This design comes from an exercise in tuning for small area and a short achievable clock period on the open sky130 flow, not from production work.
The RTL was checked by simulation tests, not by an equivalence proof against the original design.
The series may have gaps, and a smaller design here may also do less where the tests do not look.

run_1/pdn.png
Pins as bars on the die edge. Tap cells in grey.
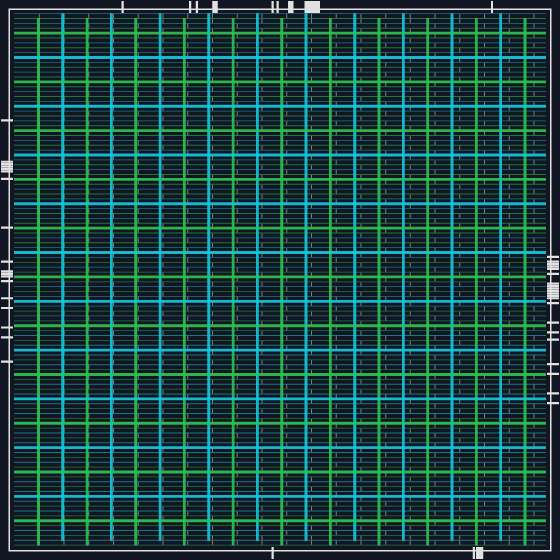
run_1/cell_classes.png
Bar = 100 um. Fill, decap, tap and diode cells in grey.
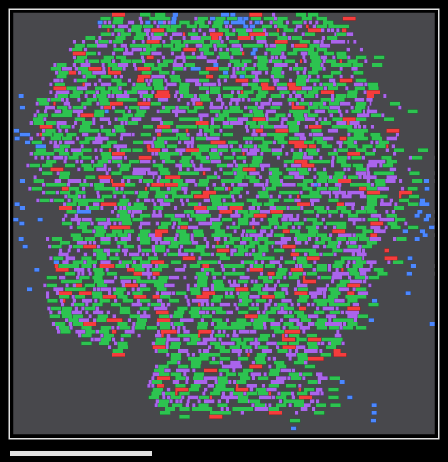
run_1/clock_map.png
Bar = 100 um.
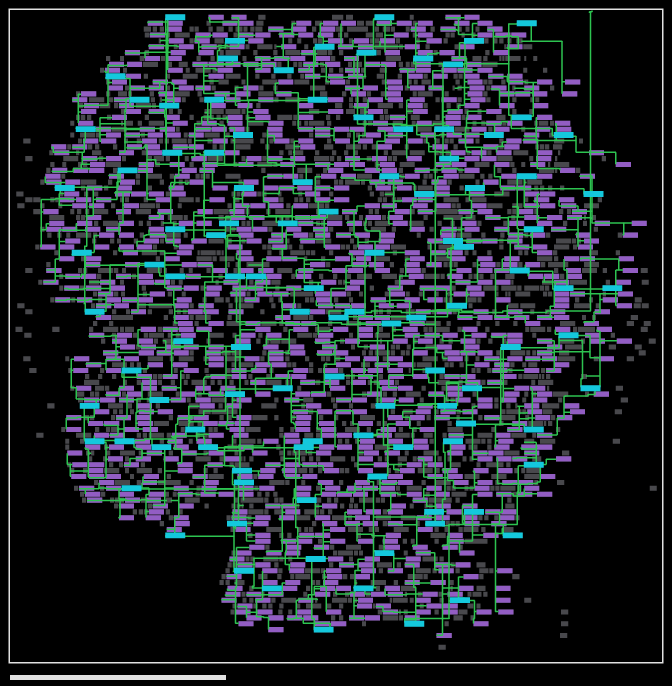
run_1/metal_stack.png
Bar = 100 um.
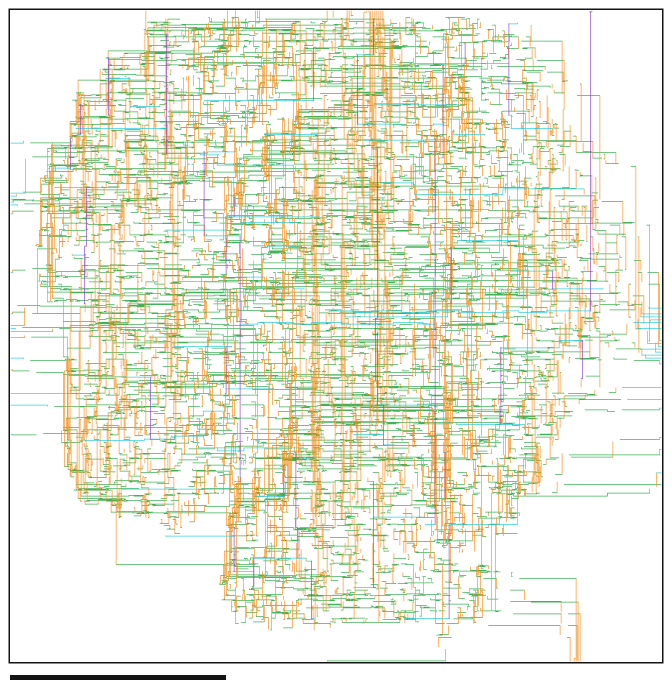
**design/flow/config.mk**
```make
export PLATFORM = sky130hd
export DESIGN_NAME = dadda_16_pipelined
export DESIGN_NICKNAME = dadda_16_pipelined
export VERILOG_FILES = /design/flow/design.v
export SDC_FILE = /design/flow/constraint.sdc
export NUM_CORES = 4
export LEC_CHECK = 0
export CAP_MARGIN = 20
export CORE_MARGIN = 2
export CORE_UTILIZATION = 40
export SLEW_MARGIN = 20
```
**design/flow/constraint.sdc**
```tcl
create_clock -name core_clock -period 9.0 [get_ports {clk}]
set_input_delay 1.8000 -clock core_clock [delete_from_list [all_inputs] [get_ports {clk}]]
set_output_delay 1.8000 -clock core_clock [all_outputs]
set_load 0.01 [all_outputs]
```
**design/flow/design.v**
```verilog
module HA(a, b, Sum, Cout);
input a, b;  
output Sum, Cout;  
assign Sum = a ^ b; 
assign Cout = a & b; 
endmodule
module csa_dadda(A,B,Cin,Y,Cout);
input A,B,Cin;
output Y,Cout;
assign Y = A^B^Cin;
assign Cout = (A&B)|(A&Cin)|(B&Cin);
endmodule
module dadda_8_pipelined(clk, rst, A, B, y);
    input clk;
    input rst;
    input [7:0] A;
    input [7:0] B;
    output wire [15:0] y;
    wire  gen_pp [0:7][7:0];
    wire [0:5]s1,c1;
    wire [0:13]s2,c2;   
    wire [0:9]s3,c3;
    wire [0:11]s4,c4;
    wire [0:13]s5,c5;
reg [0:14] s1_pp_drag_pipe_1;
reg [0:27] s2_pp_drag_pipe_1, s2_pp_drag_pipe_2;
reg [0:6] s3_pp_drag_pipe_1, s3_pp_drag_pipe_2, s3_pp_drag_pipe_3;
reg [0:8] s4_pp_drag_pipe_1, s4_pp_drag_pipe_2, s4_pp_drag_pipe_3, s4_pp_drag_pipe_4;
reg [0:4] s5_pp_drag_pipe_1, s5_pp_drag_pipe_2, s5_pp_drag_pipe_3, s5_pp_drag_pipe_4, s5_pp_drag_pipe_5;
reg [0:5] s1_pipe,c1_pipe;
reg [0:13] s2_pipe,c2_pipe;
reg [0:13] s2_drag_pipe, c2_drag_pipe;
reg [0:9] s3_pipe, c3_pipe;
reg [0:11] s4_pipe, c4_pipe;
genvar i;
genvar j;
for(i = 0; i<8; i=i+1)begin
   for(j = 0; j<8;j = j+1)begin
      assign gen_pp[i][j] = A[j]*B[i];
end
end
    HA h1(.a(s1_pp_drag_pipe_1[14]),.b(s1_pp_drag_pipe_1[13]),.Sum(s1[0]),.Cout(c1[0]));
    HA h2(.a(s1_pp_drag_pipe_1[12]),.b(s1_pp_drag_pipe_1[11]),.Sum(s1[2]),.Cout(c1[2]));
    HA h3(.a(s1_pp_drag_pipe_1[10]),.b(s1_pp_drag_pipe_1[9]),.Sum(s1[4]),.Cout(c1[4]));
    csa_dadda c11(.A(s1_pp_drag_pipe_1[8]),.B(s1_pp_drag_pipe_1[7]),.Cin(s1_pp_drag_pipe_1[6]),.Y(s1[1]),.Cout(c1[1]));
    csa_dadda c12(.A(s1_pp_drag_pipe_1[5]),.B(s1_pp_drag_pipe_1[4]),.Cin(s1_pp_drag_pipe_1[3]),.Y(s1[3]),.Cout(c1[3])); 
    csa_dadda c13(.A(s1_pp_drag_pipe_1[2]),.B(s1_pp_drag_pipe_1[1]),.Cin(s1_pp_drag_pipe_1[0]),.Y(s1[5]),.Cout(c1[5]));
    HA h4(.a(s2_pp_drag_pipe_2[27]),.b(s2_pp_drag_pipe_2[26]),.Sum(s2[0]),.Cout(c2[0]));
    HA h5(.a(s2_pp_drag_pipe_2[25]),.b(s2_pp_drag_pipe_2[24]),.Sum(s2[2]),.Cout(c2[2]));
    csa_dadda c21(.A(s2_pp_drag_pipe_2[23]),.B(s2_pp_drag_pipe_2[22]),.Cin(s2_pp_drag_pipe_2[21]),.Y(s2[1]),.Cout(c2[1]));
    csa_dadda c22(.A(s1_pipe[0]),.B(s2_pp_drag_pipe_2[1]),.Cin(s2_pp_drag_pipe_2[0]),.Y(s2[3]),.Cout(c2[3]));
    csa_dadda c23(.A(s2_pp_drag_pipe_2[20]),.B(s2_pp_drag_pipe_2[19]),.Cin(s2_pp_drag_pipe_2[18]),.Y(s2[4]),.Cout(c2[4]));
    csa_dadda c24(.A(s1_pipe[1]),.B(s1_pipe[2]),.Cin(c1_pipe[0]),.Y(s2[5]),.Cout(c2[5]));
    csa_dadda c25(.A(s2_pp_drag_pipe_2[17]),.B(s2_pp_drag_pipe_2[16]),.Cin(s2_pp_drag_pipe_2[15]),.Y(s2[6]),.Cout(c2[6]));
    csa_dadda c26(.A(s1_pipe[3]),.B(s1_pipe[4]),.Cin(c1_pipe[1]),.Y(s2[7]),.Cout(c2[7]));
    csa_dadda c27(.A(c1_pipe[2]),.B(s2_pp_drag_pipe_2[14]),.Cin(s2_pp_drag_pipe_2[13]),.Y(s2[8]),.Cout(c2[8]));
    csa_dadda c28(.A(s1_pipe[5]),.B(c1_pipe[3]),.Cin(c1_pipe[4]),.Y(s2[9]),.Cout(c2[9]));
    csa_dadda c29(.A(s2_pp_drag_pipe_2[12]),.B(s2_pp_drag_pipe_2[11]),.Cin(s2_pp_drag_pipe_2[10]),.Y(s2[10]),.Cout(c2[10]));
    csa_dadda c210(.A(s2_pp_drag_pipe_2[9]),.B(c1_pipe[5]),.Cin(s2_pp_drag_pipe_2[8]),.Y(s2[11]),.Cout(c2[11]));
    csa_dadda c211(.A(s2_pp_drag_pipe_2[7]),.B(s2_pp_drag_pipe_2[6]),.Cin(s2_pp_drag_pipe_2[5]),.Y(s2[12]),.Cout(c2[12]));
    csa_dadda c212(.A(s2_pp_drag_pipe_2[4]),.B(s2_pp_drag_pipe_2[3]),.Cin(s2_pp_drag_pipe_2[2]),.Y(s2[13]),.Cout(c2[13]));
    HA h6(.a(s3_pp_drag_pipe_3[6]),.b(s3_pp_drag_pipe_3[5]),.Sum(s3[0]),.Cout(c3[0]));
    csa_dadda c31(.A(s2_pipe[0]),.B(s3_pp_drag_pipe_3[4]),.Cin(s3_pp_drag_pipe_3[3]),.Y(s3[1]),.Cout(c3[1]));
    csa_dadda c32(.A(s2_pipe[1]),.B(s2_pipe[2]),.Cin(c2_pipe[0]),.Y(s3[2]),.Cout(c3[2]));
    csa_dadda c33(.A(c2_pipe[1]),.B(c2_pipe[2]),.Cin(s2_pipe[3]),.Y(s3[3]),.Cout(c3[3]));
    csa_dadda c34(.A(c2_pipe[3]),.B(c2_pipe[4]),.Cin(s2_pipe[5]),.Y(s3[4]),.Cout(c3[4]));
    csa_dadda c35(.A(c2_pipe[5]),.B(c2_pipe[6]),.Cin(s2_pipe[7]),.Y(s3[5]),.Cout(c3[5]));
    csa_dadda c36(.A(c2_pipe[7]),.B(c2_pipe[8]),.Cin(s2_pipe[9]),.Y(s3[6]),.Cout(c3[6]));
    csa_dadda c37(.A(c2_pipe[9]),.B(c2_pipe[10]),.Cin(s2_pipe[11]),.Y(s3[7]),.Cout(c3[7]));
    csa_dadda c38(.A(c2_pipe[11]),.B(c2_pipe[12]),.Cin(s2_pipe[13]),.Y(s3[8]),.Cout(c3[8]));
    csa_dadda c39(.A(s3_pp_drag_pipe_3[2]),.B(s3_pp_drag_pipe_3[1]),.Cin(s3_pp_drag_pipe_3[0]),.Y(s3[9]),.Cout(c3[9]));
    HA h7(.a(s4_pp_drag_pipe_4[8]),.b(s4_pp_drag_pipe_4[7]),.Sum(s4[0]),.Cout(c4[0]));
    csa_dadda c41(.A(s3_pipe[0]),.B(s4_pp_drag_pipe_4[6]),.Cin(s4_pp_drag_pipe_4[5]),.Y(s4[1]),.Cout(c4[1]));
    csa_dadda c42(.A(c3_pipe[0]),.B(s3_pipe[1]),.Cin(s4_pp_drag_pipe_4[4]),.Y(s4[2]),.Cout(c4[2]));
    csa_dadda c43(.A(c3_pipe[1]),.B(s3_pipe[2]),.Cin(s4_pp_drag_pipe_4[3]),.Y(s4[3]),.Cout(c4[3]));
    csa_dadda c44(.A(c3_pipe[2]),.B(s3_pipe[3]),.Cin(s2_drag_pipe[4]),.Y(s4[4]),.Cout(c4[4]));
    csa_dadda c45(.A(c3_pipe[3]),.B(s3_pipe[4]),.Cin(s2_drag_pipe[6]),.Y(s4[5]),.Cout(c4[5]));
    csa_dadda c46(.A(c3_pipe[4]),.B(s3_pipe[5]),.Cin(s2_drag_pipe[8]),.Y(s4[6]),.Cout(c4[6]));
    csa_dadda c47(.A(c3_pipe[5]),.B(s3_pipe[6]),.Cin(s2_drag_pipe[10]),.Y(s4[7]),.Cout(c4[7]));
    csa_dadda c48(.A(c3_pipe[6]),.B(s3_pipe[7]),.Cin(s2_drag_pipe[12]),.Y(s4[8]),.Cout(c4[8]));
    csa_dadda c49(.A(c3_pipe[7]),.B(s3_pipe[8]),.Cin(s4_pp_drag_pipe_4[2]),.Y(s4[9]),.Cout(c4[9]));
    csa_dadda c410(.A(c3_pipe[8]),.B(s3_pipe[9]),.Cin(c2_drag_pipe[13]),.Y(s4[10]),.Cout(c4[10]));
    csa_dadda c411(.A(c3_pipe[9]),.B(s4_pp_drag_pipe_4[1]),.Cin(s4_pp_drag_pipe_4[0]),.Y(s4[11]),.Cout(c4[11]));
    HA h8(.a(s5_pp_drag_pipe_5[4]),.b(s5_pp_drag_pipe_5[3]),.Sum(y[1]),.Cout(c5[0]));
    csa_dadda c51(.A(s4_pipe[0]),.B(s5_pp_drag_pipe_5[2]),.Cin(c5[0]),.Y(y[2]),.Cout(c5[1]));
    csa_dadda c52(.A(c4_pipe[0]),.B(s4_pipe[1]),.Cin(c5[1]),.Y(y[3]),.Cout(c5[2]));
    csa_dadda c54(.A(c4_pipe[1]),.B(s4_pipe[2]),.Cin(c5[2]),.Y(y[4]),.Cout(c5[3]));
    csa_dadda c55(.A(c4_pipe[2]),.B(s4_pipe[3]),.Cin(c5[3]),.Y(y[5]),.Cout(c5[4]));
    csa_dadda c56(.A(c4_pipe[3]),.B(s4_pipe[4]),.Cin(c5[4]),.Y(y[6]),.Cout(c5[5]));
    csa_dadda c57(.A(c4_pipe[4]),.B(s4_pipe[5]),.Cin(c5[5]),.Y(y[7]),.Cout(c5[6]));
    csa_dadda c58(.A(c4_pipe[5]),.B(s4_pipe[6]),.Cin(c5[6]),.Y(y[8]),.Cout(c5[7]));
    csa_dadda c59(.A(c4_pipe[6]),.B(s4_pipe[7]),.Cin(c5[7]),.Y(y[9]),.Cout(c5[8]));
    csa_dadda c510(.A(c4_pipe[7]),.B(s4_pipe[8]),.Cin(c5[8]),.Y(y[10]),.Cout(c5[9]));
    csa_dadda c511(.A(c4_pipe[8]),.B(s4_pipe[9]),.Cin(c5[9]),.Y(y[11]),.Cout(c5[10]));
    csa_dadda c512(.A(c4_pipe[9]),.B(s4_pipe[10]),.Cin(c5[10]),.Y(y[12]),.Cout(c5[11]));
    csa_dadda c513(.A(c4_pipe[10]),.B(s4_pipe[11]),.Cin(c5[11]),.Y(y[13]),.Cout(c5[12]));
    csa_dadda c514(.A(c4_pipe[11]),.B(s5_pp_drag_pipe_5[1]),.Cin(c5[12]),.Y(y[14]),.Cout(c5[13]));
    assign y[0] = s5_pp_drag_pipe_5[0];
    assign y[15] = c5[13];
always @(posedge clk) begin
    if (!rst) begin
        s1_pp_drag_pipe_1 <= 15'b0;
        s1_pipe <= 6'b0;
        c1_pipe <= 6'b0;
    end else begin
        s1_pp_drag_pipe_1[14] <= gen_pp[6][0];   
        s1_pp_drag_pipe_1[13] <= gen_pp[5][1];   
        s1_pp_drag_pipe_1[12] <= gen_pp[4][3];   
        s1_pp_drag_pipe_1[11] <= gen_pp[3][4];   
        s1_pp_drag_pipe_1[10] <= gen_pp[4][4];   
        s1_pp_drag_pipe_1[9]  <= gen_pp[3][5];   
        s1_pp_drag_pipe_1[8]  <= gen_pp[7][0];   
        s1_pp_drag_pipe_1[7]  <= gen_pp[6][1];   
        s1_pp_drag_pipe_1[6]  <= gen_pp[5][2];   
        s1_pp_drag_pipe_1[5]  <= gen_pp[7][1];   
        s1_pp_drag_pipe_1[4]  <= gen_pp[6][2];   
        s1_pp_drag_pipe_1[3]  <= gen_pp[5][3];   
        s1_pp_drag_pipe_1[2]  <= gen_pp[7][2];   
        s1_pp_drag_pipe_1[1]  <= gen_pp[6][3];   
        s1_pp_drag_pipe_1[0]  <= gen_pp[5][4];   
        s1_pipe <= s1;
        c1_pipe <= c1;
    end
end
always @(posedge clk) begin
    if (!rst) begin
        s2_pp_drag_pipe_1 <= 28'b0;
        s2_pp_drag_pipe_2 <= 28'b0;
        s2_pipe <= 14'b0;
        c2_pipe <= 14'b0;
    end else begin
        s2_pp_drag_pipe_1[27] <= gen_pp[4][0];
        s2_pp_drag_pipe_1[26] <= gen_pp[3][1];
        s2_pp_drag_pipe_1[25] <= gen_pp[2][3];
        s2_pp_drag_pipe_1[24] <= gen_pp[1][4];
        s2_pp_drag_pipe_1[23] <= gen_pp[5][0];
        s2_pp_drag_pipe_1[22] <= gen_pp[4][1];
        s2_pp_drag_pipe_1[21] <= gen_pp[3][2];
        s2_pp_drag_pipe_1[20] <= gen_pp[2][4];
        s2_pp_drag_pipe_1[19] <= gen_pp[1][5];
        s2_pp_drag_pipe_1[18] <= gen_pp[0][6];
        s2_pp_drag_pipe_1[17] <= gen_pp[2][5];
        s2_pp_drag_pipe_1[16] <= gen_pp[1][6];
        s2_pp_drag_pipe_1[15] <= gen_pp[0][7];
        s2_pp_drag_pipe_1[14] <= gen_pp[2][6];
        s2_pp_drag_pipe_1[13] <= gen_pp[1][7];
        s2_pp_drag_pipe_1[12] <= gen_pp[4][5];
        s2_pp_drag_pipe_1[11] <= gen_pp[3][6];
        s2_pp_drag_pipe_1[10] <= gen_pp[2][7];
        s2_pp_drag_pipe_1[9]  <= gen_pp[7][3];
        s2_pp_drag_pipe_1[8]  <= gen_pp[6][4];
        s2_pp_drag_pipe_1[7]  <= gen_pp[5][5];
        s2_pp_drag_pipe_1[6]  <= gen_pp[4][6];
        s2_pp_drag_pipe_1[5]  <= gen_pp[3][7];
        s2_pp_drag_pipe_1[4]  <= gen_pp[7][4];
        s2_pp_drag_pipe_1[3]  <= gen_pp[6][5];
        s2_pp_drag_pipe_1[2]  <= gen_pp[5][6];
        s2_pp_drag_pipe_1[1]  <= gen_pp[4][2];
        s2_pp_drag_pipe_1[0]  <= gen_pp[3][3];
        s2_pp_drag_pipe_2 <= s2_pp_drag_pipe_1;
        s2_pipe <= s2;
        c2_pipe <= c2;
    end
end
always @(posedge clk) begin
    if (!rst) begin
        s3_pp_drag_pipe_1 <= 7'b0000000;
        s3_pp_drag_pipe_2 <= 7'b0000000;
        s3_pp_drag_pipe_3 <= 7'b0000000;
        s3_pipe <= 10'b0000000000;
        c3_pipe <= 10'b0000000000;
    end else begin
        s3_pp_drag_pipe_1[6] <= gen_pp[3][0];
        s3_pp_drag_pipe_1[5] <= gen_pp[2][1];
        s3_pp_drag_pipe_1[4] <= gen_pp[2][2];
        s3_pp_drag_pipe_1[3] <= gen_pp[1][3];
        s3_pp_drag_pipe_1[2] <= gen_pp[7][5];
        s3_pp_drag_pipe_1[1] <= gen_pp[6][6];
        s3_pp_drag_pipe_1[0] <= gen_pp[5][7];
        s3_pp_drag_pipe_2 <= s3_pp_drag_pipe_1;
        s3_pp_drag_pipe_3 <= s3_pp_drag_pipe_2;
        s3_pipe <= s3;
        c3_pipe <= c3;
    end
end
always @(posedge clk) begin
    if (!rst) begin
        s4_pp_drag_pipe_1 <= 8'b00000000;
        s4_pp_drag_pipe_2 <= 8'b00000000;
        s4_pp_drag_pipe_3 <= 8'b00000000;
        s4_pp_drag_pipe_4 <= 8'b00000000;
        s4_pipe <= 12'b000000000000;
        c4_pipe <= 12'b000000000000;
        s2_drag_pipe <= 14'b0;
        c2_drag_pipe <= 14'b0;
    end else begin
        s4_pp_drag_pipe_1[8] <= gen_pp[2][0];
        s4_pp_drag_pipe_1[7] <= gen_pp[1][1];
        s4_pp_drag_pipe_1[6] <= gen_pp[1][2];
        s4_pp_drag_pipe_1[5] <= gen_pp[0][3];
        s4_pp_drag_pipe_1[4] <= gen_pp[0][4];
        s4_pp_drag_pipe_1[3] <= gen_pp[0][5];
        s4_pp_drag_pipe_1[2] <= gen_pp[4][7];
        s4_pp_drag_pipe_1[1] <= gen_pp[7][6];
        s4_pp_drag_pipe_1[0] <= gen_pp[6][7];
        s4_pp_drag_pipe_2 <= s4_pp_drag_pipe_1;
        s4_pp_drag_pipe_3 <= s4_pp_drag_pipe_2;
        s4_pp_drag_pipe_4 <= s4_pp_drag_pipe_3;
        s4_pipe <= s4;
        c4_pipe <= c4;
        s2_drag_pipe <= s2_pipe;
        c2_drag_pipe <= c2_pipe;
    end
end
always @(posedge clk) begin
    if (!rst) begin
        s5_pp_drag_pipe_1 <= 5'b00000;
        s5_pp_drag_pipe_2 <= 5'b00000;
        s5_pp_drag_pipe_3 <= 5'b00000;
        s5_pp_drag_pipe_4 <= 5'b00000;
        s5_pp_drag_pipe_5 <= 5'b00000;
    end else begin
        s5_pp_drag_pipe_1[4] <= gen_pp[1][0];
        s5_pp_drag_pipe_1[3] <= gen_pp[0][1];
        s5_pp_drag_pipe_1[2] <= gen_pp[0][2];
        s5_pp_drag_pipe_1[1] <= gen_pp[7][7];
        s5_pp_drag_pipe_1[0] <= gen_pp[0][0];
        s5_pp_drag_pipe_2 <= s5_pp_drag_pipe_1;
        s5_pp_drag_pipe_3 <= s5_pp_drag_pipe_2;
        s5_pp_drag_pipe_4 <= s5_pp_drag_pipe_3;
        s5_pp_drag_pipe_5 <= s5_pp_drag_pipe_4;
    end
end
endmodule 
module dadda_16_pipelined(clk, rst, A, B, Y_reg);
    input clk, rst;
    input [15:0] A;
    input [15:0] B;
    output reg [31:0] Y_reg;
    wire [31:0] Y;
    reg [15:0] A_reg, B_reg;
    wire [15:0] y11, y12, y21, y22;
    reg [15:0] y11_pipe_1, y12_pipe_1, y21_pipe_1, y22_pipe_1;
    reg [15:0] y11_pipe_2, y12_pipe_2, y21_pipe_2, y22_pipe_2;
    reg s_1_pipe_1;
    reg s_1_pipe_2;
    wire [15:0] s_1, c_1;
    reg [15:0] s_1_reg, c_1_reg;
    wire [22:0] c_2;
    dadda_8_pipelined d1(.clk(clk), .rst(rst), .A(A[7:0]), .B(B[7:0]), .y(y11));
    dadda_8_pipelined d2(.clk(clk), .rst(rst), .A(A[7:0]), .B(B[15:8]), .y(y12));
    dadda_8_pipelined d3(.clk(clk), .rst(rst), .A(A[15:8]), .B(B[7:0]), .y(y21));
    dadda_8_pipelined d4(.clk(clk), .rst(rst), .A(A[15:8]), .B(B[15:8]), .y(y22));
    always @(posedge clk) begin
        if (!rst) begin
            y11_pipe_1 <= 16'b0;
            y12_pipe_1 <= 16'b0;
            y21_pipe_1 <= 16'b0;
            y22_pipe_1 <= 16'b0;
            s_1_pipe_1 <= 1'b0;
        end else begin
            y11_pipe_1 <= y11;
            y12_pipe_1 <= y12;
            y21_pipe_1 <= y21;
            y22_pipe_1 <= y22;
            s_1_pipe_1 <= s_1[0];
        end
    end
    always @(posedge clk) begin
        if (!rst) begin
            y11_pipe_2 <= 16'b0;
            y12_pipe_2 <= 16'b0;
            y21_pipe_2 <= 16'b0;
            y22_pipe_2 <= 16'b0;
            s_1_pipe_2 <= 1'b0;
        end else begin
            y11_pipe_2 <= y11_pipe_1;
            y12_pipe_2 <= y12_pipe_1;
            y21_pipe_2 <= y21_pipe_1;
            y22_pipe_2 <= y22_pipe_1;
            s_1_pipe_2 <= s_1_pipe_1;
        end
    end
    csa_dadda c_11(.A(y11_pipe_1[8]), .B(y12_pipe_1[0]), .Cin(y21_pipe_1[0]), .Y(s_1[0]), .Cout(c_1[0]));
    csa_dadda c_12(.A(y11_pipe_1[9]), .B(y12_pipe_1[1]), .Cin(y21_pipe_1[1]), .Y(s_1[1]), .Cout(c_1[1]));
    csa_dadda c_13(.A(y11_pipe_1[10]), .B(y12_pipe_1[2]), .Cin(y21_pipe_1[2]), .Y(s_1[2]), .Cout(c_1[2]));
    csa_dadda c_14(.A(y11_pipe_1[11]), .B(y12_pipe_1[3]), .Cin(y21_pipe_1[3]), .Y(s_1[3]), .Cout(c_1[3]));
    csa_dadda c_15(.A(y11_pipe_1[12]), .B(y12_pipe_1[4]), .Cin(y21_pipe_1[4]), .Y(s_1[4]), .Cout(c_1[4]));
    csa_dadda c_16(.A(y11_pipe_1[13]), .B(y12_pipe_1[5]), .Cin(y21_pipe_1[5]), .Y(s_1[5]), .Cout(c_1[5]));
    csa_dadda c_17(.A(y11_pipe_1[14]), .B(y12_pipe_1[6]), .Cin(y21_pipe_1[6]), .Y(s_1[6]), .Cout(c_1[6]));
    csa_dadda c_18(.A(y11_pipe_1[15]), .B(y12_pipe_1[7]), .Cin(y21_pipe_1[7]), .Y(s_1[7]), .Cout(c_1[7]));
    csa_dadda c_19(.A(y22_pipe_1[0]), .B(y12_pipe_1[8]), .Cin(y21_pipe_1[8]), .Y(s_1[8]), .Cout(c_1[8]));
    csa_dadda c_110(.A(y22_pipe_1[1]), .B(y12_pipe_1[9]), .Cin(y21_pipe_1[9]), .Y(s_1[9]), .Cout(c_1[9]));
    csa_dadda c_111(.A(y22_pipe_1[2]), .B(y12_pipe_1[10]), .Cin(y21_pipe_1[10]), .Y(s_1[10]), .Cout(c_1[10]));
    csa_dadda c_112(.A(y22_pipe_1[3]), .B(y12_pipe_1[11]), .Cin(y21_pipe_1[11]), .Y(s_1[11]), .Cout(c_1[11]));
    csa_dadda c_113(.A(y22_pipe_1[4]), .B(y12_pipe_1[12]), .Cin(y21_pipe_1[12]), .Y(s_1[12]), .Cout(c_1[12]));
    csa_dadda c_114(.A(y22_pipe_1[5]), .B(y12_pipe_1[13]), .Cin(y21_pipe_1[13]), .Y(s_1[13]), .Cout(c_1[13]));
    csa_dadda c_115(.A(y22_pipe_1[6]), .B(y12_pipe_1[14]), .Cin(y21_pipe_1[14]), .Y(s_1[14]), .Cout(c_1[14]));
    csa_dadda c_116(.A(y22_pipe_1[7]), .B(y12_pipe_1[15]), .Cin(y21_pipe_1[15]), .Y(s_1[15]), .Cout(c_1[15]));
    always @(posedge clk) begin
        if (!rst) begin
            s_1_reg <= 16'b0;
            c_1_reg <= 16'b0;
        end else begin
            s_1_reg <= s_1;
            c_1_reg <= c_1;
        end
    end
    HA h1(.a(s_1_reg[1]), .b(c_1_reg[0]), .Sum(Y[9]), .Cout(c_2[0]));
    csa_dadda c_22(.A(s_1_reg[2]), .B(c_1_reg[1]), .Cin(c_2[0]), .Y(Y[10]), .Cout(c_2[1]));
    csa_dadda c_23(.A(s_1_reg[3]), .B(c_1_reg[2]), .Cin(c_2[1]), .Y(Y[11]), .Cout(c_2[2]));
    csa_dadda c_24(.A(s_1_reg[4]), .B(c_1_reg[3]), .Cin(c_2[2]), .Y(Y[12]), .Cout(c_2[3]));
    csa_dadda c_25(.A(s_1_reg[5]), .B(c_1_reg[4]), .Cin(c_2[3]), .Y(Y[13]), .Cout(c_2[4]));
    csa_dadda c_26(.A(s_1_reg[6]), .B(c_1_reg[5]), .Cin(c_2[4]), .Y(Y[14]), .Cout(c_2[5]));
    csa_dadda c_27(.A(s_1_reg[7]), .B(c_1_reg[6]), .Cin(c_2[5]), .Y(Y[15]), .Cout(c_2[6]));
    csa_dadda c_28(.A(s_1_reg[8]), .B(c_1_reg[7]), .Cin(c_2[6]), .Y(Y[16]), .Cout(c_2[7]));
    csa_dadda c_29(.A(s_1_reg[9]), .B(c_1_reg[8]), .Cin(c_2[7]), .Y(Y[17]), .Cout(c_2[8]));
    csa_dadda c_210(.A(s_1_reg[10]), .B(c_1_reg[9]), .Cin(c_2[8]), .Y(Y[18]), .Cout(c_2[9]));
    csa_dadda c_211(.A(s_1_reg[11]), .B(c_1_reg[10]), .Cin(c_2[9]), .Y(Y[19]), .Cout(c_2[10]));
    csa_dadda c_212(.A(s_1_reg[12]), .B(c_1_reg[11]), .Cin(c_2[10]), .Y(Y[20]), .Cout(c_2[11]));
    csa_dadda c_213(.A(s_1_reg[13]), .B(c_1_reg[12]), .Cin(c_2[11]), .Y(Y[21]), .Cout(c_2[12]));
    csa_dadda c_214(.A(s_1_reg[14]), .B(c_1_reg[13]), .Cin(c_2[12]), .Y(Y[22]), .Cout(c_2[13]));
    csa_dadda c_215(.A(s_1_reg[15]), .B(c_1_reg[14]), .Cin(c_2[13]), .Y(Y[23]), .Cout(c_2[14]));
    csa_dadda c_216(.A(y22_pipe_2[8]), .B(c_1_reg[15]), .Cin(c_2[14]), .Y(Y[24]), .Cout(c_2[15]));
    HA h2(.a(y22_pipe_2[9]), .b(c_2[15]), .Sum(Y[25]), .Cout(c_2[16]));
    HA h3(.a(y22_pipe_2[10]), .b(c_2[16]), .Sum(Y[26]), .Cout(c_2[17]));
    HA h4(.a(y22_pipe_2[11]), .b(c_2[17]), .Sum(Y[27]), .Cout(c_2[18]));
    HA h5(.a(y22_pipe_2[12]), .b(c_2[18]), .Sum(Y[28]), .Cout(c_2[19]));
    HA h6(.a(y22_pipe_2[13]), .b(c_2[19]), .Sum(Y[29]), .Cout(c_2[20]));
    HA h7(.a(y22_pipe_2[14]), .b(c_2[20]), .Sum(Y[30]), .Cout(c_2[21]));
    HA h8(.a(y22_pipe_2[15]), .b(c_2[21]), .Sum(Y[31]), .Cout(c_2[22]));
    assign Y[8] = s_1_pipe_1;
    assign Y[7:0] = y11_pipe_2[7:0];
    always @(posedge clk) begin
        if (!rst) begin
            Y_reg <= 32'b0;
        end else begin
            Y_reg <= Y;
        end
    end
endmodule
```
**design/flow/run.sh**
```bash
#!/bin/bash
# synth_recipe.tcl (not shown) runs the flow's synth.tcl, then flattens the netlist and writes it again
# the make line also repeats each setting of config.mk as NAME=value (left out here)
make -C /OpenROAD-flow-scripts/flow DESIGN_CONFIG=/design/flow/config.mk WORK_HOME=/design/flow/orfs CLKGATE_MAP_FILE= SYNTH_SCRIPT=/design/flow/synth_recipe.tcl finish
```
==> summary.md, run 1 <==
| Metric | Value |
|---|---|
| DR WL met2 | between 20000 and 30000 um |
| Critical Path Slowest Stage Cell | fa_1 |
| Crit Path Class | reg -> reg |
| Largest net degree at the start of global routing | around 350 |
| CTS tree | yes |
| Most frequent cells in the layout | 1116 x dfxtp_1, 848 x and2_1, 256 x and3_1 |
| Synth cell types | 14 |
| Initial Util | 0.402 |
| Vias in the first global route | about 17k |
| Clock latency (worst-skew pair) | 0.67 ns |
| Max Root-Sink Buffers | 3 |
| Status | finished clean |
| Core area | between 80000 and 90000 um2 |
| First-pass GRT wire length | about 90000 um |
| Clock Skew | around 0.019 ns |
| DIE AREA | 90700 um2 |
| Max_cap viols | 0 |
| Final Max Tran Viols | 0 |
| Final core occ | 0.459 |
| Cell mode on critical path | fa_1 |
| Final setup fails | 0 |
| Final period util | 0.958 |
| Port bufs | 65 |
| Uppermost layer routed | met4 |
| Met3 wire length | between 2000 and 2500 um |
| CP cell instances | ha_1 -> fa_1 -> fa_1 -> fa_2 -> fa_2 -> fa_2 -> fa_2 -> fa_1 -> fa_1 -> fa_2 -> fa_1 -> fa_2 -> fa_1 -> fa_1 -> fa_1 -> fa_2 -> ha_1 -> ha_1 -> ha_1 -> ha_1 -> ha_1 -> ha_1 -> xor2_1 -> and2_1 |
## Picture notes: pdn.png
green -> VSS
cyan -> VDD
met5 straps = 21
tap cells = 1165
signal pins = 66
met4 straps = 21

## Picture notes: cell_classes.png
green -> flip-flops  # cells 1116, share of their area 57%
red -> clock drivers and dummy loads  # cells 200, share of their area 9.6%
blue -> other buffers and delay cells  # cells 71, share of their area 2.0%
purple -> all other logic  # cells 1407, share of their area 31%

## Picture notes: clock_map.png
green -> clock wires  # length 11800 um
cyan -> cells driving clock nets  # count 108
purple -> flip-flops  # count 1116
routed clock nets = 109

## Picture notes: metal_stack.png
orange -> met2  # wire length 25.6 mm
cyan -> met3  # wire length 2040 um
purple -> met4  # wire length 1360 um
green -> met1  # wire length 27.5 mm

run 1: synthesized netlist by cell type (all sizes together):
library cell / count
nor2b: 12
fa: 223
dfxtp: 1116
buf: 52
xor2: 1
ha: 39
clkbuf: 104
inv: 28
and3: 256
and2: 848
run 1: path summary, 6_finish.rpt:
path                            start                       end  slack [ns]  cells past startpoint
min reg2reg  y11_pipe_1[1]$_SDFF_PN0_  y11_pipe_2[1]$_SDFF_PN0_        0.42                      1
max reg2reg     c_1_reg[0]$_SDFF_PN0_      Y_reg[31]$_SDFF_PN0_        0.38                     24
max             c_1_reg[0]$_SDFF_PN0_      Y_reg[31]$_SDFF_PN0_        0.38                     24
min          y11_pipe_1[1]$_SDFF_PN0_  y11_pipe_2[1]$_SDFF_PN0_        0.42                      1
run 1: per-layer routing:
metal | vias up | GRT usage
met3 | 91 | 0.0241
li1 | 8341 | -
met5 | - | 0
met1 | 8065 | 0.173
met4 | 0 | 0.0451
met2 | 207 | 0.198
run 1: area by class of cell:
| type | instances | area [um2] |
|---|---|---|
| antenna | 1 | 2.50 |
| clock buffer | 162 | 3240 |
| clock inverter | 38 | 499 |
| fill | 7794 | 47600 |
| inverter | 28 | 105 |
| multi-input combinational | 1379 | 12000 |
| sequential | 1116 | 22300 |
| tap | 1165 | 1460 |
| timing repair buffer | 71 | 766 |
run 1: cells by family (layout without fill, tap and decap cells):
group,count (synthesis),count (layout),share of synthesized area
xor gates and xnor gates,1,1,0.000248
adders and majority gates,262,262,0.140
and+or+nand+nor,1116,1116,0.198
other,0,1,0
buffers and inverters,184,299,0.0298
DFF,1116,1116,0.632
run 1: worst max-delay path, delay by kind of cell (launching register included):
family	cells	cell delay, ns
adders and majority gates	22	7.90
DFF	1	0.30
xor gates and xnor gates	1	0.15
and+or+nand+nor	1	0.15
run 1: repair_timing:
item	in CTS	in global routing
hold endpoints to repair	0	0
hold buffers	0	0
setup endpoints to repair	2	2
gates resized for setup	3	4
run 1: through the flow:
step,setup TNS [ns],std cells
after floorplan,0,2679
after global placement,-0.236,3757
after detailed placement,-0.104,3757
after CTS,0,3957
after global routing,0,3959
final,0,3960
run_1/final_routing.png
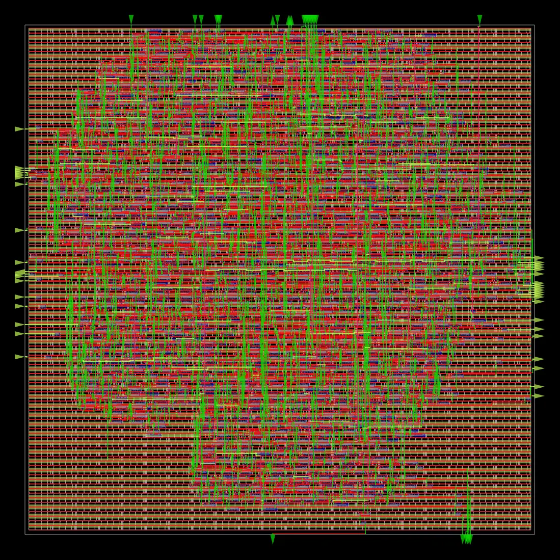

--- run 2 (changed files replaced; the others as in run 1) ---
==> design/flow/design.v <==
module HA(a, b, Sum, Cout);
input a, b;  
output Sum, Cout;  
assign Sum = a ^ b; 
assign Cout = a & b; 
endmodule
module csa_dadda(A,B,Cin,Y,Cout);
input A,B,Cin;
output Y,Cout;
assign Y = A^B^Cin;
assign Cout = (A&B)|(A&Cin)|(B&Cin);
endmodule
module dadda_16_pipelined(clk, rst, A, B, Y_reg);
    input clk, rst;
    input [15:0] A;
    input [15:0] B;
    output reg [31:0] Y_reg;
    reg [15:0] a1, a2, a3, a4, a5, a6;
    reg [15:0] b1, b2, b3, b4, b5, b6;
    always @(posedge clk) begin
        a1 <= A;  a2 <= a1; a3 <= a2; a4 <= a3; a5 <= a4; a6 <= a5;
        b1 <= B;  b2 <= b1; b3 <= b2; b4 <= b3; b5 <= b4; b6 <= b5;
    end
    reg [2:0] hold;
    always @(posedge clk) begin
        if (!rst) hold <= 3'd7;
        else if (hold != 3'd0) hold <= hold - 3'd1;
    end
    wire ok = rst & (hold == 3'd0);
    wire [255:0] pp;
    genvar i, j;
    generate
        for (i = 0; i < 16; i = i + 1) begin : g_i
            for (j = 0; j < 16; j = j + 1) begin : g_j
                assign pp[i*16+j] = a6[j] & b6[i];
            end
        end
    endgenerate
    wire s0, c0, s1, c1, s2, c2, s3, c3, s4, c4, s5, c5;
    wire s6, c6, s7, c7, s8, c8, s9, c9, s10, c10, s11, c11;
    wire s12, c12, s13, c13, s14, c14, s15, c15, s16, c16, s17, c17;
    wire s18, c18, s19, c19, s20, c20, s21, c21, s22, c22, s23, c23;
    wire s24, c24, s25, c25, s26, c26, s27, c27, s28, c28, s29, c29;
    wire s30, c30, s31, c31, s32, c32, s33, c33, s34, c34, s35, c35;
    wire s36, c36, s37, c37, s38, c38, s39, c39, s40, c40, s41, c41;
    wire s42, c42, s43, c43, s44, c44, s45, c45, s46, c46, s47, c47;
    wire s48, c48, s49, c49, s50, c50, s51, c51, s52, c52, s53, c53;
    wire s54, c54, s55, c55, s56, c56, s57, c57, s58, c58, s59, c59;
    wire s60, c60, s61, c61, s62, c62, s63, c63, s64, c64, s65, c65;
    wire s66, c66, s67, c67, s68, c68, s69, c69, s70, c70, s71, c71;
    wire s72, c72, s73, c73, s74, c74, s75, c75, s76, c76, s77, c77;
    wire s78, c78, s79, c79, s80, c80, s81, c81, s82, c82, s83, c83;
    wire s84, c84, s85, c85, s86, c86, s87, c87, s88, c88, s89, c89;
    wire s90, c90, s91, c91, s92, c92, s93, c93, s94, c94, s95, c95;
    wire s96, c96, s97, c97, s98, c98, s99, c99, s100, c100, s101, c101;
    wire s102, c102, s103, c103, s104, c104, s105, c105, s106, c106, s107, c107;
    wire s108, c108, s109, c109, s110, c110, s111, c111, s112, c112, s113, c113;
    wire s114, c114, s115, c115, s116, c116, s117, c117, s118, c118, s119, c119;
    wire s120, c120, s121, c121, s122, c122, s123, c123, s124, c124, s125, c125;
    wire s126, c126, s127, c127, s128, c128, s129, c129, s130, c130, s131, c131;
    wire s132, c132, s133, c133, s134, c134, s135, c135, s136, c136, s137, c137;
    wire s138, c138, s139, c139, s140, c140, s141, c141, s142, c142, s143, c143;
    wire s144, c144, s145, c145, s146, c146, s147, c147, s148, c148, s149, c149;
    wire s150, c150, s151, c151, s152, c152, s153, c153, s154, c154, s155, c155;
    wire s156, c156, s157, c157, s158, c158, s159, c159, s160, c160, s161, c161;
    wire s162, c162, s163, c163, s164, c164, s165, c165, s166, c166, s167, c167;
    wire s168, c168, s169, c169, s170, c170, s171, c171, s172, c172, s173, c173;
    wire s174, c174, s175, c175, s176, c176, s177, c177, s178, c178, s179, c179;
    wire s180, c180, s181, c181, s182, c182, s183, c183, s184, c184, s185, c185;
    wire s186, c186, s187, c187, s188, c188, s189, c189, s190, c190, s191, c191;
    wire s192, c192, s193, c193, s194, c194, s195, c195, s196, c196, s197, c197;
    wire s198, c198, s199, c199, s200, c200, s201, c201, s202, c202, s203, c203;
    wire s204, c204, s205, c205, s206, c206, s207, c207, s208, c208, s209, c209;
    HA ha0 (.a(pp[13]), .b(pp[28]), .Sum(s0), .Cout(c0));
    csa_dadda fa0 (.A(pp[14]), .B(pp[29]), .Cin(pp[44]), .Y(s1), .Cout(c1));
    HA ha1 (.a(pp[59]), .b(pp[74]), .Sum(s2), .Cout(c2));
    csa_dadda fa1 (.A(pp[15]), .B(pp[30]), .Cin(pp[45]), .Y(s3), .Cout(c3));
    csa_dadda fa2 (.A(pp[60]), .B(pp[75]), .Cin(pp[90]), .Y(s4), .Cout(c4));
    HA ha2 (.a(pp[105]), .b(pp[120]), .Sum(s5), .Cout(c5));
    csa_dadda fa3 (.A(pp[31]), .B(pp[46]), .Cin(pp[61]), .Y(s6), .Cout(c6));
    csa_dadda fa4 (.A(pp[76]), .B(pp[91]), .Cin(pp[106]), .Y(s7), .Cout(c7));
    HA ha3 (.a(pp[121]), .b(pp[136]), .Sum(s8), .Cout(c8));
    csa_dadda fa5 (.A(pp[47]), .B(pp[62]), .Cin(pp[77]), .Y(s9), .Cout(c9));
    csa_dadda fa6 (.A(pp[92]), .B(pp[107]), .Cin(pp[122]), .Y(s10), .Cout(c10));
    csa_dadda fa7 (.A(pp[63]), .B(pp[78]), .Cin(pp[93]), .Y(s11), .Cout(c11));
    HA ha4 (.a(pp[9]), .b(pp[24]), .Sum(s12), .Cout(c12));
    csa_dadda fa8 (.A(pp[10]), .B(pp[25]), .Cin(pp[40]), .Y(s13), .Cout(c13));
    HA ha5 (.a(pp[55]), .b(pp[70]), .Sum(s14), .Cout(c14));
    csa_dadda fa9 (.A(pp[11]), .B(pp[26]), .Cin(pp[41]), .Y(s15), .Cout(c15));
    csa_dadda fa10 (.A(pp[56]), .B(pp[71]), .Cin(pp[86]), .Y(s16), .Cout(c16));
    HA ha6 (.a(pp[101]), .b(pp[116]), .Sum(s17), .Cout(c17));
    csa_dadda fa11 (.A(pp[12]), .B(pp[27]), .Cin(pp[42]), .Y(s18), .Cout(c18));
    csa_dadda fa12 (.A(pp[57]), .B(pp[72]), .Cin(pp[87]), .Y(s19), .Cout(c19));
    csa_dadda fa13 (.A(pp[102]), .B(pp[117]), .Cin(pp[132]), .Y(s20), .Cout(c20));
    HA ha7 (.a(pp[147]), .b(pp[162]), .Sum(s21), .Cout(c21));
    csa_dadda fa14 (.A(pp[43]), .B(pp[58]), .Cin(pp[73]), .Y(s22), .Cout(c22));
    csa_dadda fa15 (.A(pp[88]), .B(pp[103]), .Cin(pp[118]), .Y(s23), .Cout(c23));
    csa_dadda fa16 (.A(pp[133]), .B(pp[148]), .Cin(pp[163]), .Y(s24), .Cout(c24));
    csa_dadda fa17 (.A(pp[178]), .B(pp[193]), .Cin(pp[208]), .Y(s25), .Cout(c25));
    csa_dadda fa18 (.A(pp[89]), .B(pp[104]), .Cin(pp[119]), .Y(s26), .Cout(c26));
    csa_dadda fa19 (.A(pp[134]), .B(pp[149]), .Cin(pp[164]), .Y(s27), .Cout(c27));
    csa_dadda fa20 (.A(pp[179]), .B(pp[194]), .Cin(pp[209]), .Y(s28), .Cout(c28));
    csa_dadda fa21 (.A(pp[224]), .B(s1), .Cin(s2), .Y(s29), .Cout(c29));
    csa_dadda fa22 (.A(pp[135]), .B(pp[150]), .Cin(pp[165]), .Y(s30), .Cout(c30));
    csa_dadda fa23 (.A(pp[180]), .B(pp[195]), .Cin(pp[210]), .Y(s31), .Cout(c31));
    csa_dadda fa24 (.A(pp[225]), .B(pp[240]), .Cin(s3), .Y(s32), .Cout(c32));
    csa_dadda fa25 (.A(s4), .B(s5), .Cin(c1), .Y(s33), .Cout(c33));
    csa_dadda fa26 (.A(pp[151]), .B(pp[166]), .Cin(pp[181]), .Y(s34), .Cout(c34));
    csa_dadda fa27 (.A(pp[196]), .B(pp[211]), .Cin(pp[226]), .Y(s35), .Cout(c35));
    csa_dadda fa28 (.A(pp[241]), .B(s6), .Cin(s7), .Y(s36), .Cout(c36));
    csa_dadda fa29 (.A(s8), .B(c3), .Cin(c4), .Y(s37), .Cout(c37));
    csa_dadda fa30 (.A(pp[137]), .B(pp[152]), .Cin(pp[167]), .Y(s38), .Cout(c38));
    csa_dadda fa31 (.A(pp[182]), .B(pp[197]), .Cin(pp[212]), .Y(s39), .Cout(c39));
    csa_dadda fa32 (.A(pp[227]), .B(pp[242]), .Cin(s9), .Y(s40), .Cout(c40));
    csa_dadda fa33 (.A(s10), .B(c6), .Cin(c7), .Y(s41), .Cout(c41));
    csa_dadda fa34 (.A(pp[108]), .B(pp[123]), .Cin(pp[138]), .Y(s42), .Cout(c42));
    csa_dadda fa35 (.A(pp[153]), .B(pp[168]), .Cin(pp[183]), .Y(s43), .Cout(c43));
    csa_dadda fa36 (.A(pp[198]), .B(pp[213]), .Cin(pp[228]), .Y(s44), .Cout(c44));
    csa_dadda fa37 (.A(pp[243]), .B(s11), .Cin(c9), .Y(s45), .Cout(c45));
    csa_dadda fa38 (.A(pp[79]), .B(pp[94]), .Cin(pp[109]), .Y(s46), .Cout(c46));
    csa_dadda fa39 (.A(pp[124]), .B(pp[139]), .Cin(pp[154]), .Y(s47), .Cout(c47));
    csa_dadda fa40 (.A(pp[169]), .B(pp[184]), .Cin(pp[199]), .Y(s48), .Cout(c48));
    csa_dadda fa41 (.A(pp[214]), .B(pp[229]), .Cin(pp[244]), .Y(s49), .Cout(c49));
    csa_dadda fa42 (.A(pp[95]), .B(pp[110]), .Cin(pp[125]), .Y(s50), .Cout(c50));
    csa_dadda fa43 (.A(pp[140]), .B(pp[155]), .Cin(pp[170]), .Y(s51), .Cout(c51));
    csa_dadda fa44 (.A(pp[185]), .B(pp[200]), .Cin(pp[215]), .Y(s52), .Cout(c52));
    csa_dadda fa45 (.A(pp[111]), .B(pp[126]), .Cin(pp[141]), .Y(s53), .Cout(c53));
    csa_dadda fa46 (.A(pp[156]), .B(pp[171]), .Cin(pp[186]), .Y(s54), .Cout(c54));
    csa_dadda fa47 (.A(pp[127]), .B(pp[142]), .Cin(pp[157]), .Y(s55), .Cout(c55));
    HA ha8 (.a(pp[6]), .b(pp[21]), .Sum(s56), .Cout(c56));
    csa_dadda fa48 (.A(pp[7]), .B(pp[22]), .Cin(pp[37]), .Y(s57), .Cout(c57));
    HA ha9 (.a(pp[52]), .b(pp[67]), .Sum(s58), .Cout(c58));
    csa_dadda fa49 (.A(pp[8]), .B(pp[23]), .Cin(pp[38]), .Y(s59), .Cout(c59));
    csa_dadda fa50 (.A(pp[53]), .B(pp[68]), .Cin(pp[83]), .Y(s60), .Cout(c60));
    HA ha10 (.a(pp[98]), .b(pp[113]), .Sum(s61), .Cout(c61));
    csa_dadda fa51 (.A(pp[39]), .B(pp[54]), .Cin(pp[69]), .Y(s62), .Cout(c62));
    csa_dadda fa52 (.A(pp[84]), .B(pp[99]), .Cin(pp[114]), .Y(s63), .Cout(c63));
    csa_dadda fa53 (.A(pp[129]), .B(pp[144]), .Cin(s12), .Y(s64), .Cout(c64));
    csa_dadda fa54 (.A(pp[85]), .B(pp[100]), .Cin(pp[115]), .Y(s65), .Cout(c65));
    csa_dadda fa55 (.A(pp[130]), .B(pp[145]), .Cin(pp[160]), .Y(s66), .Cout(c66));
    csa_dadda fa56 (.A(s13), .B(s14), .Cin(c12), .Y(s67), .Cout(c67));
    csa_dadda fa57 (.A(pp[131]), .B(pp[146]), .Cin(pp[161]), .Y(s68), .Cout(c68));
    csa_dadda fa58 (.A(pp[176]), .B(s15), .Cin(s16), .Y(s69), .Cout(c69));
    csa_dadda fa59 (.A(s17), .B(c13), .Cin(c14), .Y(s70), .Cout(c70));
    csa_dadda fa60 (.A(pp[177]), .B(pp[192]), .Cin(s18), .Y(s71), .Cout(c71));
    csa_dadda fa61 (.A(s19), .B(s20), .Cin(s21), .Y(s72), .Cout(c72));
    csa_dadda fa62 (.A(c15), .B(c16), .Cin(c17), .Y(s73), .Cout(c73));
    csa_dadda fa63 (.A(s0), .B(s22), .Cin(s23), .Y(s74), .Cout(c74));
    csa_dadda fa64 (.A(s24), .B(s25), .Cin(c18), .Y(s75), .Cout(c75));
    csa_dadda fa65 (.A(c19), .B(c20), .Cin(c21), .Y(s76), .Cout(c76));
    csa_dadda fa66 (.A(c0), .B(s26), .Cin(s27), .Y(s77), .Cout(c77));
    csa_dadda fa67 (.A(s28), .B(s29), .Cin(c22), .Y(s78), .Cout(c78));
    csa_dadda fa68 (.A(c23), .B(c24), .Cin(c25), .Y(s79), .Cout(c79));
    csa_dadda fa69 (.A(c2), .B(s30), .Cin(s31), .Y(s80), .Cout(c80));
    csa_dadda fa70 (.A(s32), .B(s33), .Cin(c26), .Y(s81), .Cout(c81));
    csa_dadda fa71 (.A(c27), .B(c28), .Cin(c29), .Y(s82), .Cout(c82));
    csa_dadda fa72 (.A(c5), .B(s34), .Cin(s35), .Y(s83), .Cout(c83));
    csa_dadda fa73 (.A(s36), .B(s37), .Cin(c30), .Y(s84), .Cout(c84));
    csa_dadda fa74 (.A(c31), .B(c32), .Cin(c33), .Y(s85), .Cout(c85));
    csa_dadda fa75 (.A(c8), .B(s38), .Cin(s39), .Y(s86), .Cout(c86));
    csa_dadda fa76 (.A(s40), .B(s41), .Cin(c34), .Y(s87), .Cout(c87));
    csa_dadda fa77 (.A(c35), .B(c36), .Cin(c37), .Y(s88), .Cout(c88));
    csa_dadda fa78 (.A(c10), .B(s42), .Cin(s43), .Y(s89), .Cout(c89));
    csa_dadda fa79 (.A(s44), .B(s45), .Cin(c38), .Y(s90), .Cout(c90));
    csa_dadda fa80 (.A(c39), .B(c40), .Cin(c41), .Y(s91), .Cout(c91));
    csa_dadda fa81 (.A(c11), .B(s46), .Cin(s47), .Y(s92), .Cout(c92));
    csa_dadda fa82 (.A(s48), .B(s49), .Cin(c42), .Y(s93), .Cout(c93));
    csa_dadda fa83 (.A(c43), .B(c44), .Cin(c45), .Y(s94), .Cout(c94));
    csa_dadda fa84 (.A(pp[230]), .B(pp[245]), .Cin(s50), .Y(s95), .Cout(c95));
    csa_dadda fa85 (.A(s51), .B(s52), .Cin(c46), .Y(s96), .Cout(c96));
    csa_dadda fa86 (.A(c47), .B(c48), .Cin(c49), .Y(s97), .Cout(c97));
    csa_dadda fa87 (.A(pp[201]), .B(pp[216]), .Cin(pp[231]), .Y(s98), .Cout(c98));
    csa_dadda fa88 (.A(pp[246]), .B(s53), .Cin(s54), .Y(s99), .Cout(c99));
    csa_dadda fa89 (.A(c50), .B(c51), .Cin(c52), .Y(s100), .Cout(c100));
    csa_dadda fa90 (.A(pp[172]), .B(pp[187]), .Cin(pp[202]), .Y(s101), .Cout(c101));
    csa_dadda fa91 (.A(pp[217]), .B(pp[232]), .Cin(pp[247]), .Y(s102), .Cout(c102));
    csa_dadda fa92 (.A(s55), .B(c53), .Cin(c54), .Y(s103), .Cout(c103));
    csa_dadda fa93 (.A(pp[143]), .B(pp[158]), .Cin(pp[173]), .Y(s104), .Cout(c104));
    csa_dadda fa94 (.A(pp[188]), .B(pp[203]), .Cin(pp[218]), .Y(s105), .Cout(c105));
    csa_dadda fa95 (.A(pp[233]), .B(pp[248]), .Cin(c55), .Y(s106), .Cout(c106));
    csa_dadda fa96 (.A(pp[159]), .B(pp[174]), .Cin(pp[189]), .Y(s107), .Cout(c107));
    csa_dadda fa97 (.A(pp[204]), .B(pp[219]), .Cin(pp[234]), .Y(s108), .Cout(c108));
    csa_dadda fa98 (.A(pp[175]), .B(pp[190]), .Cin(pp[205]), .Y(s109), .Cout(c109));
    HA ha11 (.a(pp[4]), .b(pp[19]), .Sum(s110), .Cout(c110));
    csa_dadda fa99 (.A(pp[5]), .B(pp[20]), .Cin(pp[35]), .Y(s111), .Cout(c111));
    HA ha12 (.a(pp[50]), .b(pp[65]), .Sum(s112), .Cout(c112));
    csa_dadda fa100 (.A(pp[36]), .B(pp[51]), .Cin(pp[66]), .Y(s113), .Cout(c113));
    csa_dadda fa101 (.A(pp[81]), .B(pp[96]), .Cin(s56), .Y(s114), .Cout(c114));
    csa_dadda fa102 (.A(pp[82]), .B(pp[97]), .Cin(pp[112]), .Y(s115), .Cout(c115));
    csa_dadda fa103 (.A(s57), .B(s58), .Cin(c56), .Y(s116), .Cout(c116));
    csa_dadda fa104 (.A(pp[128]), .B(s59), .Cin(s60), .Y(s117), .Cout(c117));
    csa_dadda fa105 (.A(s61), .B(c57), .Cin(c58), .Y(s118), .Cout(c118));
    csa_dadda fa106 (.A(s62), .B(s63), .Cin(s64), .Y(s119), .Cout(c119));
    csa_dadda fa107 (.A(c59), .B(c60), .Cin(c61), .Y(s120), .Cout(c120));
    csa_dadda fa108 (.A(s65), .B(s66), .Cin(s67), .Y(s121), .Cout(c121));
    csa_dadda fa109 (.A(c62), .B(c63), .Cin(c64), .Y(s122), .Cout(c122));
    csa_dadda fa110 (.A(s68), .B(s69), .Cin(s70), .Y(s123), .Cout(c123));
    csa_dadda fa111 (.A(c65), .B(c66), .Cin(c67), .Y(s124), .Cout(c124));
    csa_dadda fa112 (.A(s71), .B(s72), .Cin(s73), .Y(s125), .Cout(c125));
    csa_dadda fa113 (.A(c68), .B(c69), .Cin(c70), .Y(s126), .Cout(c126));
    csa_dadda fa114 (.A(s74), .B(s75), .Cin(s76), .Y(s127), .Cout(c127));
    csa_dadda fa115 (.A(c71), .B(c72), .Cin(c73), .Y(s128), .Cout(c128));
    csa_dadda fa116 (.A(s77), .B(s78), .Cin(s79), .Y(s129), .Cout(c129));
    csa_dadda fa117 (.A(c74), .B(c75), .Cin(c76), .Y(s130), .Cout(c130));
    csa_dadda fa118 (.A(s80), .B(s81), .Cin(s82), .Y(s131), .Cout(c131));
    csa_dadda fa119 (.A(c77), .B(c78), .Cin(c79), .Y(s132), .Cout(c132));
    csa_dadda fa120 (.A(s83), .B(s84), .Cin(s85), .Y(s133), .Cout(c133));
    csa_dadda fa121 (.A(c80), .B(c81), .Cin(c82), .Y(s134), .Cout(c134));
    csa_dadda fa122 (.A(s86), .B(s87), .Cin(s88), .Y(s135), .Cout(c135));
    csa_dadda fa123 (.A(c83), .B(c84), .Cin(c85), .Y(s136), .Cout(c136));
    csa_dadda fa124 (.A(s89), .B(s90), .Cin(s91), .Y(s137), .Cout(c137));
    csa_dadda fa125 (.A(c86), .B(c87), .Cin(c88), .Y(s138), .Cout(c138));
    csa_dadda fa126 (.A(s92), .B(s93), .Cin(s94), .Y(s139), .Cout(c139));
    csa_dadda fa127 (.A(c89), .B(c90), .Cin(c91), .Y(s140), .Cout(c140));
    csa_dadda fa128 (.A(s95), .B(s96), .Cin(s97), .Y(s141), .Cout(c141));
    csa_dadda fa129 (.A(c92), .B(c93), .Cin(c94), .Y(s142), .Cout(c142));
    csa_dadda fa130 (.A(s98), .B(s99), .Cin(s100), .Y(s143), .Cout(c143));
    csa_dadda fa131 (.A(c95), .B(c96), .Cin(c97), .Y(s144), .Cout(c144));
    csa_dadda fa132 (.A(s101), .B(s102), .Cin(s103), .Y(s145), .Cout(c145));
    csa_dadda fa133 (.A(c98), .B(c99), .Cin(c100), .Y(s146), .Cout(c146));
    csa_dadda fa134 (.A(s104), .B(s105), .Cin(s106), .Y(s147), .Cout(c147));
    csa_dadda fa135 (.A(c101), .B(c102), .Cin(c103), .Y(s148), .Cout(c148));
    csa_dadda fa136 (.A(pp[249]), .B(s107), .Cin(s108), .Y(s149), .Cout(c149));
    csa_dadda fa137 (.A(c104), .B(c105), .Cin(c106), .Y(s150), .Cout(c150));
    csa_dadda fa138 (.A(pp[220]), .B(pp[235]), .Cin(pp[250]), .Y(s151), .Cout(c151));
    csa_dadda fa139 (.A(s109), .B(c107), .Cin(c108), .Y(s152), .Cout(c152));
    csa_dadda fa140 (.A(pp[191]), .B(pp[206]), .Cin(pp[221]), .Y(s153), .Cout(c153));
    csa_dadda fa141 (.A(pp[236]), .B(pp[251]), .Cin(c109), .Y(s154), .Cout(c154));
    csa_dadda fa142 (.A(pp[207]), .B(pp[222]), .Cin(pp[237]), .Y(s155), .Cout(c155));
    HA ha13 (.a(pp[3]), .b(pp[18]), .Sum(s156), .Cout(c156));
    csa_dadda fa143 (.A(pp[34]), .B(pp[49]), .Cin(pp[64]), .Y(s157), .Cout(c157));
    csa_dadda fa144 (.A(pp[80]), .B(s111), .Cin(s112), .Y(s158), .Cout(c158));
    csa_dadda fa145 (.A(s113), .B(s114), .Cin(c111), .Y(s159), .Cout(c159));
    csa_dadda fa146 (.A(s115), .B(s116), .Cin(c113), .Y(s160), .Cout(c160));
    csa_dadda fa147 (.A(s117), .B(s118), .Cin(c115), .Y(s161), .Cout(c161));
    csa_dadda fa148 (.A(s119), .B(s120), .Cin(c117), .Y(s162), .Cout(c162));
    csa_dadda fa149 (.A(s121), .B(s122), .Cin(c119), .Y(s163), .Cout(c163));
    csa_dadda fa150 (.A(s123), .B(s124), .Cin(c121), .Y(s164), .Cout(c164));
    csa_dadda fa151 (.A(s125), .B(s126), .Cin(c123), .Y(s165), .Cout(c165));
    csa_dadda fa152 (.A(s127), .B(s128), .Cin(c125), .Y(s166), .Cout(c166));
    csa_dadda fa153 (.A(s129), .B(s130), .Cin(c127), .Y(s167), .Cout(c167));
    csa_dadda fa154 (.A(s131), .B(s132), .Cin(c129), .Y(s168), .Cout(c168));
    csa_dadda fa155 (.A(s133), .B(s134), .Cin(c131), .Y(s169), .Cout(c169));
    csa_dadda fa156 (.A(s135), .B(s136), .Cin(c133), .Y(s170), .Cout(c170));
    csa_dadda fa157 (.A(s137), .B(s138), .Cin(c135), .Y(s171), .Cout(c171));
    csa_dadda fa158 (.A(s139), .B(s140), .Cin(c137), .Y(s172), .Cout(c172));
    csa_dadda fa159 (.A(s141), .B(s142), .Cin(c139), .Y(s173), .Cout(c173));
    csa_dadda fa160 (.A(s143), .B(s144), .Cin(c141), .Y(s174), .Cout(c174));
    csa_dadda fa161 (.A(s145), .B(s146), .Cin(c143), .Y(s175), .Cout(c175));
    csa_dadda fa162 (.A(s147), .B(s148), .Cin(c145), .Y(s176), .Cout(c176));
    csa_dadda fa163 (.A(s149), .B(s150), .Cin(c147), .Y(s177), .Cout(c177));
    csa_dadda fa164 (.A(s151), .B(s152), .Cin(c149), .Y(s178), .Cout(c178));
    csa_dadda fa165 (.A(s153), .B(s154), .Cin(c151), .Y(s179), .Cout(c179));
    csa_dadda fa166 (.A(pp[252]), .B(s155), .Cin(c153), .Y(s180), .Cout(c180));
    csa_dadda fa167 (.A(pp[223]), .B(pp[238]), .Cin(pp[253]), .Y(s181), .Cout(c181));
    reg [87:0] m_q;
    always @(posedge clk) begin
        m_q <= {pp[255], c181, pp[254], pp[239], c180, s181, c155, c179, s180, c154, c178, s179, c152, c177, s178, c150, c176, s177, c148, c175, s176, c146, c174, s175, c144, c173, s174, c142, c172, s173, c140, c171, s172, c138, c170, s171, c136, c169, s170, c134, c168, s169, c132, c167, s168, c130, c166, s167, c128, c165, s166, c126, c164, s165, c124, c163, s164, c122, c162, s163, c120, c161, s162, c118, c160, s161, c116, c159, s160, c114, c158, s159, c112, c157, s158, c110, c156, s157, s110, s156, pp[48], pp[33], pp[32], pp[17], pp[2], pp[16], pp[1], pp[0]};
    end
    HA ha14 (.a(m_q[3]), .b(m_q[4]), .Sum(s182), .Cout(c182));
    csa_dadda fa168 (.A(m_q[6]), .B(m_q[7]), .Cin(m_q[8]), .Y(s183), .Cout(c183));
    csa_dadda fa169 (.A(m_q[9]), .B(m_q[10]), .Cin(m_q[11]), .Y(s184), .Cout(c184));
    csa_dadda fa170 (.A(m_q[12]), .B(m_q[13]), .Cin(m_q[14]), .Y(s185), .Cout(c185));
    csa_dadda fa171 (.A(m_q[15]), .B(m_q[16]), .Cin(m_q[17]), .Y(s186), .Cout(c186));
    csa_dadda fa172 (.A(m_q[18]), .B(m_q[19]), .Cin(m_q[20]), .Y(s187), .Cout(c187));
    csa_dadda fa173 (.A(m_q[21]), .B(m_q[22]), .Cin(m_q[23]), .Y(s188), .Cout(c188));
    csa_dadda fa174 (.A(m_q[24]), .B(m_q[25]), .Cin(m_q[26]), .Y(s189), .Cout(c189));
    csa_dadda fa175 (.A(m_q[27]), .B(m_q[28]), .Cin(m_q[29]), .Y(s190), .Cout(c190));
    csa_dadda fa176 (.A(m_q[30]), .B(m_q[31]), .Cin(m_q[32]), .Y(s191), .Cout(c191));
    csa_dadda fa177 (.A(m_q[33]), .B(m_q[34]), .Cin(m_q[35]), .Y(s192), .Cout(c192));
    csa_dadda fa178 (.A(m_q[36]), .B(m_q[37]), .Cin(m_q[38]), .Y(s193), .Cout(c193));
    csa_dadda fa179 (.A(m_q[39]), .B(m_q[40]), .Cin(m_q[41]), .Y(s194), .Cout(c194));
    csa_dadda fa180 (.A(m_q[42]), .B(m_q[43]), .Cin(m_q[44]), .Y(s195), .Cout(c195));
    csa_dadda fa181 (.A(m_q[45]), .B(m_q[46]), .Cin(m_q[47]), .Y(s196), .Cout(c196));
    csa_dadda fa182 (.A(m_q[48]), .B(m_q[49]), .Cin(m_q[50]), .Y(s197), .Cout(c197));
    csa_dadda fa183 (.A(m_q[51]), .B(m_q[52]), .Cin(m_q[53]), .Y(s198), .Cout(c198));
    csa_dadda fa184 (.A(m_q[54]), .B(m_q[55]), .Cin(m_q[56]), .Y(s199), .Cout(c199));
    csa_dadda fa185 (.A(m_q[57]), .B(m_q[58]), .Cin(m_q[59]), .Y(s200), .Cout(c200));
    csa_dadda fa186 (.A(m_q[60]), .B(m_q[61]), .Cin(m_q[62]), .Y(s201), .Cout(c201));
    csa_dadda fa187 (.A(m_q[63]), .B(m_q[64]), .Cin(m_q[65]), .Y(s202), .Cout(c202));
    csa_dadda fa188 (.A(m_q[66]), .B(m_q[67]), .Cin(m_q[68]), .Y(s203), .Cout(c203));
    csa_dadda fa189 (.A(m_q[69]), .B(m_q[70]), .Cin(m_q[71]), .Y(s204), .Cout(c204));
    csa_dadda fa190 (.A(m_q[72]), .B(m_q[73]), .Cin(m_q[74]), .Y(s205), .Cout(c205));
    csa_dadda fa191 (.A(m_q[75]), .B(m_q[76]), .Cin(m_q[77]), .Y(s206), .Cout(c206));
    csa_dadda fa192 (.A(m_q[78]), .B(m_q[79]), .Cin(m_q[80]), .Y(s207), .Cout(c207));
    csa_dadda fa193 (.A(m_q[81]), .B(m_q[82]), .Cin(m_q[83]), .Y(s208), .Cout(c208));
    csa_dadda fa194 (.A(m_q[84]), .B(m_q[85]), .Cin(m_q[86]), .Y(s209), .Cout(c209));
    wire [31:0] r0 = {1'b0, m_q[87], s209, s208, s207, s206, s205, s204, s203, s202, s201, s200, s199, s198, s197, s196, s195, s194, s193, s192, s191, s190, s189, s188, s187, s186, s185, s184, s183, m_q[5], m_q[1], m_q[0]};
    wire [31:0] r1 = {1'b0, c209, c208, c207, c206, c205, c204, c203, c202, c201, c200, c199, c198, c197, c196, c195, c194, c193, c192, c191, c190, c189, c188, c187, c186, c185, c184, c183, c182, s182, m_q[2], 1'b0};
    wire [31:0] sum = r0 + r1;
    always @(posedge clk) begin
        Y_reg <= ok ? sum : 32'd0;
    end
endmodule
run_2/final_routing.png
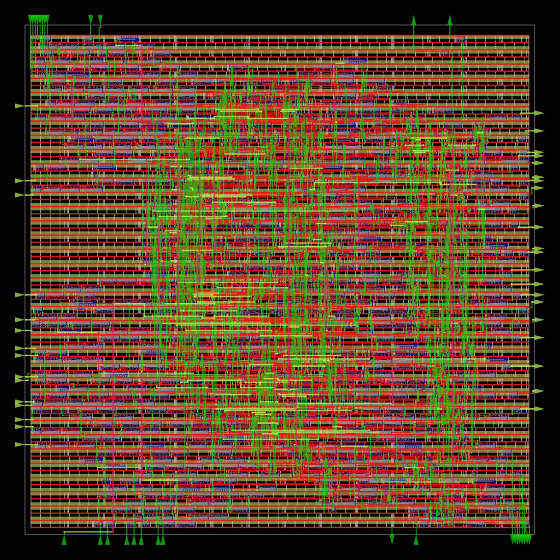
final WL: 28800 um
DR WL met2: 12800 um

run_2/cell_classes.png
Bar = 50 um. Fill, decap, tap and diode cells in grey.
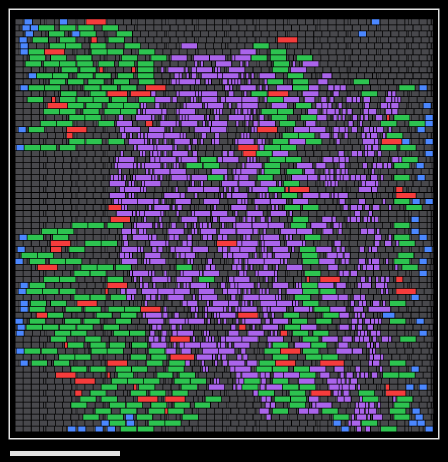
final core occ: 0.467
fin area: 16700 um2
sequential cell area share: 0.378

run_2/clock_map.png
Bar = 50 um.
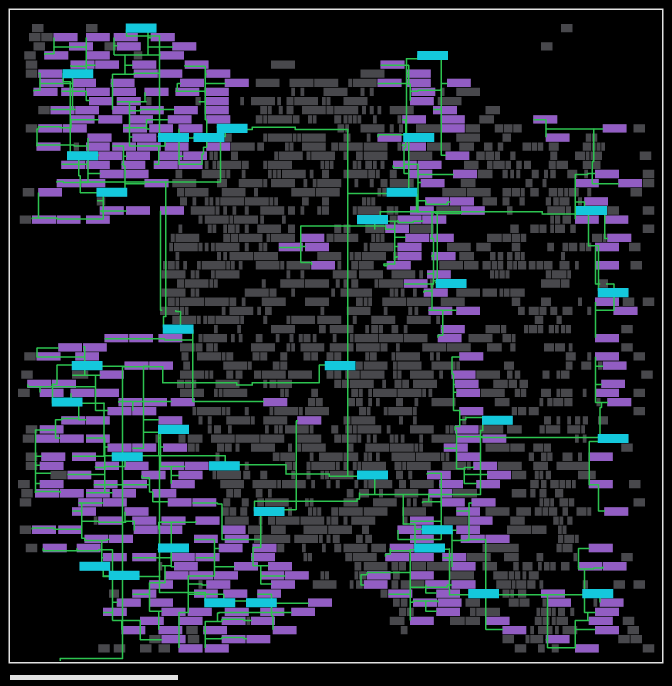
green -> clock wires  # length 3550 um
cyan -> cells driving clock nets  # count 34
purple -> flip-flops  # count 315
flops lie = all over the die

==> summary.md, run 2 <==
| Metric | Value |
|---|---|
| Status | finished clean |
| DIE AREA | 37800 um2 (-58%) |
| Post-route setup TNS | 0 ns (unchanged) |
| Xor/xnor cell area share of the yosys netlist | 0.0115 (+0.0112) |
| Final antenna-violating net count | 0 |
| Compound-Gate Fraction of Synth Area | 0.0490 (+0.0490) |
| Vias in the first global route | 9168 (-46%) |
| Synth cell types | 54 (+40) |
| Final setup fails | 0 (unchanged) |
| Post-synthesis adder-cell area fraction | 0.311 (+0.171) |
| Final period util | 0.408 (-0.550) |
| Hold Fails Final Rpt | 0 |
| Largest family of logic cells by synthesized area | adder cells |
| Clock Skew | 0.0229 ns (+0.00405 ns) |
| PostCTS Resize Cnt | 0 (-3) |
| Initial Util | 0.407 (+0.00514) |
| Critical Path Slowest Stage Cell | dfxtp_1 |
| Share of cells above drive strength 1 | 0.0482 |
| Crit Path Class | reg -> reg |
| Core area | 35700 um2 (-59%) |
| Cell mode on critical path | fa_1 |
| Largest net degree at the start of global routing | 31 (-91%) |
| Number of synthesized flops with an enable pin | 0 (unchanged) |
| Max-slew headroom | 0.435 |
| Commonest cells in the netlist | 315 x dfxtp_1, 196 x fa_1, 187 x inv_1 |
| Count leader, synth | dfxtp_1 |
| Port bufs | 65 (unchanged) |
| Final Max Tran Viols | 0 (unchanged) |
| Multiplexer share of the synthesized area | 0.00216 (+0.00216) |
| Chip Height | 194 um |
| Clk root buf | clkbuf_16 |
| Crit path max-delay family | adder cells |
| First-pass GRT wire length | 47600 um (-47%) |
| Ant. Diodes | 0 (-1) |
| # hold bufs at CTS | 0 (unchanged) |
| CTS tree | yes |
| CP Data Required Time | roughly 9.4 ns |
| Max Root-Sink Buffers | 3 (unchanged) |
| Most used DFF post-synth | dfxtp_1 |
| Clock latency (worst-skew pair) | 0.53 ns (-0.14 ns) |
| Max_cap viols | 0 (unchanged) |
| Syn Area/Cell | between 10 and 15 um2 |
| Final HPWL from detailed placement | between 20000 and 25000 um |
| Cell taking the most area after synthesis | dfxtp_1 |
| CP Data Arrival Time | ~4.1 ns |
| RSZ-0062 raised after global routing | false |
| Vias post-DR | about 8.4k |
| CP cell instances | nand2_1 -> fa_1 -> inv_1 -> fa_1 -> fa_1 -> fa_1 -> fa_1 |
| Post-synthesis simple-gate area fraction | 0.131 (-0.0665) |
| Async set-reset flop share out of synthesis | 0 (unchanged) |
| # H-tree levels | 2 |
| Buffers & Inverters on Critical Path | 1 (+1) |
| Most frequent cells in the layout | 315 x dfxtp_1, 196 x fa_1, 187 x inv_1 |
## run 2: cell count changes after synthesis, moves of 69 or more
cell and change:
and2_1 -703, nand2_1 +140, and3_1 -249, inv_1 +159, clkbuf_2 -69, dfxtp_1 -801
## run 2: routing by layer
layer	wire [um]	share of wire	GRT usage
met1	13200	0.46	0.214
met2	12800	0.44	0.253
met3	1820	0.063	0.0370
met4	919	0.032	0.0604
met5	0	0	0
## run 2: final cells by class
cell class / count / area, um2
fillers: 3266 / 19000
multi-input cells: 740 / 7320
flip-flops and latches: 315 / 6310
clock buffers: 44 / 908
inverters: 187 / 702
repair buffers: 66 / 666
well taps: 461 / 577
clock inverters: 16 / 180
## run 2: final timing paths
path                                     start              end  slack (ns)  depth (start not counted)
worst min register to register   a3[9]$_DFF_P_    a4[9]$_DFF_P_        0.31                          0
worst max register to register  a6[15]$_DFF_P_  m_q[49]$_DFF_P_        5.33                          7
worst min-delay path             a3[9]$_DFF_P_    a4[9]$_DFF_P_        0.31                          0
worst max-delay path            a6[15]$_DFF_P_  m_q[49]$_DFF_P_        5.33                          7
## run 2: metrics by stage
step	hold WS (ns)	utilization	std cells	setup WS (ns)
2_1_floorplan	0.310	-	1287	5.63
3_3_place_gp	0.310	0.436	1768	5.32
3_5_place_dp	0.312	0.436	1768	5.27
4_1_cts	0.320	0.467	1828	5.33
5_1_grt	0.324	0.467	1829	5.17
6_report	0.314	0.467	1829	5.33
## run 2: worst register-to-register path: stages (launching register included)
cell and delay, ns:
dfxtp_1 0.76, nand2_1 0.19, fa_1 0.56, inv_1 0.05, fa_1 0.47, fa_1 0.58, fa_1 0.46, fa_1 0.47
## run 2: kinds of logic (layout without fill, tap and decap cells)
group                      Yosys count  in the layout
DFF                                315            315
and+or+nand+nor                    374            374
adders and majority gates          243            243
xor gates and xnor gates            19             19
AOI/OAI and AO/OA                  101            101
muxes                                3              3
buffers and inverters              232            313
run_2/metal_stack.png
Bar = 50 um.
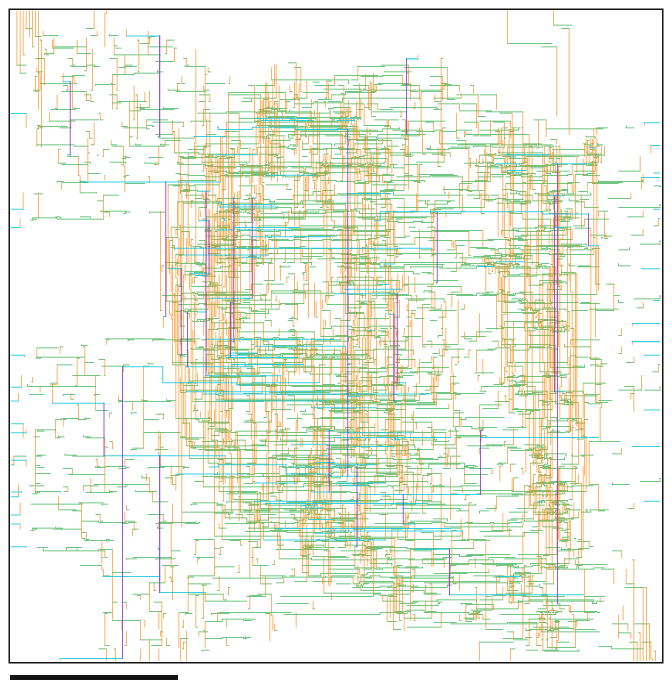

==> run 3: too many edits to list; what changed since run 2 <==
design/flow/design.v: 294 -> 425 lines; modules unchanged: 2
  HA_n: new, 6 lines
  gate_xnor2: new, 5 lines
  gate_or2: new, 5 lines
  final_adder: new, 122 lines
  dadda_16_pipelined: edited, 282 -> 275 lines
==> module HA_n as of run 3 <==
module HA_n(na, nb, nSum, nCout);
input na, nb;
output nSum, nCout;
gate_xnor2 x (.a(na), .b(nb), .y(nSum));
gate_or2   o (.a(na), .b(nb), .y(nCout));
endmodule
==> module final_adder as of run 3 <==
module final_adder(a, b, s);
    input [31:0] a, b;
    output [31:0] s;
    wire [31:0] p = a ^ b;
    wire [31:0] g = a & b;
    wire G0 = g[0] | (p[0] & 1'b1);
    wire G1 = g[2] | (p[2] & g[1]);
    wire P1 = p[2] & p[1];
    wire G2 = g[4] | (p[4] & g[3]);
    wire P2 = p[4] & p[3];
    wire G3 = g[6] | (p[6] & g[5]);
    wire P3 = p[6] & p[5];
    wire G4 = g[8] | (p[8] & g[7]);
    wire P4 = p[8] & p[7];
    wire G5 = g[10] | (p[10] & g[9]);
    wire P5 = p[10] & p[9];
    wire G6 = g[12] | (p[12] & g[11]);
    wire P6 = p[12] & p[11];
    wire G7 = g[14] | (p[14] & g[13]);
    wire P7 = p[14] & p[13];
    wire G8 = g[16] | (p[16] & g[15]);
    wire P8 = p[16] & p[15];
    wire G9 = g[18] | (p[18] & g[17]);
    wire P9 = p[18] & p[17];
    wire G10 = g[20] | (p[20] & g[19]);
    wire P10 = p[20] & p[19];
    wire G11 = g[22] | (p[22] & g[21]);
    wire P11 = p[22] & p[21];
    wire G12 = g[24] | (p[24] & g[23]);
    wire P12 = p[24] & p[23];
    wire G13 = g[26] | (p[26] & g[25]);
    wire P13 = p[26] & p[25];
    wire G14 = g[28] | (p[28] & g[27]);
    wire P14 = p[28] & p[27];
    wire G15 = g[30] | (p[30] & g[29]);
    wire P15 = p[30] & p[29];
    wire G16 = G1 | (P1 & G0);
    wire G17 = G3 | (P3 & G2);
    wire P17 = P3 & P2;
    wire G18 = G5 | (P5 & G4);
    wire P18 = P5 & P4;
    wire G19 = G7 | (P7 & G6);
    wire P19 = P7 & P6;
    wire G20 = G9 | (P9 & G8);
    wire P20 = P9 & P8;
    wire G21 = G11 | (P11 & G10);
    wire P21 = P11 & P10;
    wire G22 = G13 | (P13 & G12);
    wire P22 = P13 & P12;
    wire G23 = G15 | (P15 & G14);
    wire P23 = P15 & P14;
    wire G24 = G17 | (P17 & G16);
    wire G25 = G19 | (P19 & G18);
    wire P25 = P19 & P18;
    wire G26 = G21 | (P21 & G20);
    wire P26 = P21 & P20;
    wire G27 = G23 | (P23 & G22);
    wire P27 = P23 & P22;
    wire G28 = G25 | (P25 & G24);
    wire G29 = G27 | (P27 & G26);
    wire P29 = P27 & P26;
    wire G30 = G29 | (P29 & G28);
    wire G31 = G26 | (P26 & G28);
    wire G32 = G18 | (P18 & G24);
    wire G33 = G20 | (P20 & G28);
    wire G34 = G22 | (P22 & G31);
    wire G35 = G2 | (P2 & G16);
    wire G36 = G4 | (P4 & G24);
    wire G37 = G6 | (P6 & G32);
    wire G38 = G8 | (P8 & G28);
    wire G39 = G10 | (P10 & G33);
    wire G40 = G12 | (P12 & G31);
    wire G41 = G14 | (P14 & G34);
    wire G42 = g[1] | (p[1] & G0);
    wire G43 = g[3] | (p[3] & G16);
    wire G44 = g[5] | (p[5] & G35);
    wire G45 = g[7] | (p[7] & G24);
    wire G46 = g[9] | (p[9] & G36);
    wire G47 = g[11] | (p[11] & G32);
    wire G48 = g[13] | (p[13] & G37);
    wire G49 = g[15] | (p[15] & G28);
    wire G50 = g[17] | (p[17] & G38);
    wire G51 = g[19] | (p[19] & G33);
    wire G52 = g[21] | (p[21] & G39);
    wire G53 = g[23] | (p[23] & G31);
    wire G54 = g[25] | (p[25] & G40);
    wire G55 = g[27] | (p[27] & G34);
    wire G56 = g[29] | (p[29] & G41);
    wire G57 = g[31] | (p[31] & G30);
    assign s[0] = p[0] ^ 1'b1;
    assign s[1] = p[1] ^ G0;
    assign s[2] = p[2] ^ G42;
    assign s[3] = p[3] ^ G16;
    assign s[4] = p[4] ^ G43;
    assign s[5] = p[5] ^ G35;
    assign s[6] = p[6] ^ G44;
    assign s[7] = p[7] ^ G24;
    assign s[8] = p[8] ^ G45;
    assign s[9] = p[9] ^ G36;
    assign s[10] = p[10] ^ G46;
    assign s[11] = p[11] ^ G32;
    assign s[12] = p[12] ^ G47;
    assign s[13] = p[13] ^ G37;
    assign s[14] = p[14] ^ G48;
    assign s[15] = p[15] ^ G28;
    assign s[16] = p[16] ^ G49;
    assign s[17] = p[17] ^ G38;
    assign s[18] = p[18] ^ G50;
    assign s[19] = p[19] ^ G33;
    assign s[20] = p[20] ^ G51;
    assign s[21] = p[21] ^ G39;
    assign s[22] = p[22] ^ G52;
    assign s[23] = p[23] ^ G31;
    assign s[24] = p[24] ^ G53;
    assign s[25] = p[25] ^ G40;
    assign s[26] = p[26] ^ G54;
    assign s[27] = p[27] ^ G34;
    assign s[28] = p[28] ^ G55;
    assign s[29] = p[29] ^ G41;
    assign s[30] = p[30] ^ G56;
    assign s[31] = p[31] ^ G30;
endmodule
==> module gate_xnor2 as of run 3 <==
module gate_xnor2(a, b, y);
input a, b;
output y;
assign y = ~(a ^ b);
endmodule
==> module gate_or2 as of run 3 <==
module gate_or2(a, b, y);
input a, b;
output y;
assign y = a | b;
endmodule
==> design/flow/flow/run.sh (new file) <==
#!/bin/bash
set -euo pipefail
cd "$(dirname "${BASH_SOURCE[0]}")/.."
bash standard.sh SETUP_SLACK_MARGIN=5.8 \
  "BUFFER_PORTS_ARGS=-buffer_cell sky130_fd_sc_hd__buf_1" finish > flow_make.log 2>&1
==> design/flow/standard.sh (new file) <==
#!/bin/bash
# synth_recipe.tcl (not shown) runs the flow's synth.tcl, then flattens the netlist and writes it again
# the make line also repeats each setting of config.mk as NAME=value (left out here)
make -C /OpenROAD-flow-scripts/flow DESIGN_CONFIG=/design/flow/config.mk WORK_HOME=/design/flow/orfs CLKGATE_MAP_FILE= SYNTH_SCRIPT=/design/flow/synth_recipe.tcl "${@:-finish}"
--- a/design/flow/config.mk
+++ b/design/flow/config.mk
@@ -10,2 +10,4 @@
 export CORE_UTILIZATION = 40
 export SLEW_MARGIN = 20
+export SYNTH_HIERARCHICAL = 1
+export SYNTH_MINIMUM_KEEP_SIZE = 0
removed: design/flow/run.sh
run_3/metal_stack.png
Bar = 50 um.
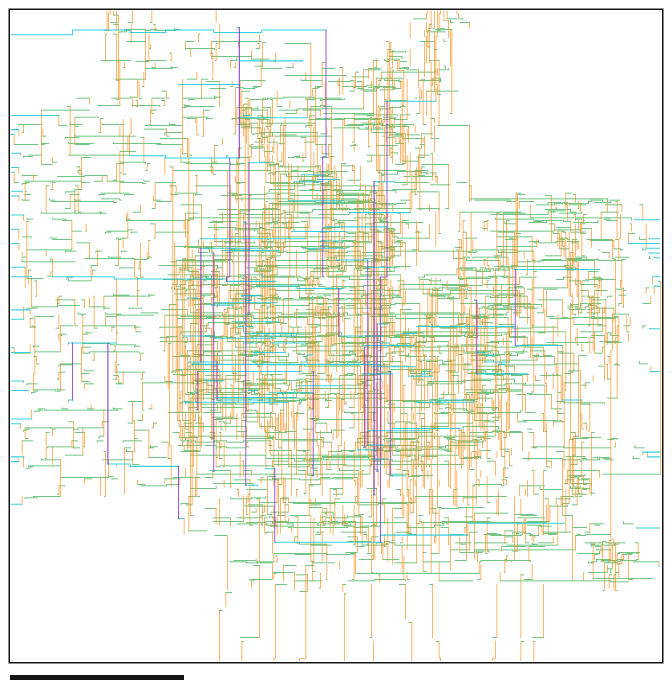
final WL: 24200 um
vias post-DR: 7245

run_3/cell_classes.png
Bar = 50 um. Fill, decap, tap and diode cells in grey.
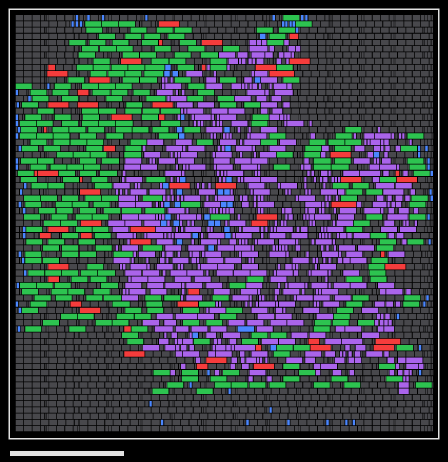
sequential cell area share: 0.412
row count: 67
final core occ: 0.466
core area: 33300 um2
fin area: 15500 um2

run_3/final_clocks.png
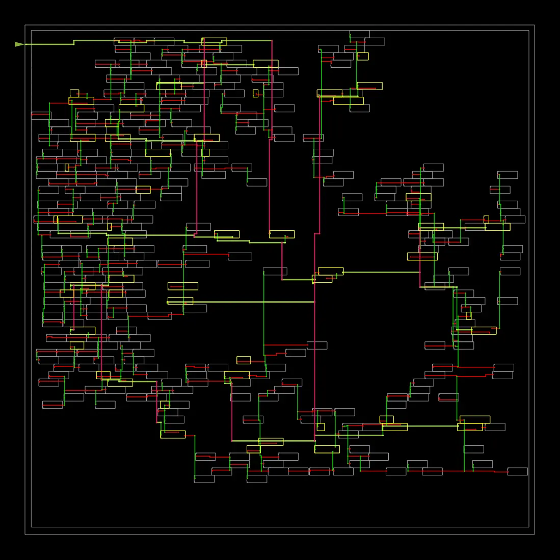
Clock Skew: 0.0280 ns
clock latency (worst-skew pair): 0.58 ns
FFs & Latches: 315

==> summary.md, run 3 <==
| Metric | Value |
|---|---|
| CP Data Arrival Time | 3.71 ns (-0.35 ns) |
| Final setup fails | 0 (unchanged) |
| Worst slack, placed | 5.43 ns (+0.159 ns) |
| RSZ-0062 raised after global routing | true |
| Commonest cells in the netlist | 315 x dfxtp_1, 265 x nand2_1, 210 x fa_1 |
| Final HPWL from detailed placement | 16700 um (-20%) |
| Number of synthesized flops with an enable pin | 0 (unchanged) |
| First-pass GRT wire length | 39300 um (-18%) |
| Clk root buf | clkbuf_16 |
| CP Launch Point | m_q[9]$_DFF_P_ |
| CP Data Required Time | 9.51 ns (+0.12 ns) |
| Post-route setup TNS | 0 ns (unchanged) |
| Dpl cells | 1510 (-15%) |
| Met3 wire length | 1350 um (-26%) |
| Cell mode on critical path | fa_1 |
| Ant. Diodes | 0 (unchanged) |
| Initial Util | 0.402 (-0.00450) |
| Hold_sp | a1[0]$_DFF_P_ |
| Metal-1 WL | 10000 um (-24%) |
| Max_cap viols | 0 (unchanged) |
| Vias in the first global route | 7756 (-15%) |
| WHS Path Cells | 0 (unchanged) |
| Setup ws final | 5.80 ns (+0.470 ns) |
| Most frequent cells in the layout | 281 x dfxtp_1, 264 x nand2_1, 206 x fa_1 |
| Final hold slack | 0.302 ns (-0.0120 ns) |
| DR WL met2 | 11900 um (-7.1%) |
| Crit Path Class | reg -> reg |
| Commonest non-fill, non-tap cell in the layout | dfxtp_1 |
| Cell Count, Final, Fillers Out | 1602 (-12%) |
| Critical Path Slowest Stage Cell | fa_1 |
| Port bufs | 65 (unchanged) |
| # hold bufs at CTS | 0 (unchanged) |
| R2R cell count | 12 (+5) |
| Chip Height | 187 um (-3.8%) |
| Final period util | 0.356 (-0.0522) |
| Count leader, synth | dfxtp_1 |
| Most used DFF post-synth | dfxtp_1 |
| Uppermost layer routed | met4 |
| Final antenna-violating net count | 0 (unchanged) |
| Reg2Reg Setup Slack | 5.80 ns (+0.47 ns) |
| Status | finished clean |
| DIE AREA | 35000 um2 (-7.5%) |
| Syn Area/Cell | 12.6 um2 (+12%) |
| Share of cells above drive strength 1 | 0.159 (+0.110) |
==> run 3: cell types whose count changed after synthesis, moves of 13 or more <==
| cell | change |
|---|---|
| a21oi_1 | -23 |
| fa_1 | +14 |
| inv_1 | -161 |
| nor2_2 | +27 |
| clkbuf_1 | -13 |
| nor3_1 | -13 |
| ha_1 | -14 |
| nand2_1 | +125 |
| or2_1 | +15 |
| buf_2 | +27 |
| and2_1 | -145 |
| nor2_1 | -25 |
==> run 3: Yosys stat by module, one instance, submodules excluded, a selection <==
module,times used,cell area [um2],cells
final_adder,1,1340,152
gate_or2,15,6.26,1
gate_xnor2,15,8.76,1
dadda_16_pipelined,1,7930,685
csa_dadda,195,20.0,1
==> run 3: what timing repair did <==
item / CTS / global route
gates resized for setup: 47 / 30
pin swaps: 14 / 30
cloned: 0 / 0
buffers inserted: 8 / 27
endpoints found under the setup margin: 27 / 34
endpoints found under the hold margin: 0 / 0
==> run 3: layout make-up <==
| type | instances | area, um2 |
|---|---|---|
| sequential | 315 | 6380 |
| fill | 2996 | 17800 |
| multi-input combinational | 656 | 6840 |
| clock buffer | 43 | 911 |
| inverter | 26 | 97.6 |
| timing repair buffer | 100 | 517 |
| tap | 448 | 561 |
| clock inverter | 14 | 204 |
==> run 3: critical path, delay by kind of cell (launching register included) <==
family | cells | cell delay, ns
flops | 1 | 0.32
buf+inv | 1 | 0.16
fa+ha+maj | 3 | 1.25
compound gates | 7 | 1.33
simple gates | 1 | 0.08
==> run 3: metal layers <==
layer | vias to the layer above | GRT usage
met3 | 53 | 0.0270
met4 | 0 | 0.0534
met5 | - | 0
li1 | 3370 | -
met1 | 3587 | 0.177
met2 | 235 | 0.240
==> run 3: per-stage QoR <==
| stage | area [um2] |
|---|---|
| 2_1_floorplan | 13400 |
| 3_3_place_gp | 13900 |
| 3_5_place_dp | 13900 |
| 4_1_cts | 15200 |
| 5_1_grt | 15500 |
| 6_report | 15500 |
==> run 3: worst max path at each step <==
stage          cells after the start              endpoint  slack (ns)
6_report                          12  Y_reg[27]$_SDFF_PN0_        5.80
3_5_place_dp                       6       m_q[52]$_DFF_P_        5.43
4_1_cts                           12  Y_reg[27]$_SDFF_PN0_        5.67
2_1_floorplan                      8       m_q[46]$_DFF_P_        5.80
5_1_grt                           12  Y_reg[27]$_SDFF_PN0_        5.69
3_3_place_gp                       6       m_q[40]$_DFF_P_        5.47
==> run 3: cells by family (layout without fill, tap and decap cells) <==
group / count (synthesis) / in the layout / share of synthesized area
flip-flops: 315 / 315 / 0.471
AND/OR/NAND/NOR: 339 / 339 / 0.110
multiplexers: 1 / 1 / 0.00112
other: 1 / 3 / 0.000280
XOR/XNOR: 32 / 32 / 0.0209
AO/OA/AOI/OAI: 38 / 38 / 0.0207
buffers and inverters: 93 / 183 / 0.0315
adder cells (fa/ha/maj): 243 / 243 / 0.345
run_3/final_routing.png
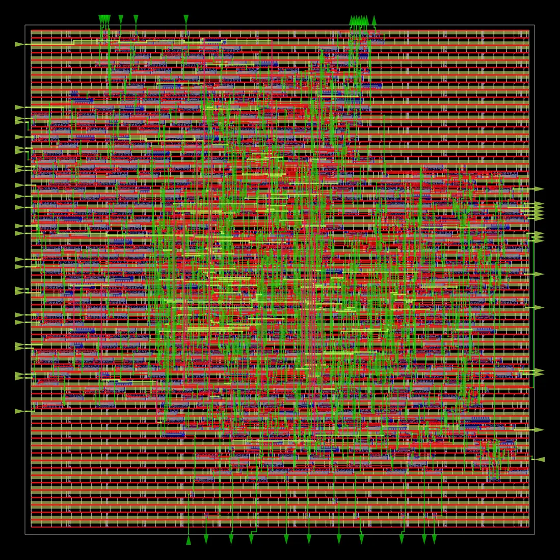

## Run 4: large edit since run 3, in outline
design/flow/design.v: 425 -> 430 lines; modules unchanged: 5
  adder_lo: new, 52 lines
  adder_hi: new, 67 lines
  dadda_16_pipelined: edited, 275 -> 283 lines
  removed: final_adder
==> module adder_lo as of run 4 <==
module adder_lo(a, b, s, co);
    input [13:0] a, b;
    output [13:0] s;
    output co;
    wire [13:0] p = a ^ b;
    wire [13:0] g = a & b;
    wire G0 = g[0] | (p[0] & 1'b1);
    wire G1 = g[2] | (p[2] & g[1]);
    wire P1 = p[2] & p[1];
    wire G2 = g[4] | (p[4] & g[3]);
    wire P2 = p[4] & p[3];
    wire G3 = g[6] | (p[6] & g[5]);
    wire P3 = p[6] & p[5];
    wire G4 = g[8] | (p[8] & g[7]);
    wire P4 = p[8] & p[7];
    wire G5 = g[10] | (p[10] & g[9]);
    wire P5 = p[10] & p[9];
    wire G6 = g[12] | (p[12] & g[11]);
    wire P6 = p[12] & p[11];
    wire G7 = G1 | (P1 & G0);
    wire G8 = G3 | (P3 & G2);
    wire P8 = P3 & P2;
    wire G9 = G5 | (P5 & G4);
    wire P9 = P5 & P4;
    wire G10 = G8 | (P8 & G7);
    wire G11 = G9 | (P9 & G10);
    wire G12 = G2 | (P2 & G7);
    wire G13 = G4 | (P4 & G10);
    wire G14 = G6 | (P6 & G11);
    wire G15 = g[1] | (p[1] & G0);
    wire G16 = g[3] | (p[3] & G7);
    wire G17 = g[5] | (p[5] & G12);
    wire G18 = g[7] | (p[7] & G10);
    wire G19 = g[9] | (p[9] & G13);
    wire G20 = g[11] | (p[11] & G11);
    wire G21 = g[13] | (p[13] & G14);
    assign s[0] = p[0] ^ 1'b1;
    assign s[1] = p[1] ^ G0;
    assign s[2] = p[2] ^ G15;
    assign s[3] = p[3] ^ G7;
    assign s[4] = p[4] ^ G16;
    assign s[5] = p[5] ^ G12;
    assign s[6] = p[6] ^ G17;
    assign s[7] = p[7] ^ G10;
    assign s[8] = p[8] ^ G18;
    assign s[9] = p[9] ^ G13;
    assign s[10] = p[10] ^ G19;
    assign s[11] = p[11] ^ G11;
    assign s[12] = p[12] ^ G20;
    assign s[13] = p[13] ^ G14;
    assign co = G21;
endmodule
==> module adder_hi as of run 4 <==
module adder_hi(a, b, ci, s);
    input [17:0] a, b;
    input ci;
    output [17:0] s;
    wire [17:0] p = a ^ b;
    wire [17:0] g = a & b;
    wire G0 = g[0] | (p[0] & ci);
    wire G1 = g[2] | (p[2] & g[1]);
    wire P1 = p[2] & p[1];
    wire G2 = g[4] | (p[4] & g[3]);
    wire P2 = p[4] & p[3];
    wire G3 = g[6] | (p[6] & g[5]);
    wire P3 = p[6] & p[5];
    wire G4 = g[8] | (p[8] & g[7]);
    wire P4 = p[8] & p[7];
    wire G5 = g[10] | (p[10] & g[9]);
    wire P5 = p[10] & p[9];
    wire G6 = g[12] | (p[12] & g[11]);
    wire P6 = p[12] & p[11];
    wire G7 = g[14] | (p[14] & g[13]);
    wire P7 = p[14] & p[13];
    wire G8 = g[16] | (p[16] & g[15]);
    wire P8 = p[16] & p[15];
    wire G9 = G1 | (P1 & G0);
    wire G10 = G3 | (P3 & G2);
    wire P10 = P3 & P2;
    wire G11 = G5 | (P5 & G4);
    wire P11 = P5 & P4;
    wire G12 = G7 | (P7 & G6);
    wire P12 = P7 & P6;
    wire G13 = G10 | (P10 & G9);
    wire G14 = G12 | (P12 & G11);
    wire P14 = P12 & P11;
    wire G15 = G14 | (P14 & G13);
    wire G16 = G11 | (P11 & G13);
    wire G17 = G2 | (P2 & G9);
    wire G18 = G4 | (P4 & G13);
    wire G19 = G6 | (P6 & G16);
    wire G20 = G8 | (P8 & G15);
    wire G21 = g[1] | (p[1] & G0);
    wire G22 = g[3] | (p[3] & G9);
    wire G23 = g[5] | (p[5] & G17);
    wire G24 = g[7] | (p[7] & G13);
    wire G25 = g[9] | (p[9] & G18);
    wire G26 = g[11] | (p[11] & G16);
    wire G27 = g[13] | (p[13] & G19);
    wire G28 = g[15] | (p[15] & G15);
    wire G29 = g[17] | (p[17] & G20);
    assign s[0] = p[0] ^ ci;
    assign s[1] = p[1] ^ G0;
    assign s[2] = p[2] ^ G21;
    assign s[3] = p[3] ^ G9;
    assign s[4] = p[4] ^ G22;
    assign s[5] = p[5] ^ G17;
    assign s[6] = p[6] ^ G23;
    assign s[7] = p[7] ^ G13;
    assign s[8] = p[8] ^ G24;
    assign s[9] = p[9] ^ G18;
    assign s[10] = p[10] ^ G25;
    assign s[11] = p[11] ^ G16;
    assign s[12] = p[12] ^ G26;
    assign s[13] = p[13] ^ G19;
    assign s[14] = p[14] ^ G27;
    assign s[15] = p[15] ^ G15;
    assign s[16] = p[16] ^ G28;
    assign s[17] = p[17] ^ G20;
endmodule
==> design/flow/flow/run.sh (replaced) <==
#!/bin/bash
set -euo pipefail
cd "$(dirname "${BASH_SOURCE[0]}")/.."
bash standard.sh SETUP_SLACK_MARGIN=6.2 \
  "BUFFER_PORTS_ARGS=-buffer_cell sky130_fd_sc_hd__buf_1" finish > flow_make.log 2>&1
run_4/final_routing.png
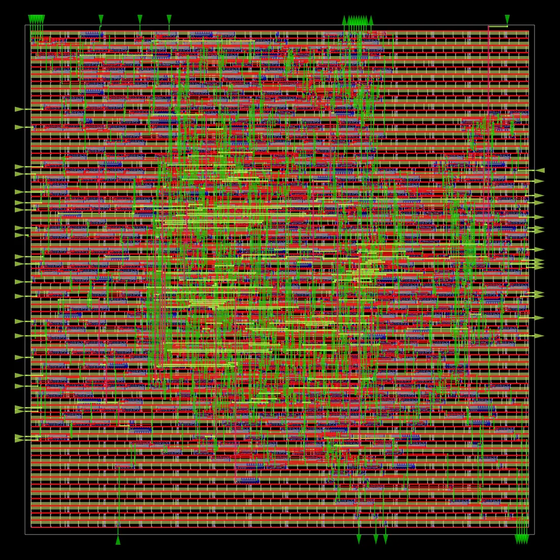
final WL: 25900 um
total track usage: 0.145
met3 wire length: 2080 um

run_4/cell_classes.png
Bar = 50 um. Fill, decap, tap and diode cells in grey.
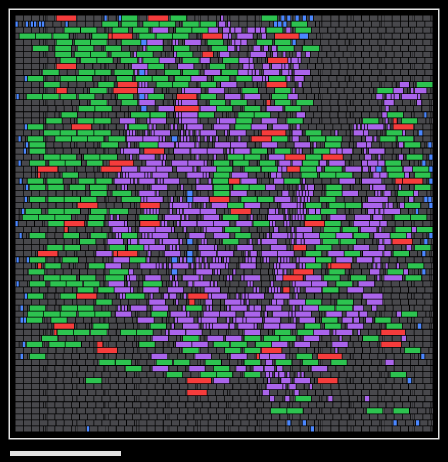
blue -> other buffers and delay cells  # cells 78, share of their area 2.4%
green -> flip-flops  # cells 357, share of their area 46%
red -> clock drivers and dummy loads  # cells 66, share of their area 8.6%
purple -> all other logic  # cells 686, share of their area 43%

==> summary.md, run 4 <==
| Metric | Value |
|---|---|
| Status | finished clean |
| Post-route setup TNS | 0 ns (unchanged) |
| End point of the critical path | nlo_q[9]$_DFF_P_ |
| Final period util | 0.314 (-0.0423) |
| CP Data Arrival Time | 3.24 ns (-0.47 ns) |
| Cell mode on critical path | fa_1 |
| Syn Area/Cell | 12.9 um2 (+1.9%) |
| Most frequent cells in the layout | 330 x dfxtp_1, 264 x nand2_1, 210 x fa_1 |
| Fill cells | 3103 (+3.6%) |
| CP Launch Point | m1[10]$_DFF_P_ |
| # hold bufs at CTS | 0 (unchanged) |
| Critical Path Slowest Stage Cell | fa_1 |
| CP Data Required Time | 9.42 ns (-0.09 ns) |
| Commonest cells in the netlist | 357 x dfxtp_1, 264 x nand2_1, 211 x fa_1 |
| Initial Util | 0.403 (+0.000971) |
| DIE AREA | 37100 um2 (+6.2%) |
| Final hold slack | 0.319 ns (+0.0175 ns) |
| Vias post-DR | 7430 (+2.6%) |
| Max_cap viols | 0 (unchanged) |
| Reg2Reg Setup Slack | 6.18 ns (+0.38 ns) |
| Count leader, synth | dfxtp_1 |
| RSZ-0062 raised after global routing | true |
| Final antenna-violating net count | 0 (unchanged) |
| Ant. Diodes | 0 (unchanged) |
| Share of cells above drive strength 1 | 0.159 (+0.000646) |
| Final HPWL from detailed placement | 18000 um (+8.1%) |
| First-pass GRT wire length | 41300 um (+5.1%) |
| Commonest non-fill, non-tap cell in the layout | dfxtp_1 |
| Crit Path Class | reg -> reg |
| Clk root buf | clkbuf_16 |
| Dpl cells | 1569 (+3.9%) |
| Setup ws final | 6.18 ns (+0.381 ns) |
| Port bufs | 65 (unchanged) |
| Number of synthesized flops with an enable pin | 0 (unchanged) |
run_4/clock_map.png
Bar = 50 um.
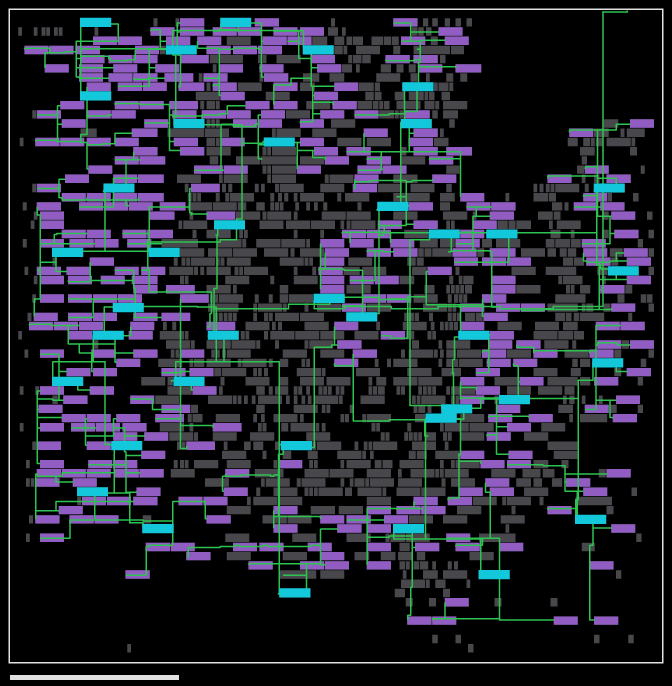
Clock Skew: 0.0212 ns
clock latency (worst-skew pair): 0.53 ns

run 4: changes by cell type after synthesis, moves of 3 or more:
cell,before,now
inv_1,26,35
nand4_1,4,1
dfxtp_1,315,357
xnor2_1,21,25
xor2_1,11,7
run 4: cell type report:
type,count,area [um2],share of cell area
sequential,357,7220,0.439
multi-input combinational,651,6750,0.411
clock buffer,46,1030,0.0628
tap,461,577,0.0351
timing repair buffer,78,387,0.0235
clock inverter,20,335,0.0204
inverter,35,131,0.00800
run 4: metal layers:
layer / track usage / share of wire / vias up
li1: - / - / 3458
met2: 0.232 / 0.46 / 254
met1: 0.188 / 0.43 / 3666
met5: 0 / 0 / -
met3: 0.0351 / 0.081 / 52
met4: 0.0587 / 0.031 / 0
run 4: logic make-up (layout without fill, tap and decap cells):
family,Yosys count,after routing,synth area share
flops,357,357,0.502
simple gates,330,330,0.100
fa+ha+maj,242,242,0.324
buf+inv,102,179,0.0322
compound gates,42,42,0.0205
xor+xnor,32,32,0.0197
mux,2,2,0.00176
other cells,1,3,0.000263
run 4: worst min path at each step:
| stage | from | slack (ns) | end | cells after the start |
|---|---|---|---|---|
| 2_1_floorplan | a1[0]$_DFF_P_ | 0.31 | a2[0]$_DFF_P_ | 0 |
| 3_5_place_dp | a1[4]$_DFF_P_ | 0.31 | a2[4]$_DFF_P_ | 0 |
| 5_1_grt | a2[6]$_DFF_P_ | 0.33 | a3[6]$_DFF_P_ | 0 |
| 4_1_cts | a4[7]$_DFF_P_ | 0.32 | a5[7]$_DFF_P_ | 0 |
| 6_report | a2[7]$_DFF_P_ | 0.32 | a3[7]$_DFF_P_ | 0 |
| 3_3_place_gp | b2[15]$_DFF_P_ | 0.31 | b3[15]$_DFF_P_ | 0 |
run 4: metrics by stage:
| stage | utilization | instance area, um2 |
|---|---|---|
| after global routing | 0.465 | 16400 |
| after global placement | 0.418 | 14700 |
| after floorplan | - | 14300 |
| after detailed placement | 0.418 | 14700 |
| after CTS | 0.461 | 16300 |
| final | 0.465 | 16400 |
run 4: worst max-delay path: cells and delay by family, from the launching register on:
| kind | cells | cell delay (ns) |
|---|---|---|
| buffers and inverters | 1 | 0.03 |
| AOI/OAI and AO/OA | 3 | 0.40 |
| and+or+nand+nor | 1 | 0.15 |
| adders and majority gates | 4 | 1.83 |
| DFF | 1 | 0.32 |
run 4: what timing repair did:
item                                    4_1_cts  5_1_grt
buffers inserted                              1       12
resized for setup                            50       42
pin swaps                                    14        3
endpoints found under the setup margin       43       44
run 4: modules after synthesis (local to each module, per instance), excerpt:
module / times used / flip-flops and latches
dadda_16_pipelined: 1 / 357
adder_hi: 1 / 0
csa_dadda: 195 / 0
adder_lo: 1 / 0
gate_or2: 15 / 0
gate_xnor2: 15 / 0
run_4/final_clocks.png
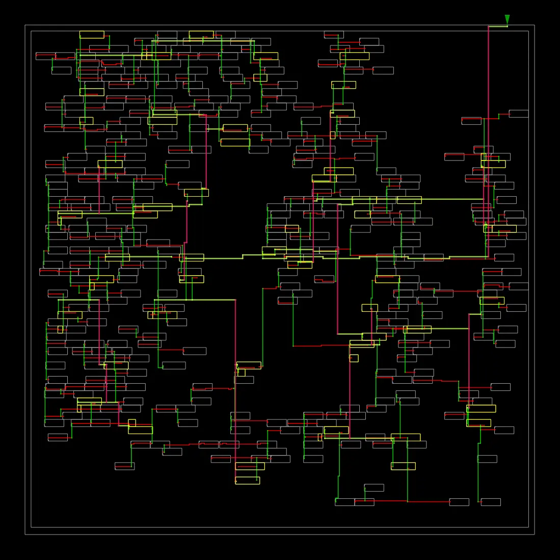

## Run 5: what changed since run 4
--- a/design/flow/config.mk
+++ b/design/flow/config.mk
@@ -8,6 +8,9 @@
 export CAP_MARGIN = 20
 export CORE_MARGIN = 2
 export CORE_UTILIZATION = 40
+export CTS_BUF_LIST = sky130_fd_sc_hd__clkbuf_8 sky130_fd_sc_hd__clkbuf_16
+export CTS_CLUSTER_DIAMETER = 100
+export CTS_CLUSTER_SIZE = 18
 export SLEW_MARGIN = 20
 export SYNTH_HIERARCHICAL = 1
 export SYNTH_MINIMUM_KEEP_SIZE = 0
run_5/final_clocks.png
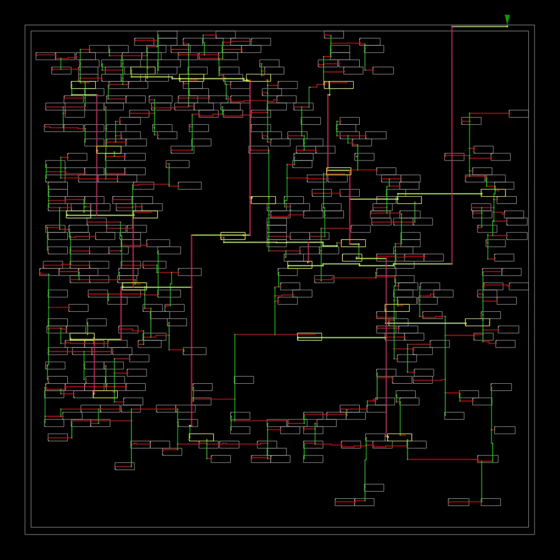
FFs & Latches: 357

run_5/final_routing.png
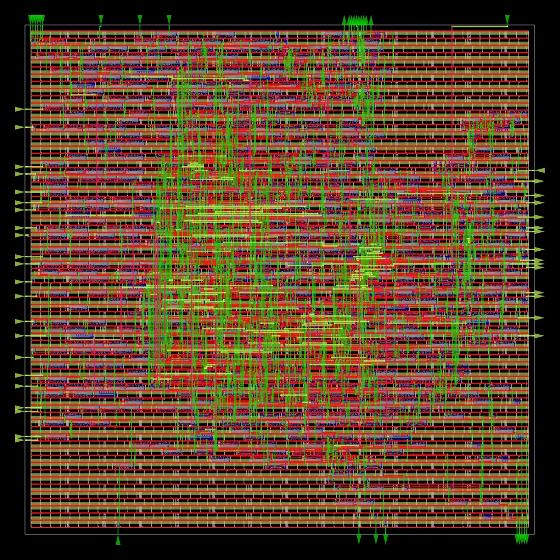
vias post-DR: 7290
Metal-1 WL: 11100 um
total track usage: 0.140
Routed WL per cell: 15.7 um
uppermost layer routed: met4

==> summary.md, run 5 <==
| Metric | Value |
|---|---|
| Status | finished clean |
| Reg area | 7230 um2 (+0.14%) |
| Setup ws final | 6.18 ns (+0.00556 ns) |
| Crit Path Class | reg -> reg |
| Final antenna-violating net count | 0 (unchanged) |
| Clock Skew | 0.0232 ns (+0.00198 ns) |
| Buffers & Inverters on Critical Path | 1 (unchanged) |
| Count leader, synth | dfxtp_1 |
| Critical Path Slowest Stage Cell | fa_1 |
| CP Data Required Time | 9.44 ns (+0.02 ns) |
| Syn Area/Cell | 12.9 um2 (unchanged) |
| Final HPWL from detailed placement | 18000 um (unchanged) |
| Final period util | 0.313 (-0.000618) |
| Most frequent cells in the layout | 322 x dfxtp_1, 264 x nand2_1, 210 x fa_1 |
| Cell taking the most area after synthesis | dfxtp_1 |
| Final WL | 25200 um (-2.6%) |
| Ant. Diodes | 0 (unchanged) |
| Post-route setup TNS | 0 ns (unchanged) |
| Clk root buf | clkbuf_16 |
| Initial Util | 0.403 (unchanged) |
| Commonest cells in the netlist | 357 x dfxtp_1, 264 x nand2_1, 211 x fa_1 |
| Number of synthesized flops with an enable pin | 0 (unchanged) |
| Clock latency (worst-skew pair) | 0.54 ns (about the same) |
| Fill cells | 3165 (+2.0%) |
| CP Data Arrival Time | 3.25 ns (about the same) |
| Port bufs | 65 (unchanged) |
| Vias/cell | around 4.5 |
| RSZ-0062 raised after global routing | true |
| Cell mode on critical path | fa_1 |
| Share of cells above drive strength 1 | 0.139 (-0.0204) |
| Multi-input logic area | 6760 um2 (+0.11%) |
| Dpl cells | 1569 (unchanged) |
| Final core occ | 0.446 (-0.0196) |
| Crit path max-delay family | adder cells |
run_5/cell_classes.png
Bar = 50 um. Fill, decap, tap and diode cells in grey.
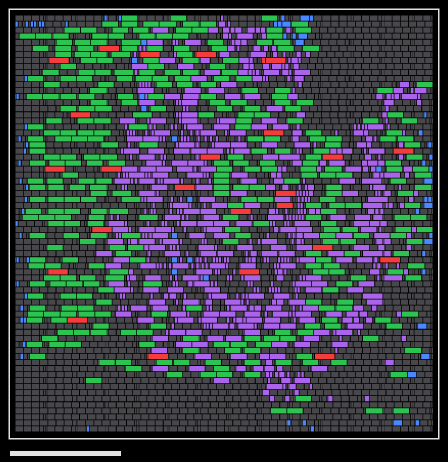
green -> flip-flops  # cells 357, share of their area 48%
purple -> all other logic  # cells 686, share of their area 45%
red -> clock drivers and dummy loads  # cells 25, share of their area 4.0%
blue -> other buffers and delay cells  # cells 77, share of their area 2.9%

[run 5: logic make-up (layout without fill, tap and decap cells)]
| group | count (synthesis) | in the layout | share of synthesized area |
|---|---|---|---|
| AO/OA/AOI/OAI | 42 | 42 | 0.0205 |
| multiplexers | 2 | 2 | 0.00176 |
| buffers and inverters | 102 | 137 | 0.0322 |
| AND/OR/NAND/NOR | 330 | 330 | 0.100 |
| adder cells (fa/ha/maj) | 242 | 242 | 0.324 |
| other | 1 | 3 | 0.000263 |
| XOR/XNOR | 32 | 32 | 0.0197 |
| flip-flops | 357 | 357 | 0.502 |
[run 5: through the flow]
stage               hold WS (ns)  area, um2
floorplan                  0.310      14300
global placement           0.310      14700
detailed placement         0.312      14700
CTS                        0.321      15500
global route               0.325      15700
finish                     0.321      15700
[run 5: layer usage]
metal,vias up,global-route usage,wire (um)
li1,3395,-,-
met2,233,0.230,11600
met4,0,0.0473,828
met1,3614,0.185,11100
met5,-,0,0
met3,48,0.0291,1620
[run 5: repair_timing]
action                                  in CTS  in global routing
hold buffers                                 0                  0
endpoints found under the setup margin      59                 47
buffers inserted                             1                 11
resized for setup                           73                 41
pin swaps                                   14                  5
[run 5: path summary, 6_finish.rpt]
path                  start          endpoint  slack, ns  cells past startpoint
max          m1[10]$_DFF_P_  nlo_q[9]$_DFF_P_       6.18                      9
min           b4[2]$_DFF_P_     b5[2]$_DFF_P_       0.32                      0
max reg2reg  m1[10]$_DFF_P_  nlo_q[9]$_DFF_P_       6.18                      9
min reg2reg   b4[2]$_DFF_P_     b5[2]$_DFF_P_       0.32                      0
[run 5: cell type report]
| cell class | instances | area share |
|---|---|---|
| Clock buffer | 23 | 0.0366 |
| Clock inverter | 2 | 0.00159 |
| Tap cell | 461 | 0.0367 |
| Timing Repair Buffer | 77 | 0.0282 |
| Inverter | 35 | 0.00835 |
| Multi-Input combinational cell | 651 | 0.429 |
| Sequential cell | 357 | 0.459 |
[run 5: per-module statistics from Yosys, one instance, submodules excluded, a selection]
module / flip-flops and latches / times used
gate_or2: 0 / 15
dadda_16_pipelined: 357 / 1
adder_lo: 0 / 1
adder_hi: 0 / 1
gate_xnor2: 0 / 15
csa_dadda: 0 / 195

==> gallery <==
Power grid.
Pins as bars on the die edge. Tap cells in grey.
panel A
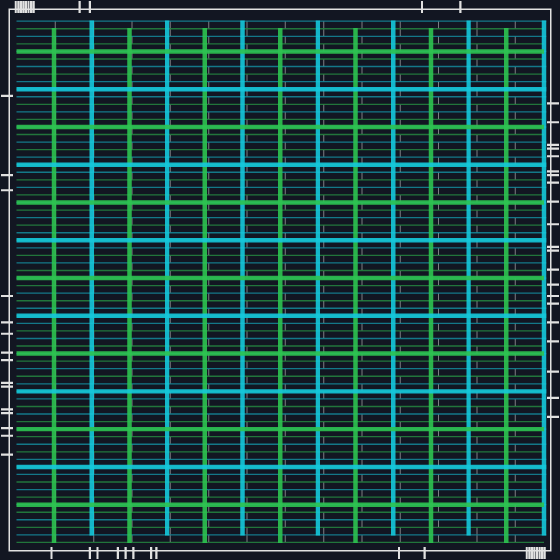
panel B
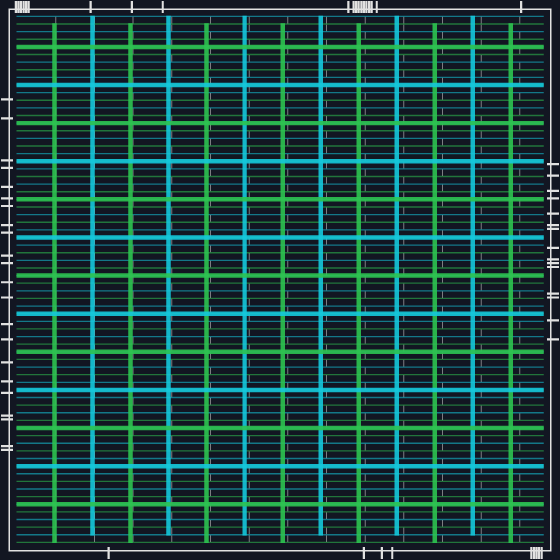
panel C
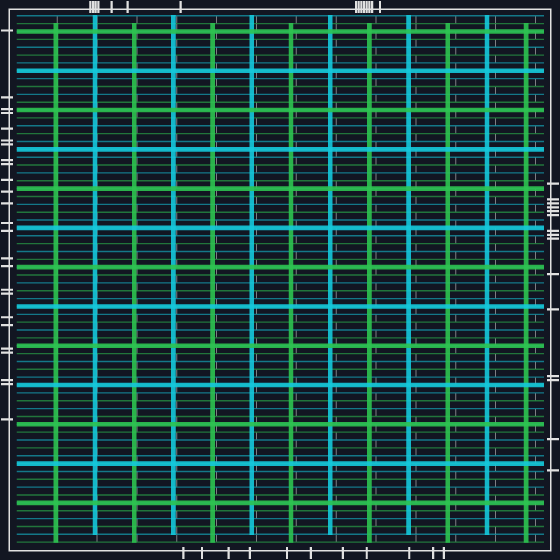
run 2: panel A
run 3: panel C
run 4: panel B

Key to panel C:
green -> VSS
cyan -> VDD
met5 straps = 13
tap cells = 448
met1 rails = 68
met4 straps = 13

==> separate check: timing with driven ports <==
Ports are ideal in the flow. The routed layouts listed here were re-timed in OpenROAD.
Step 1: set_driving_cell puts a clkbuf_16 on clk and a buf_2 on each other input, an assumption about the parent block.
Step 2 adds t to the input delays and takes it off the output delays; t is the mean of the earliest and latest rising clock arrival at the registers after step 1. Input paths then give back, and output paths get back, about the clock's delay inside the block.
a / b / c = ideal / step 1 / step 2; a / b = the first two.
run | t, ns | slack for setup (ns) | worst setup path at the end | worst register clock-pin slew, ns | worst slew at a driven data input, ns
run 1 | 0.716 | 0.380 / 0.380 / 0.380 | register to register | 0.06 / 0.06 | 0.07
run 2 | 0.564 | 5.326 / 5.326 / 5.326 | register to register | 0.07 / 0.07 | 0.04
run 3 | 0.615 | 5.796 / 5.796 / 5.796 | register to register | 0.06 / 0.06 | 0.03
run 4 | 0.576 | 6.177 / 6.177 / 6.074 | input to register | 0.06 / 0.06 | 0.04
run 5 | 0.584 | 6.182 / 6.182 / 6.078 | input to register | 0.09 / 0.09 | 0.04
After both steps setup and hold are still met in every run listed. The setup slack of run 5, which loses most, moves by 0.000 ns with the drivers and by -0.104 ns with both steps.
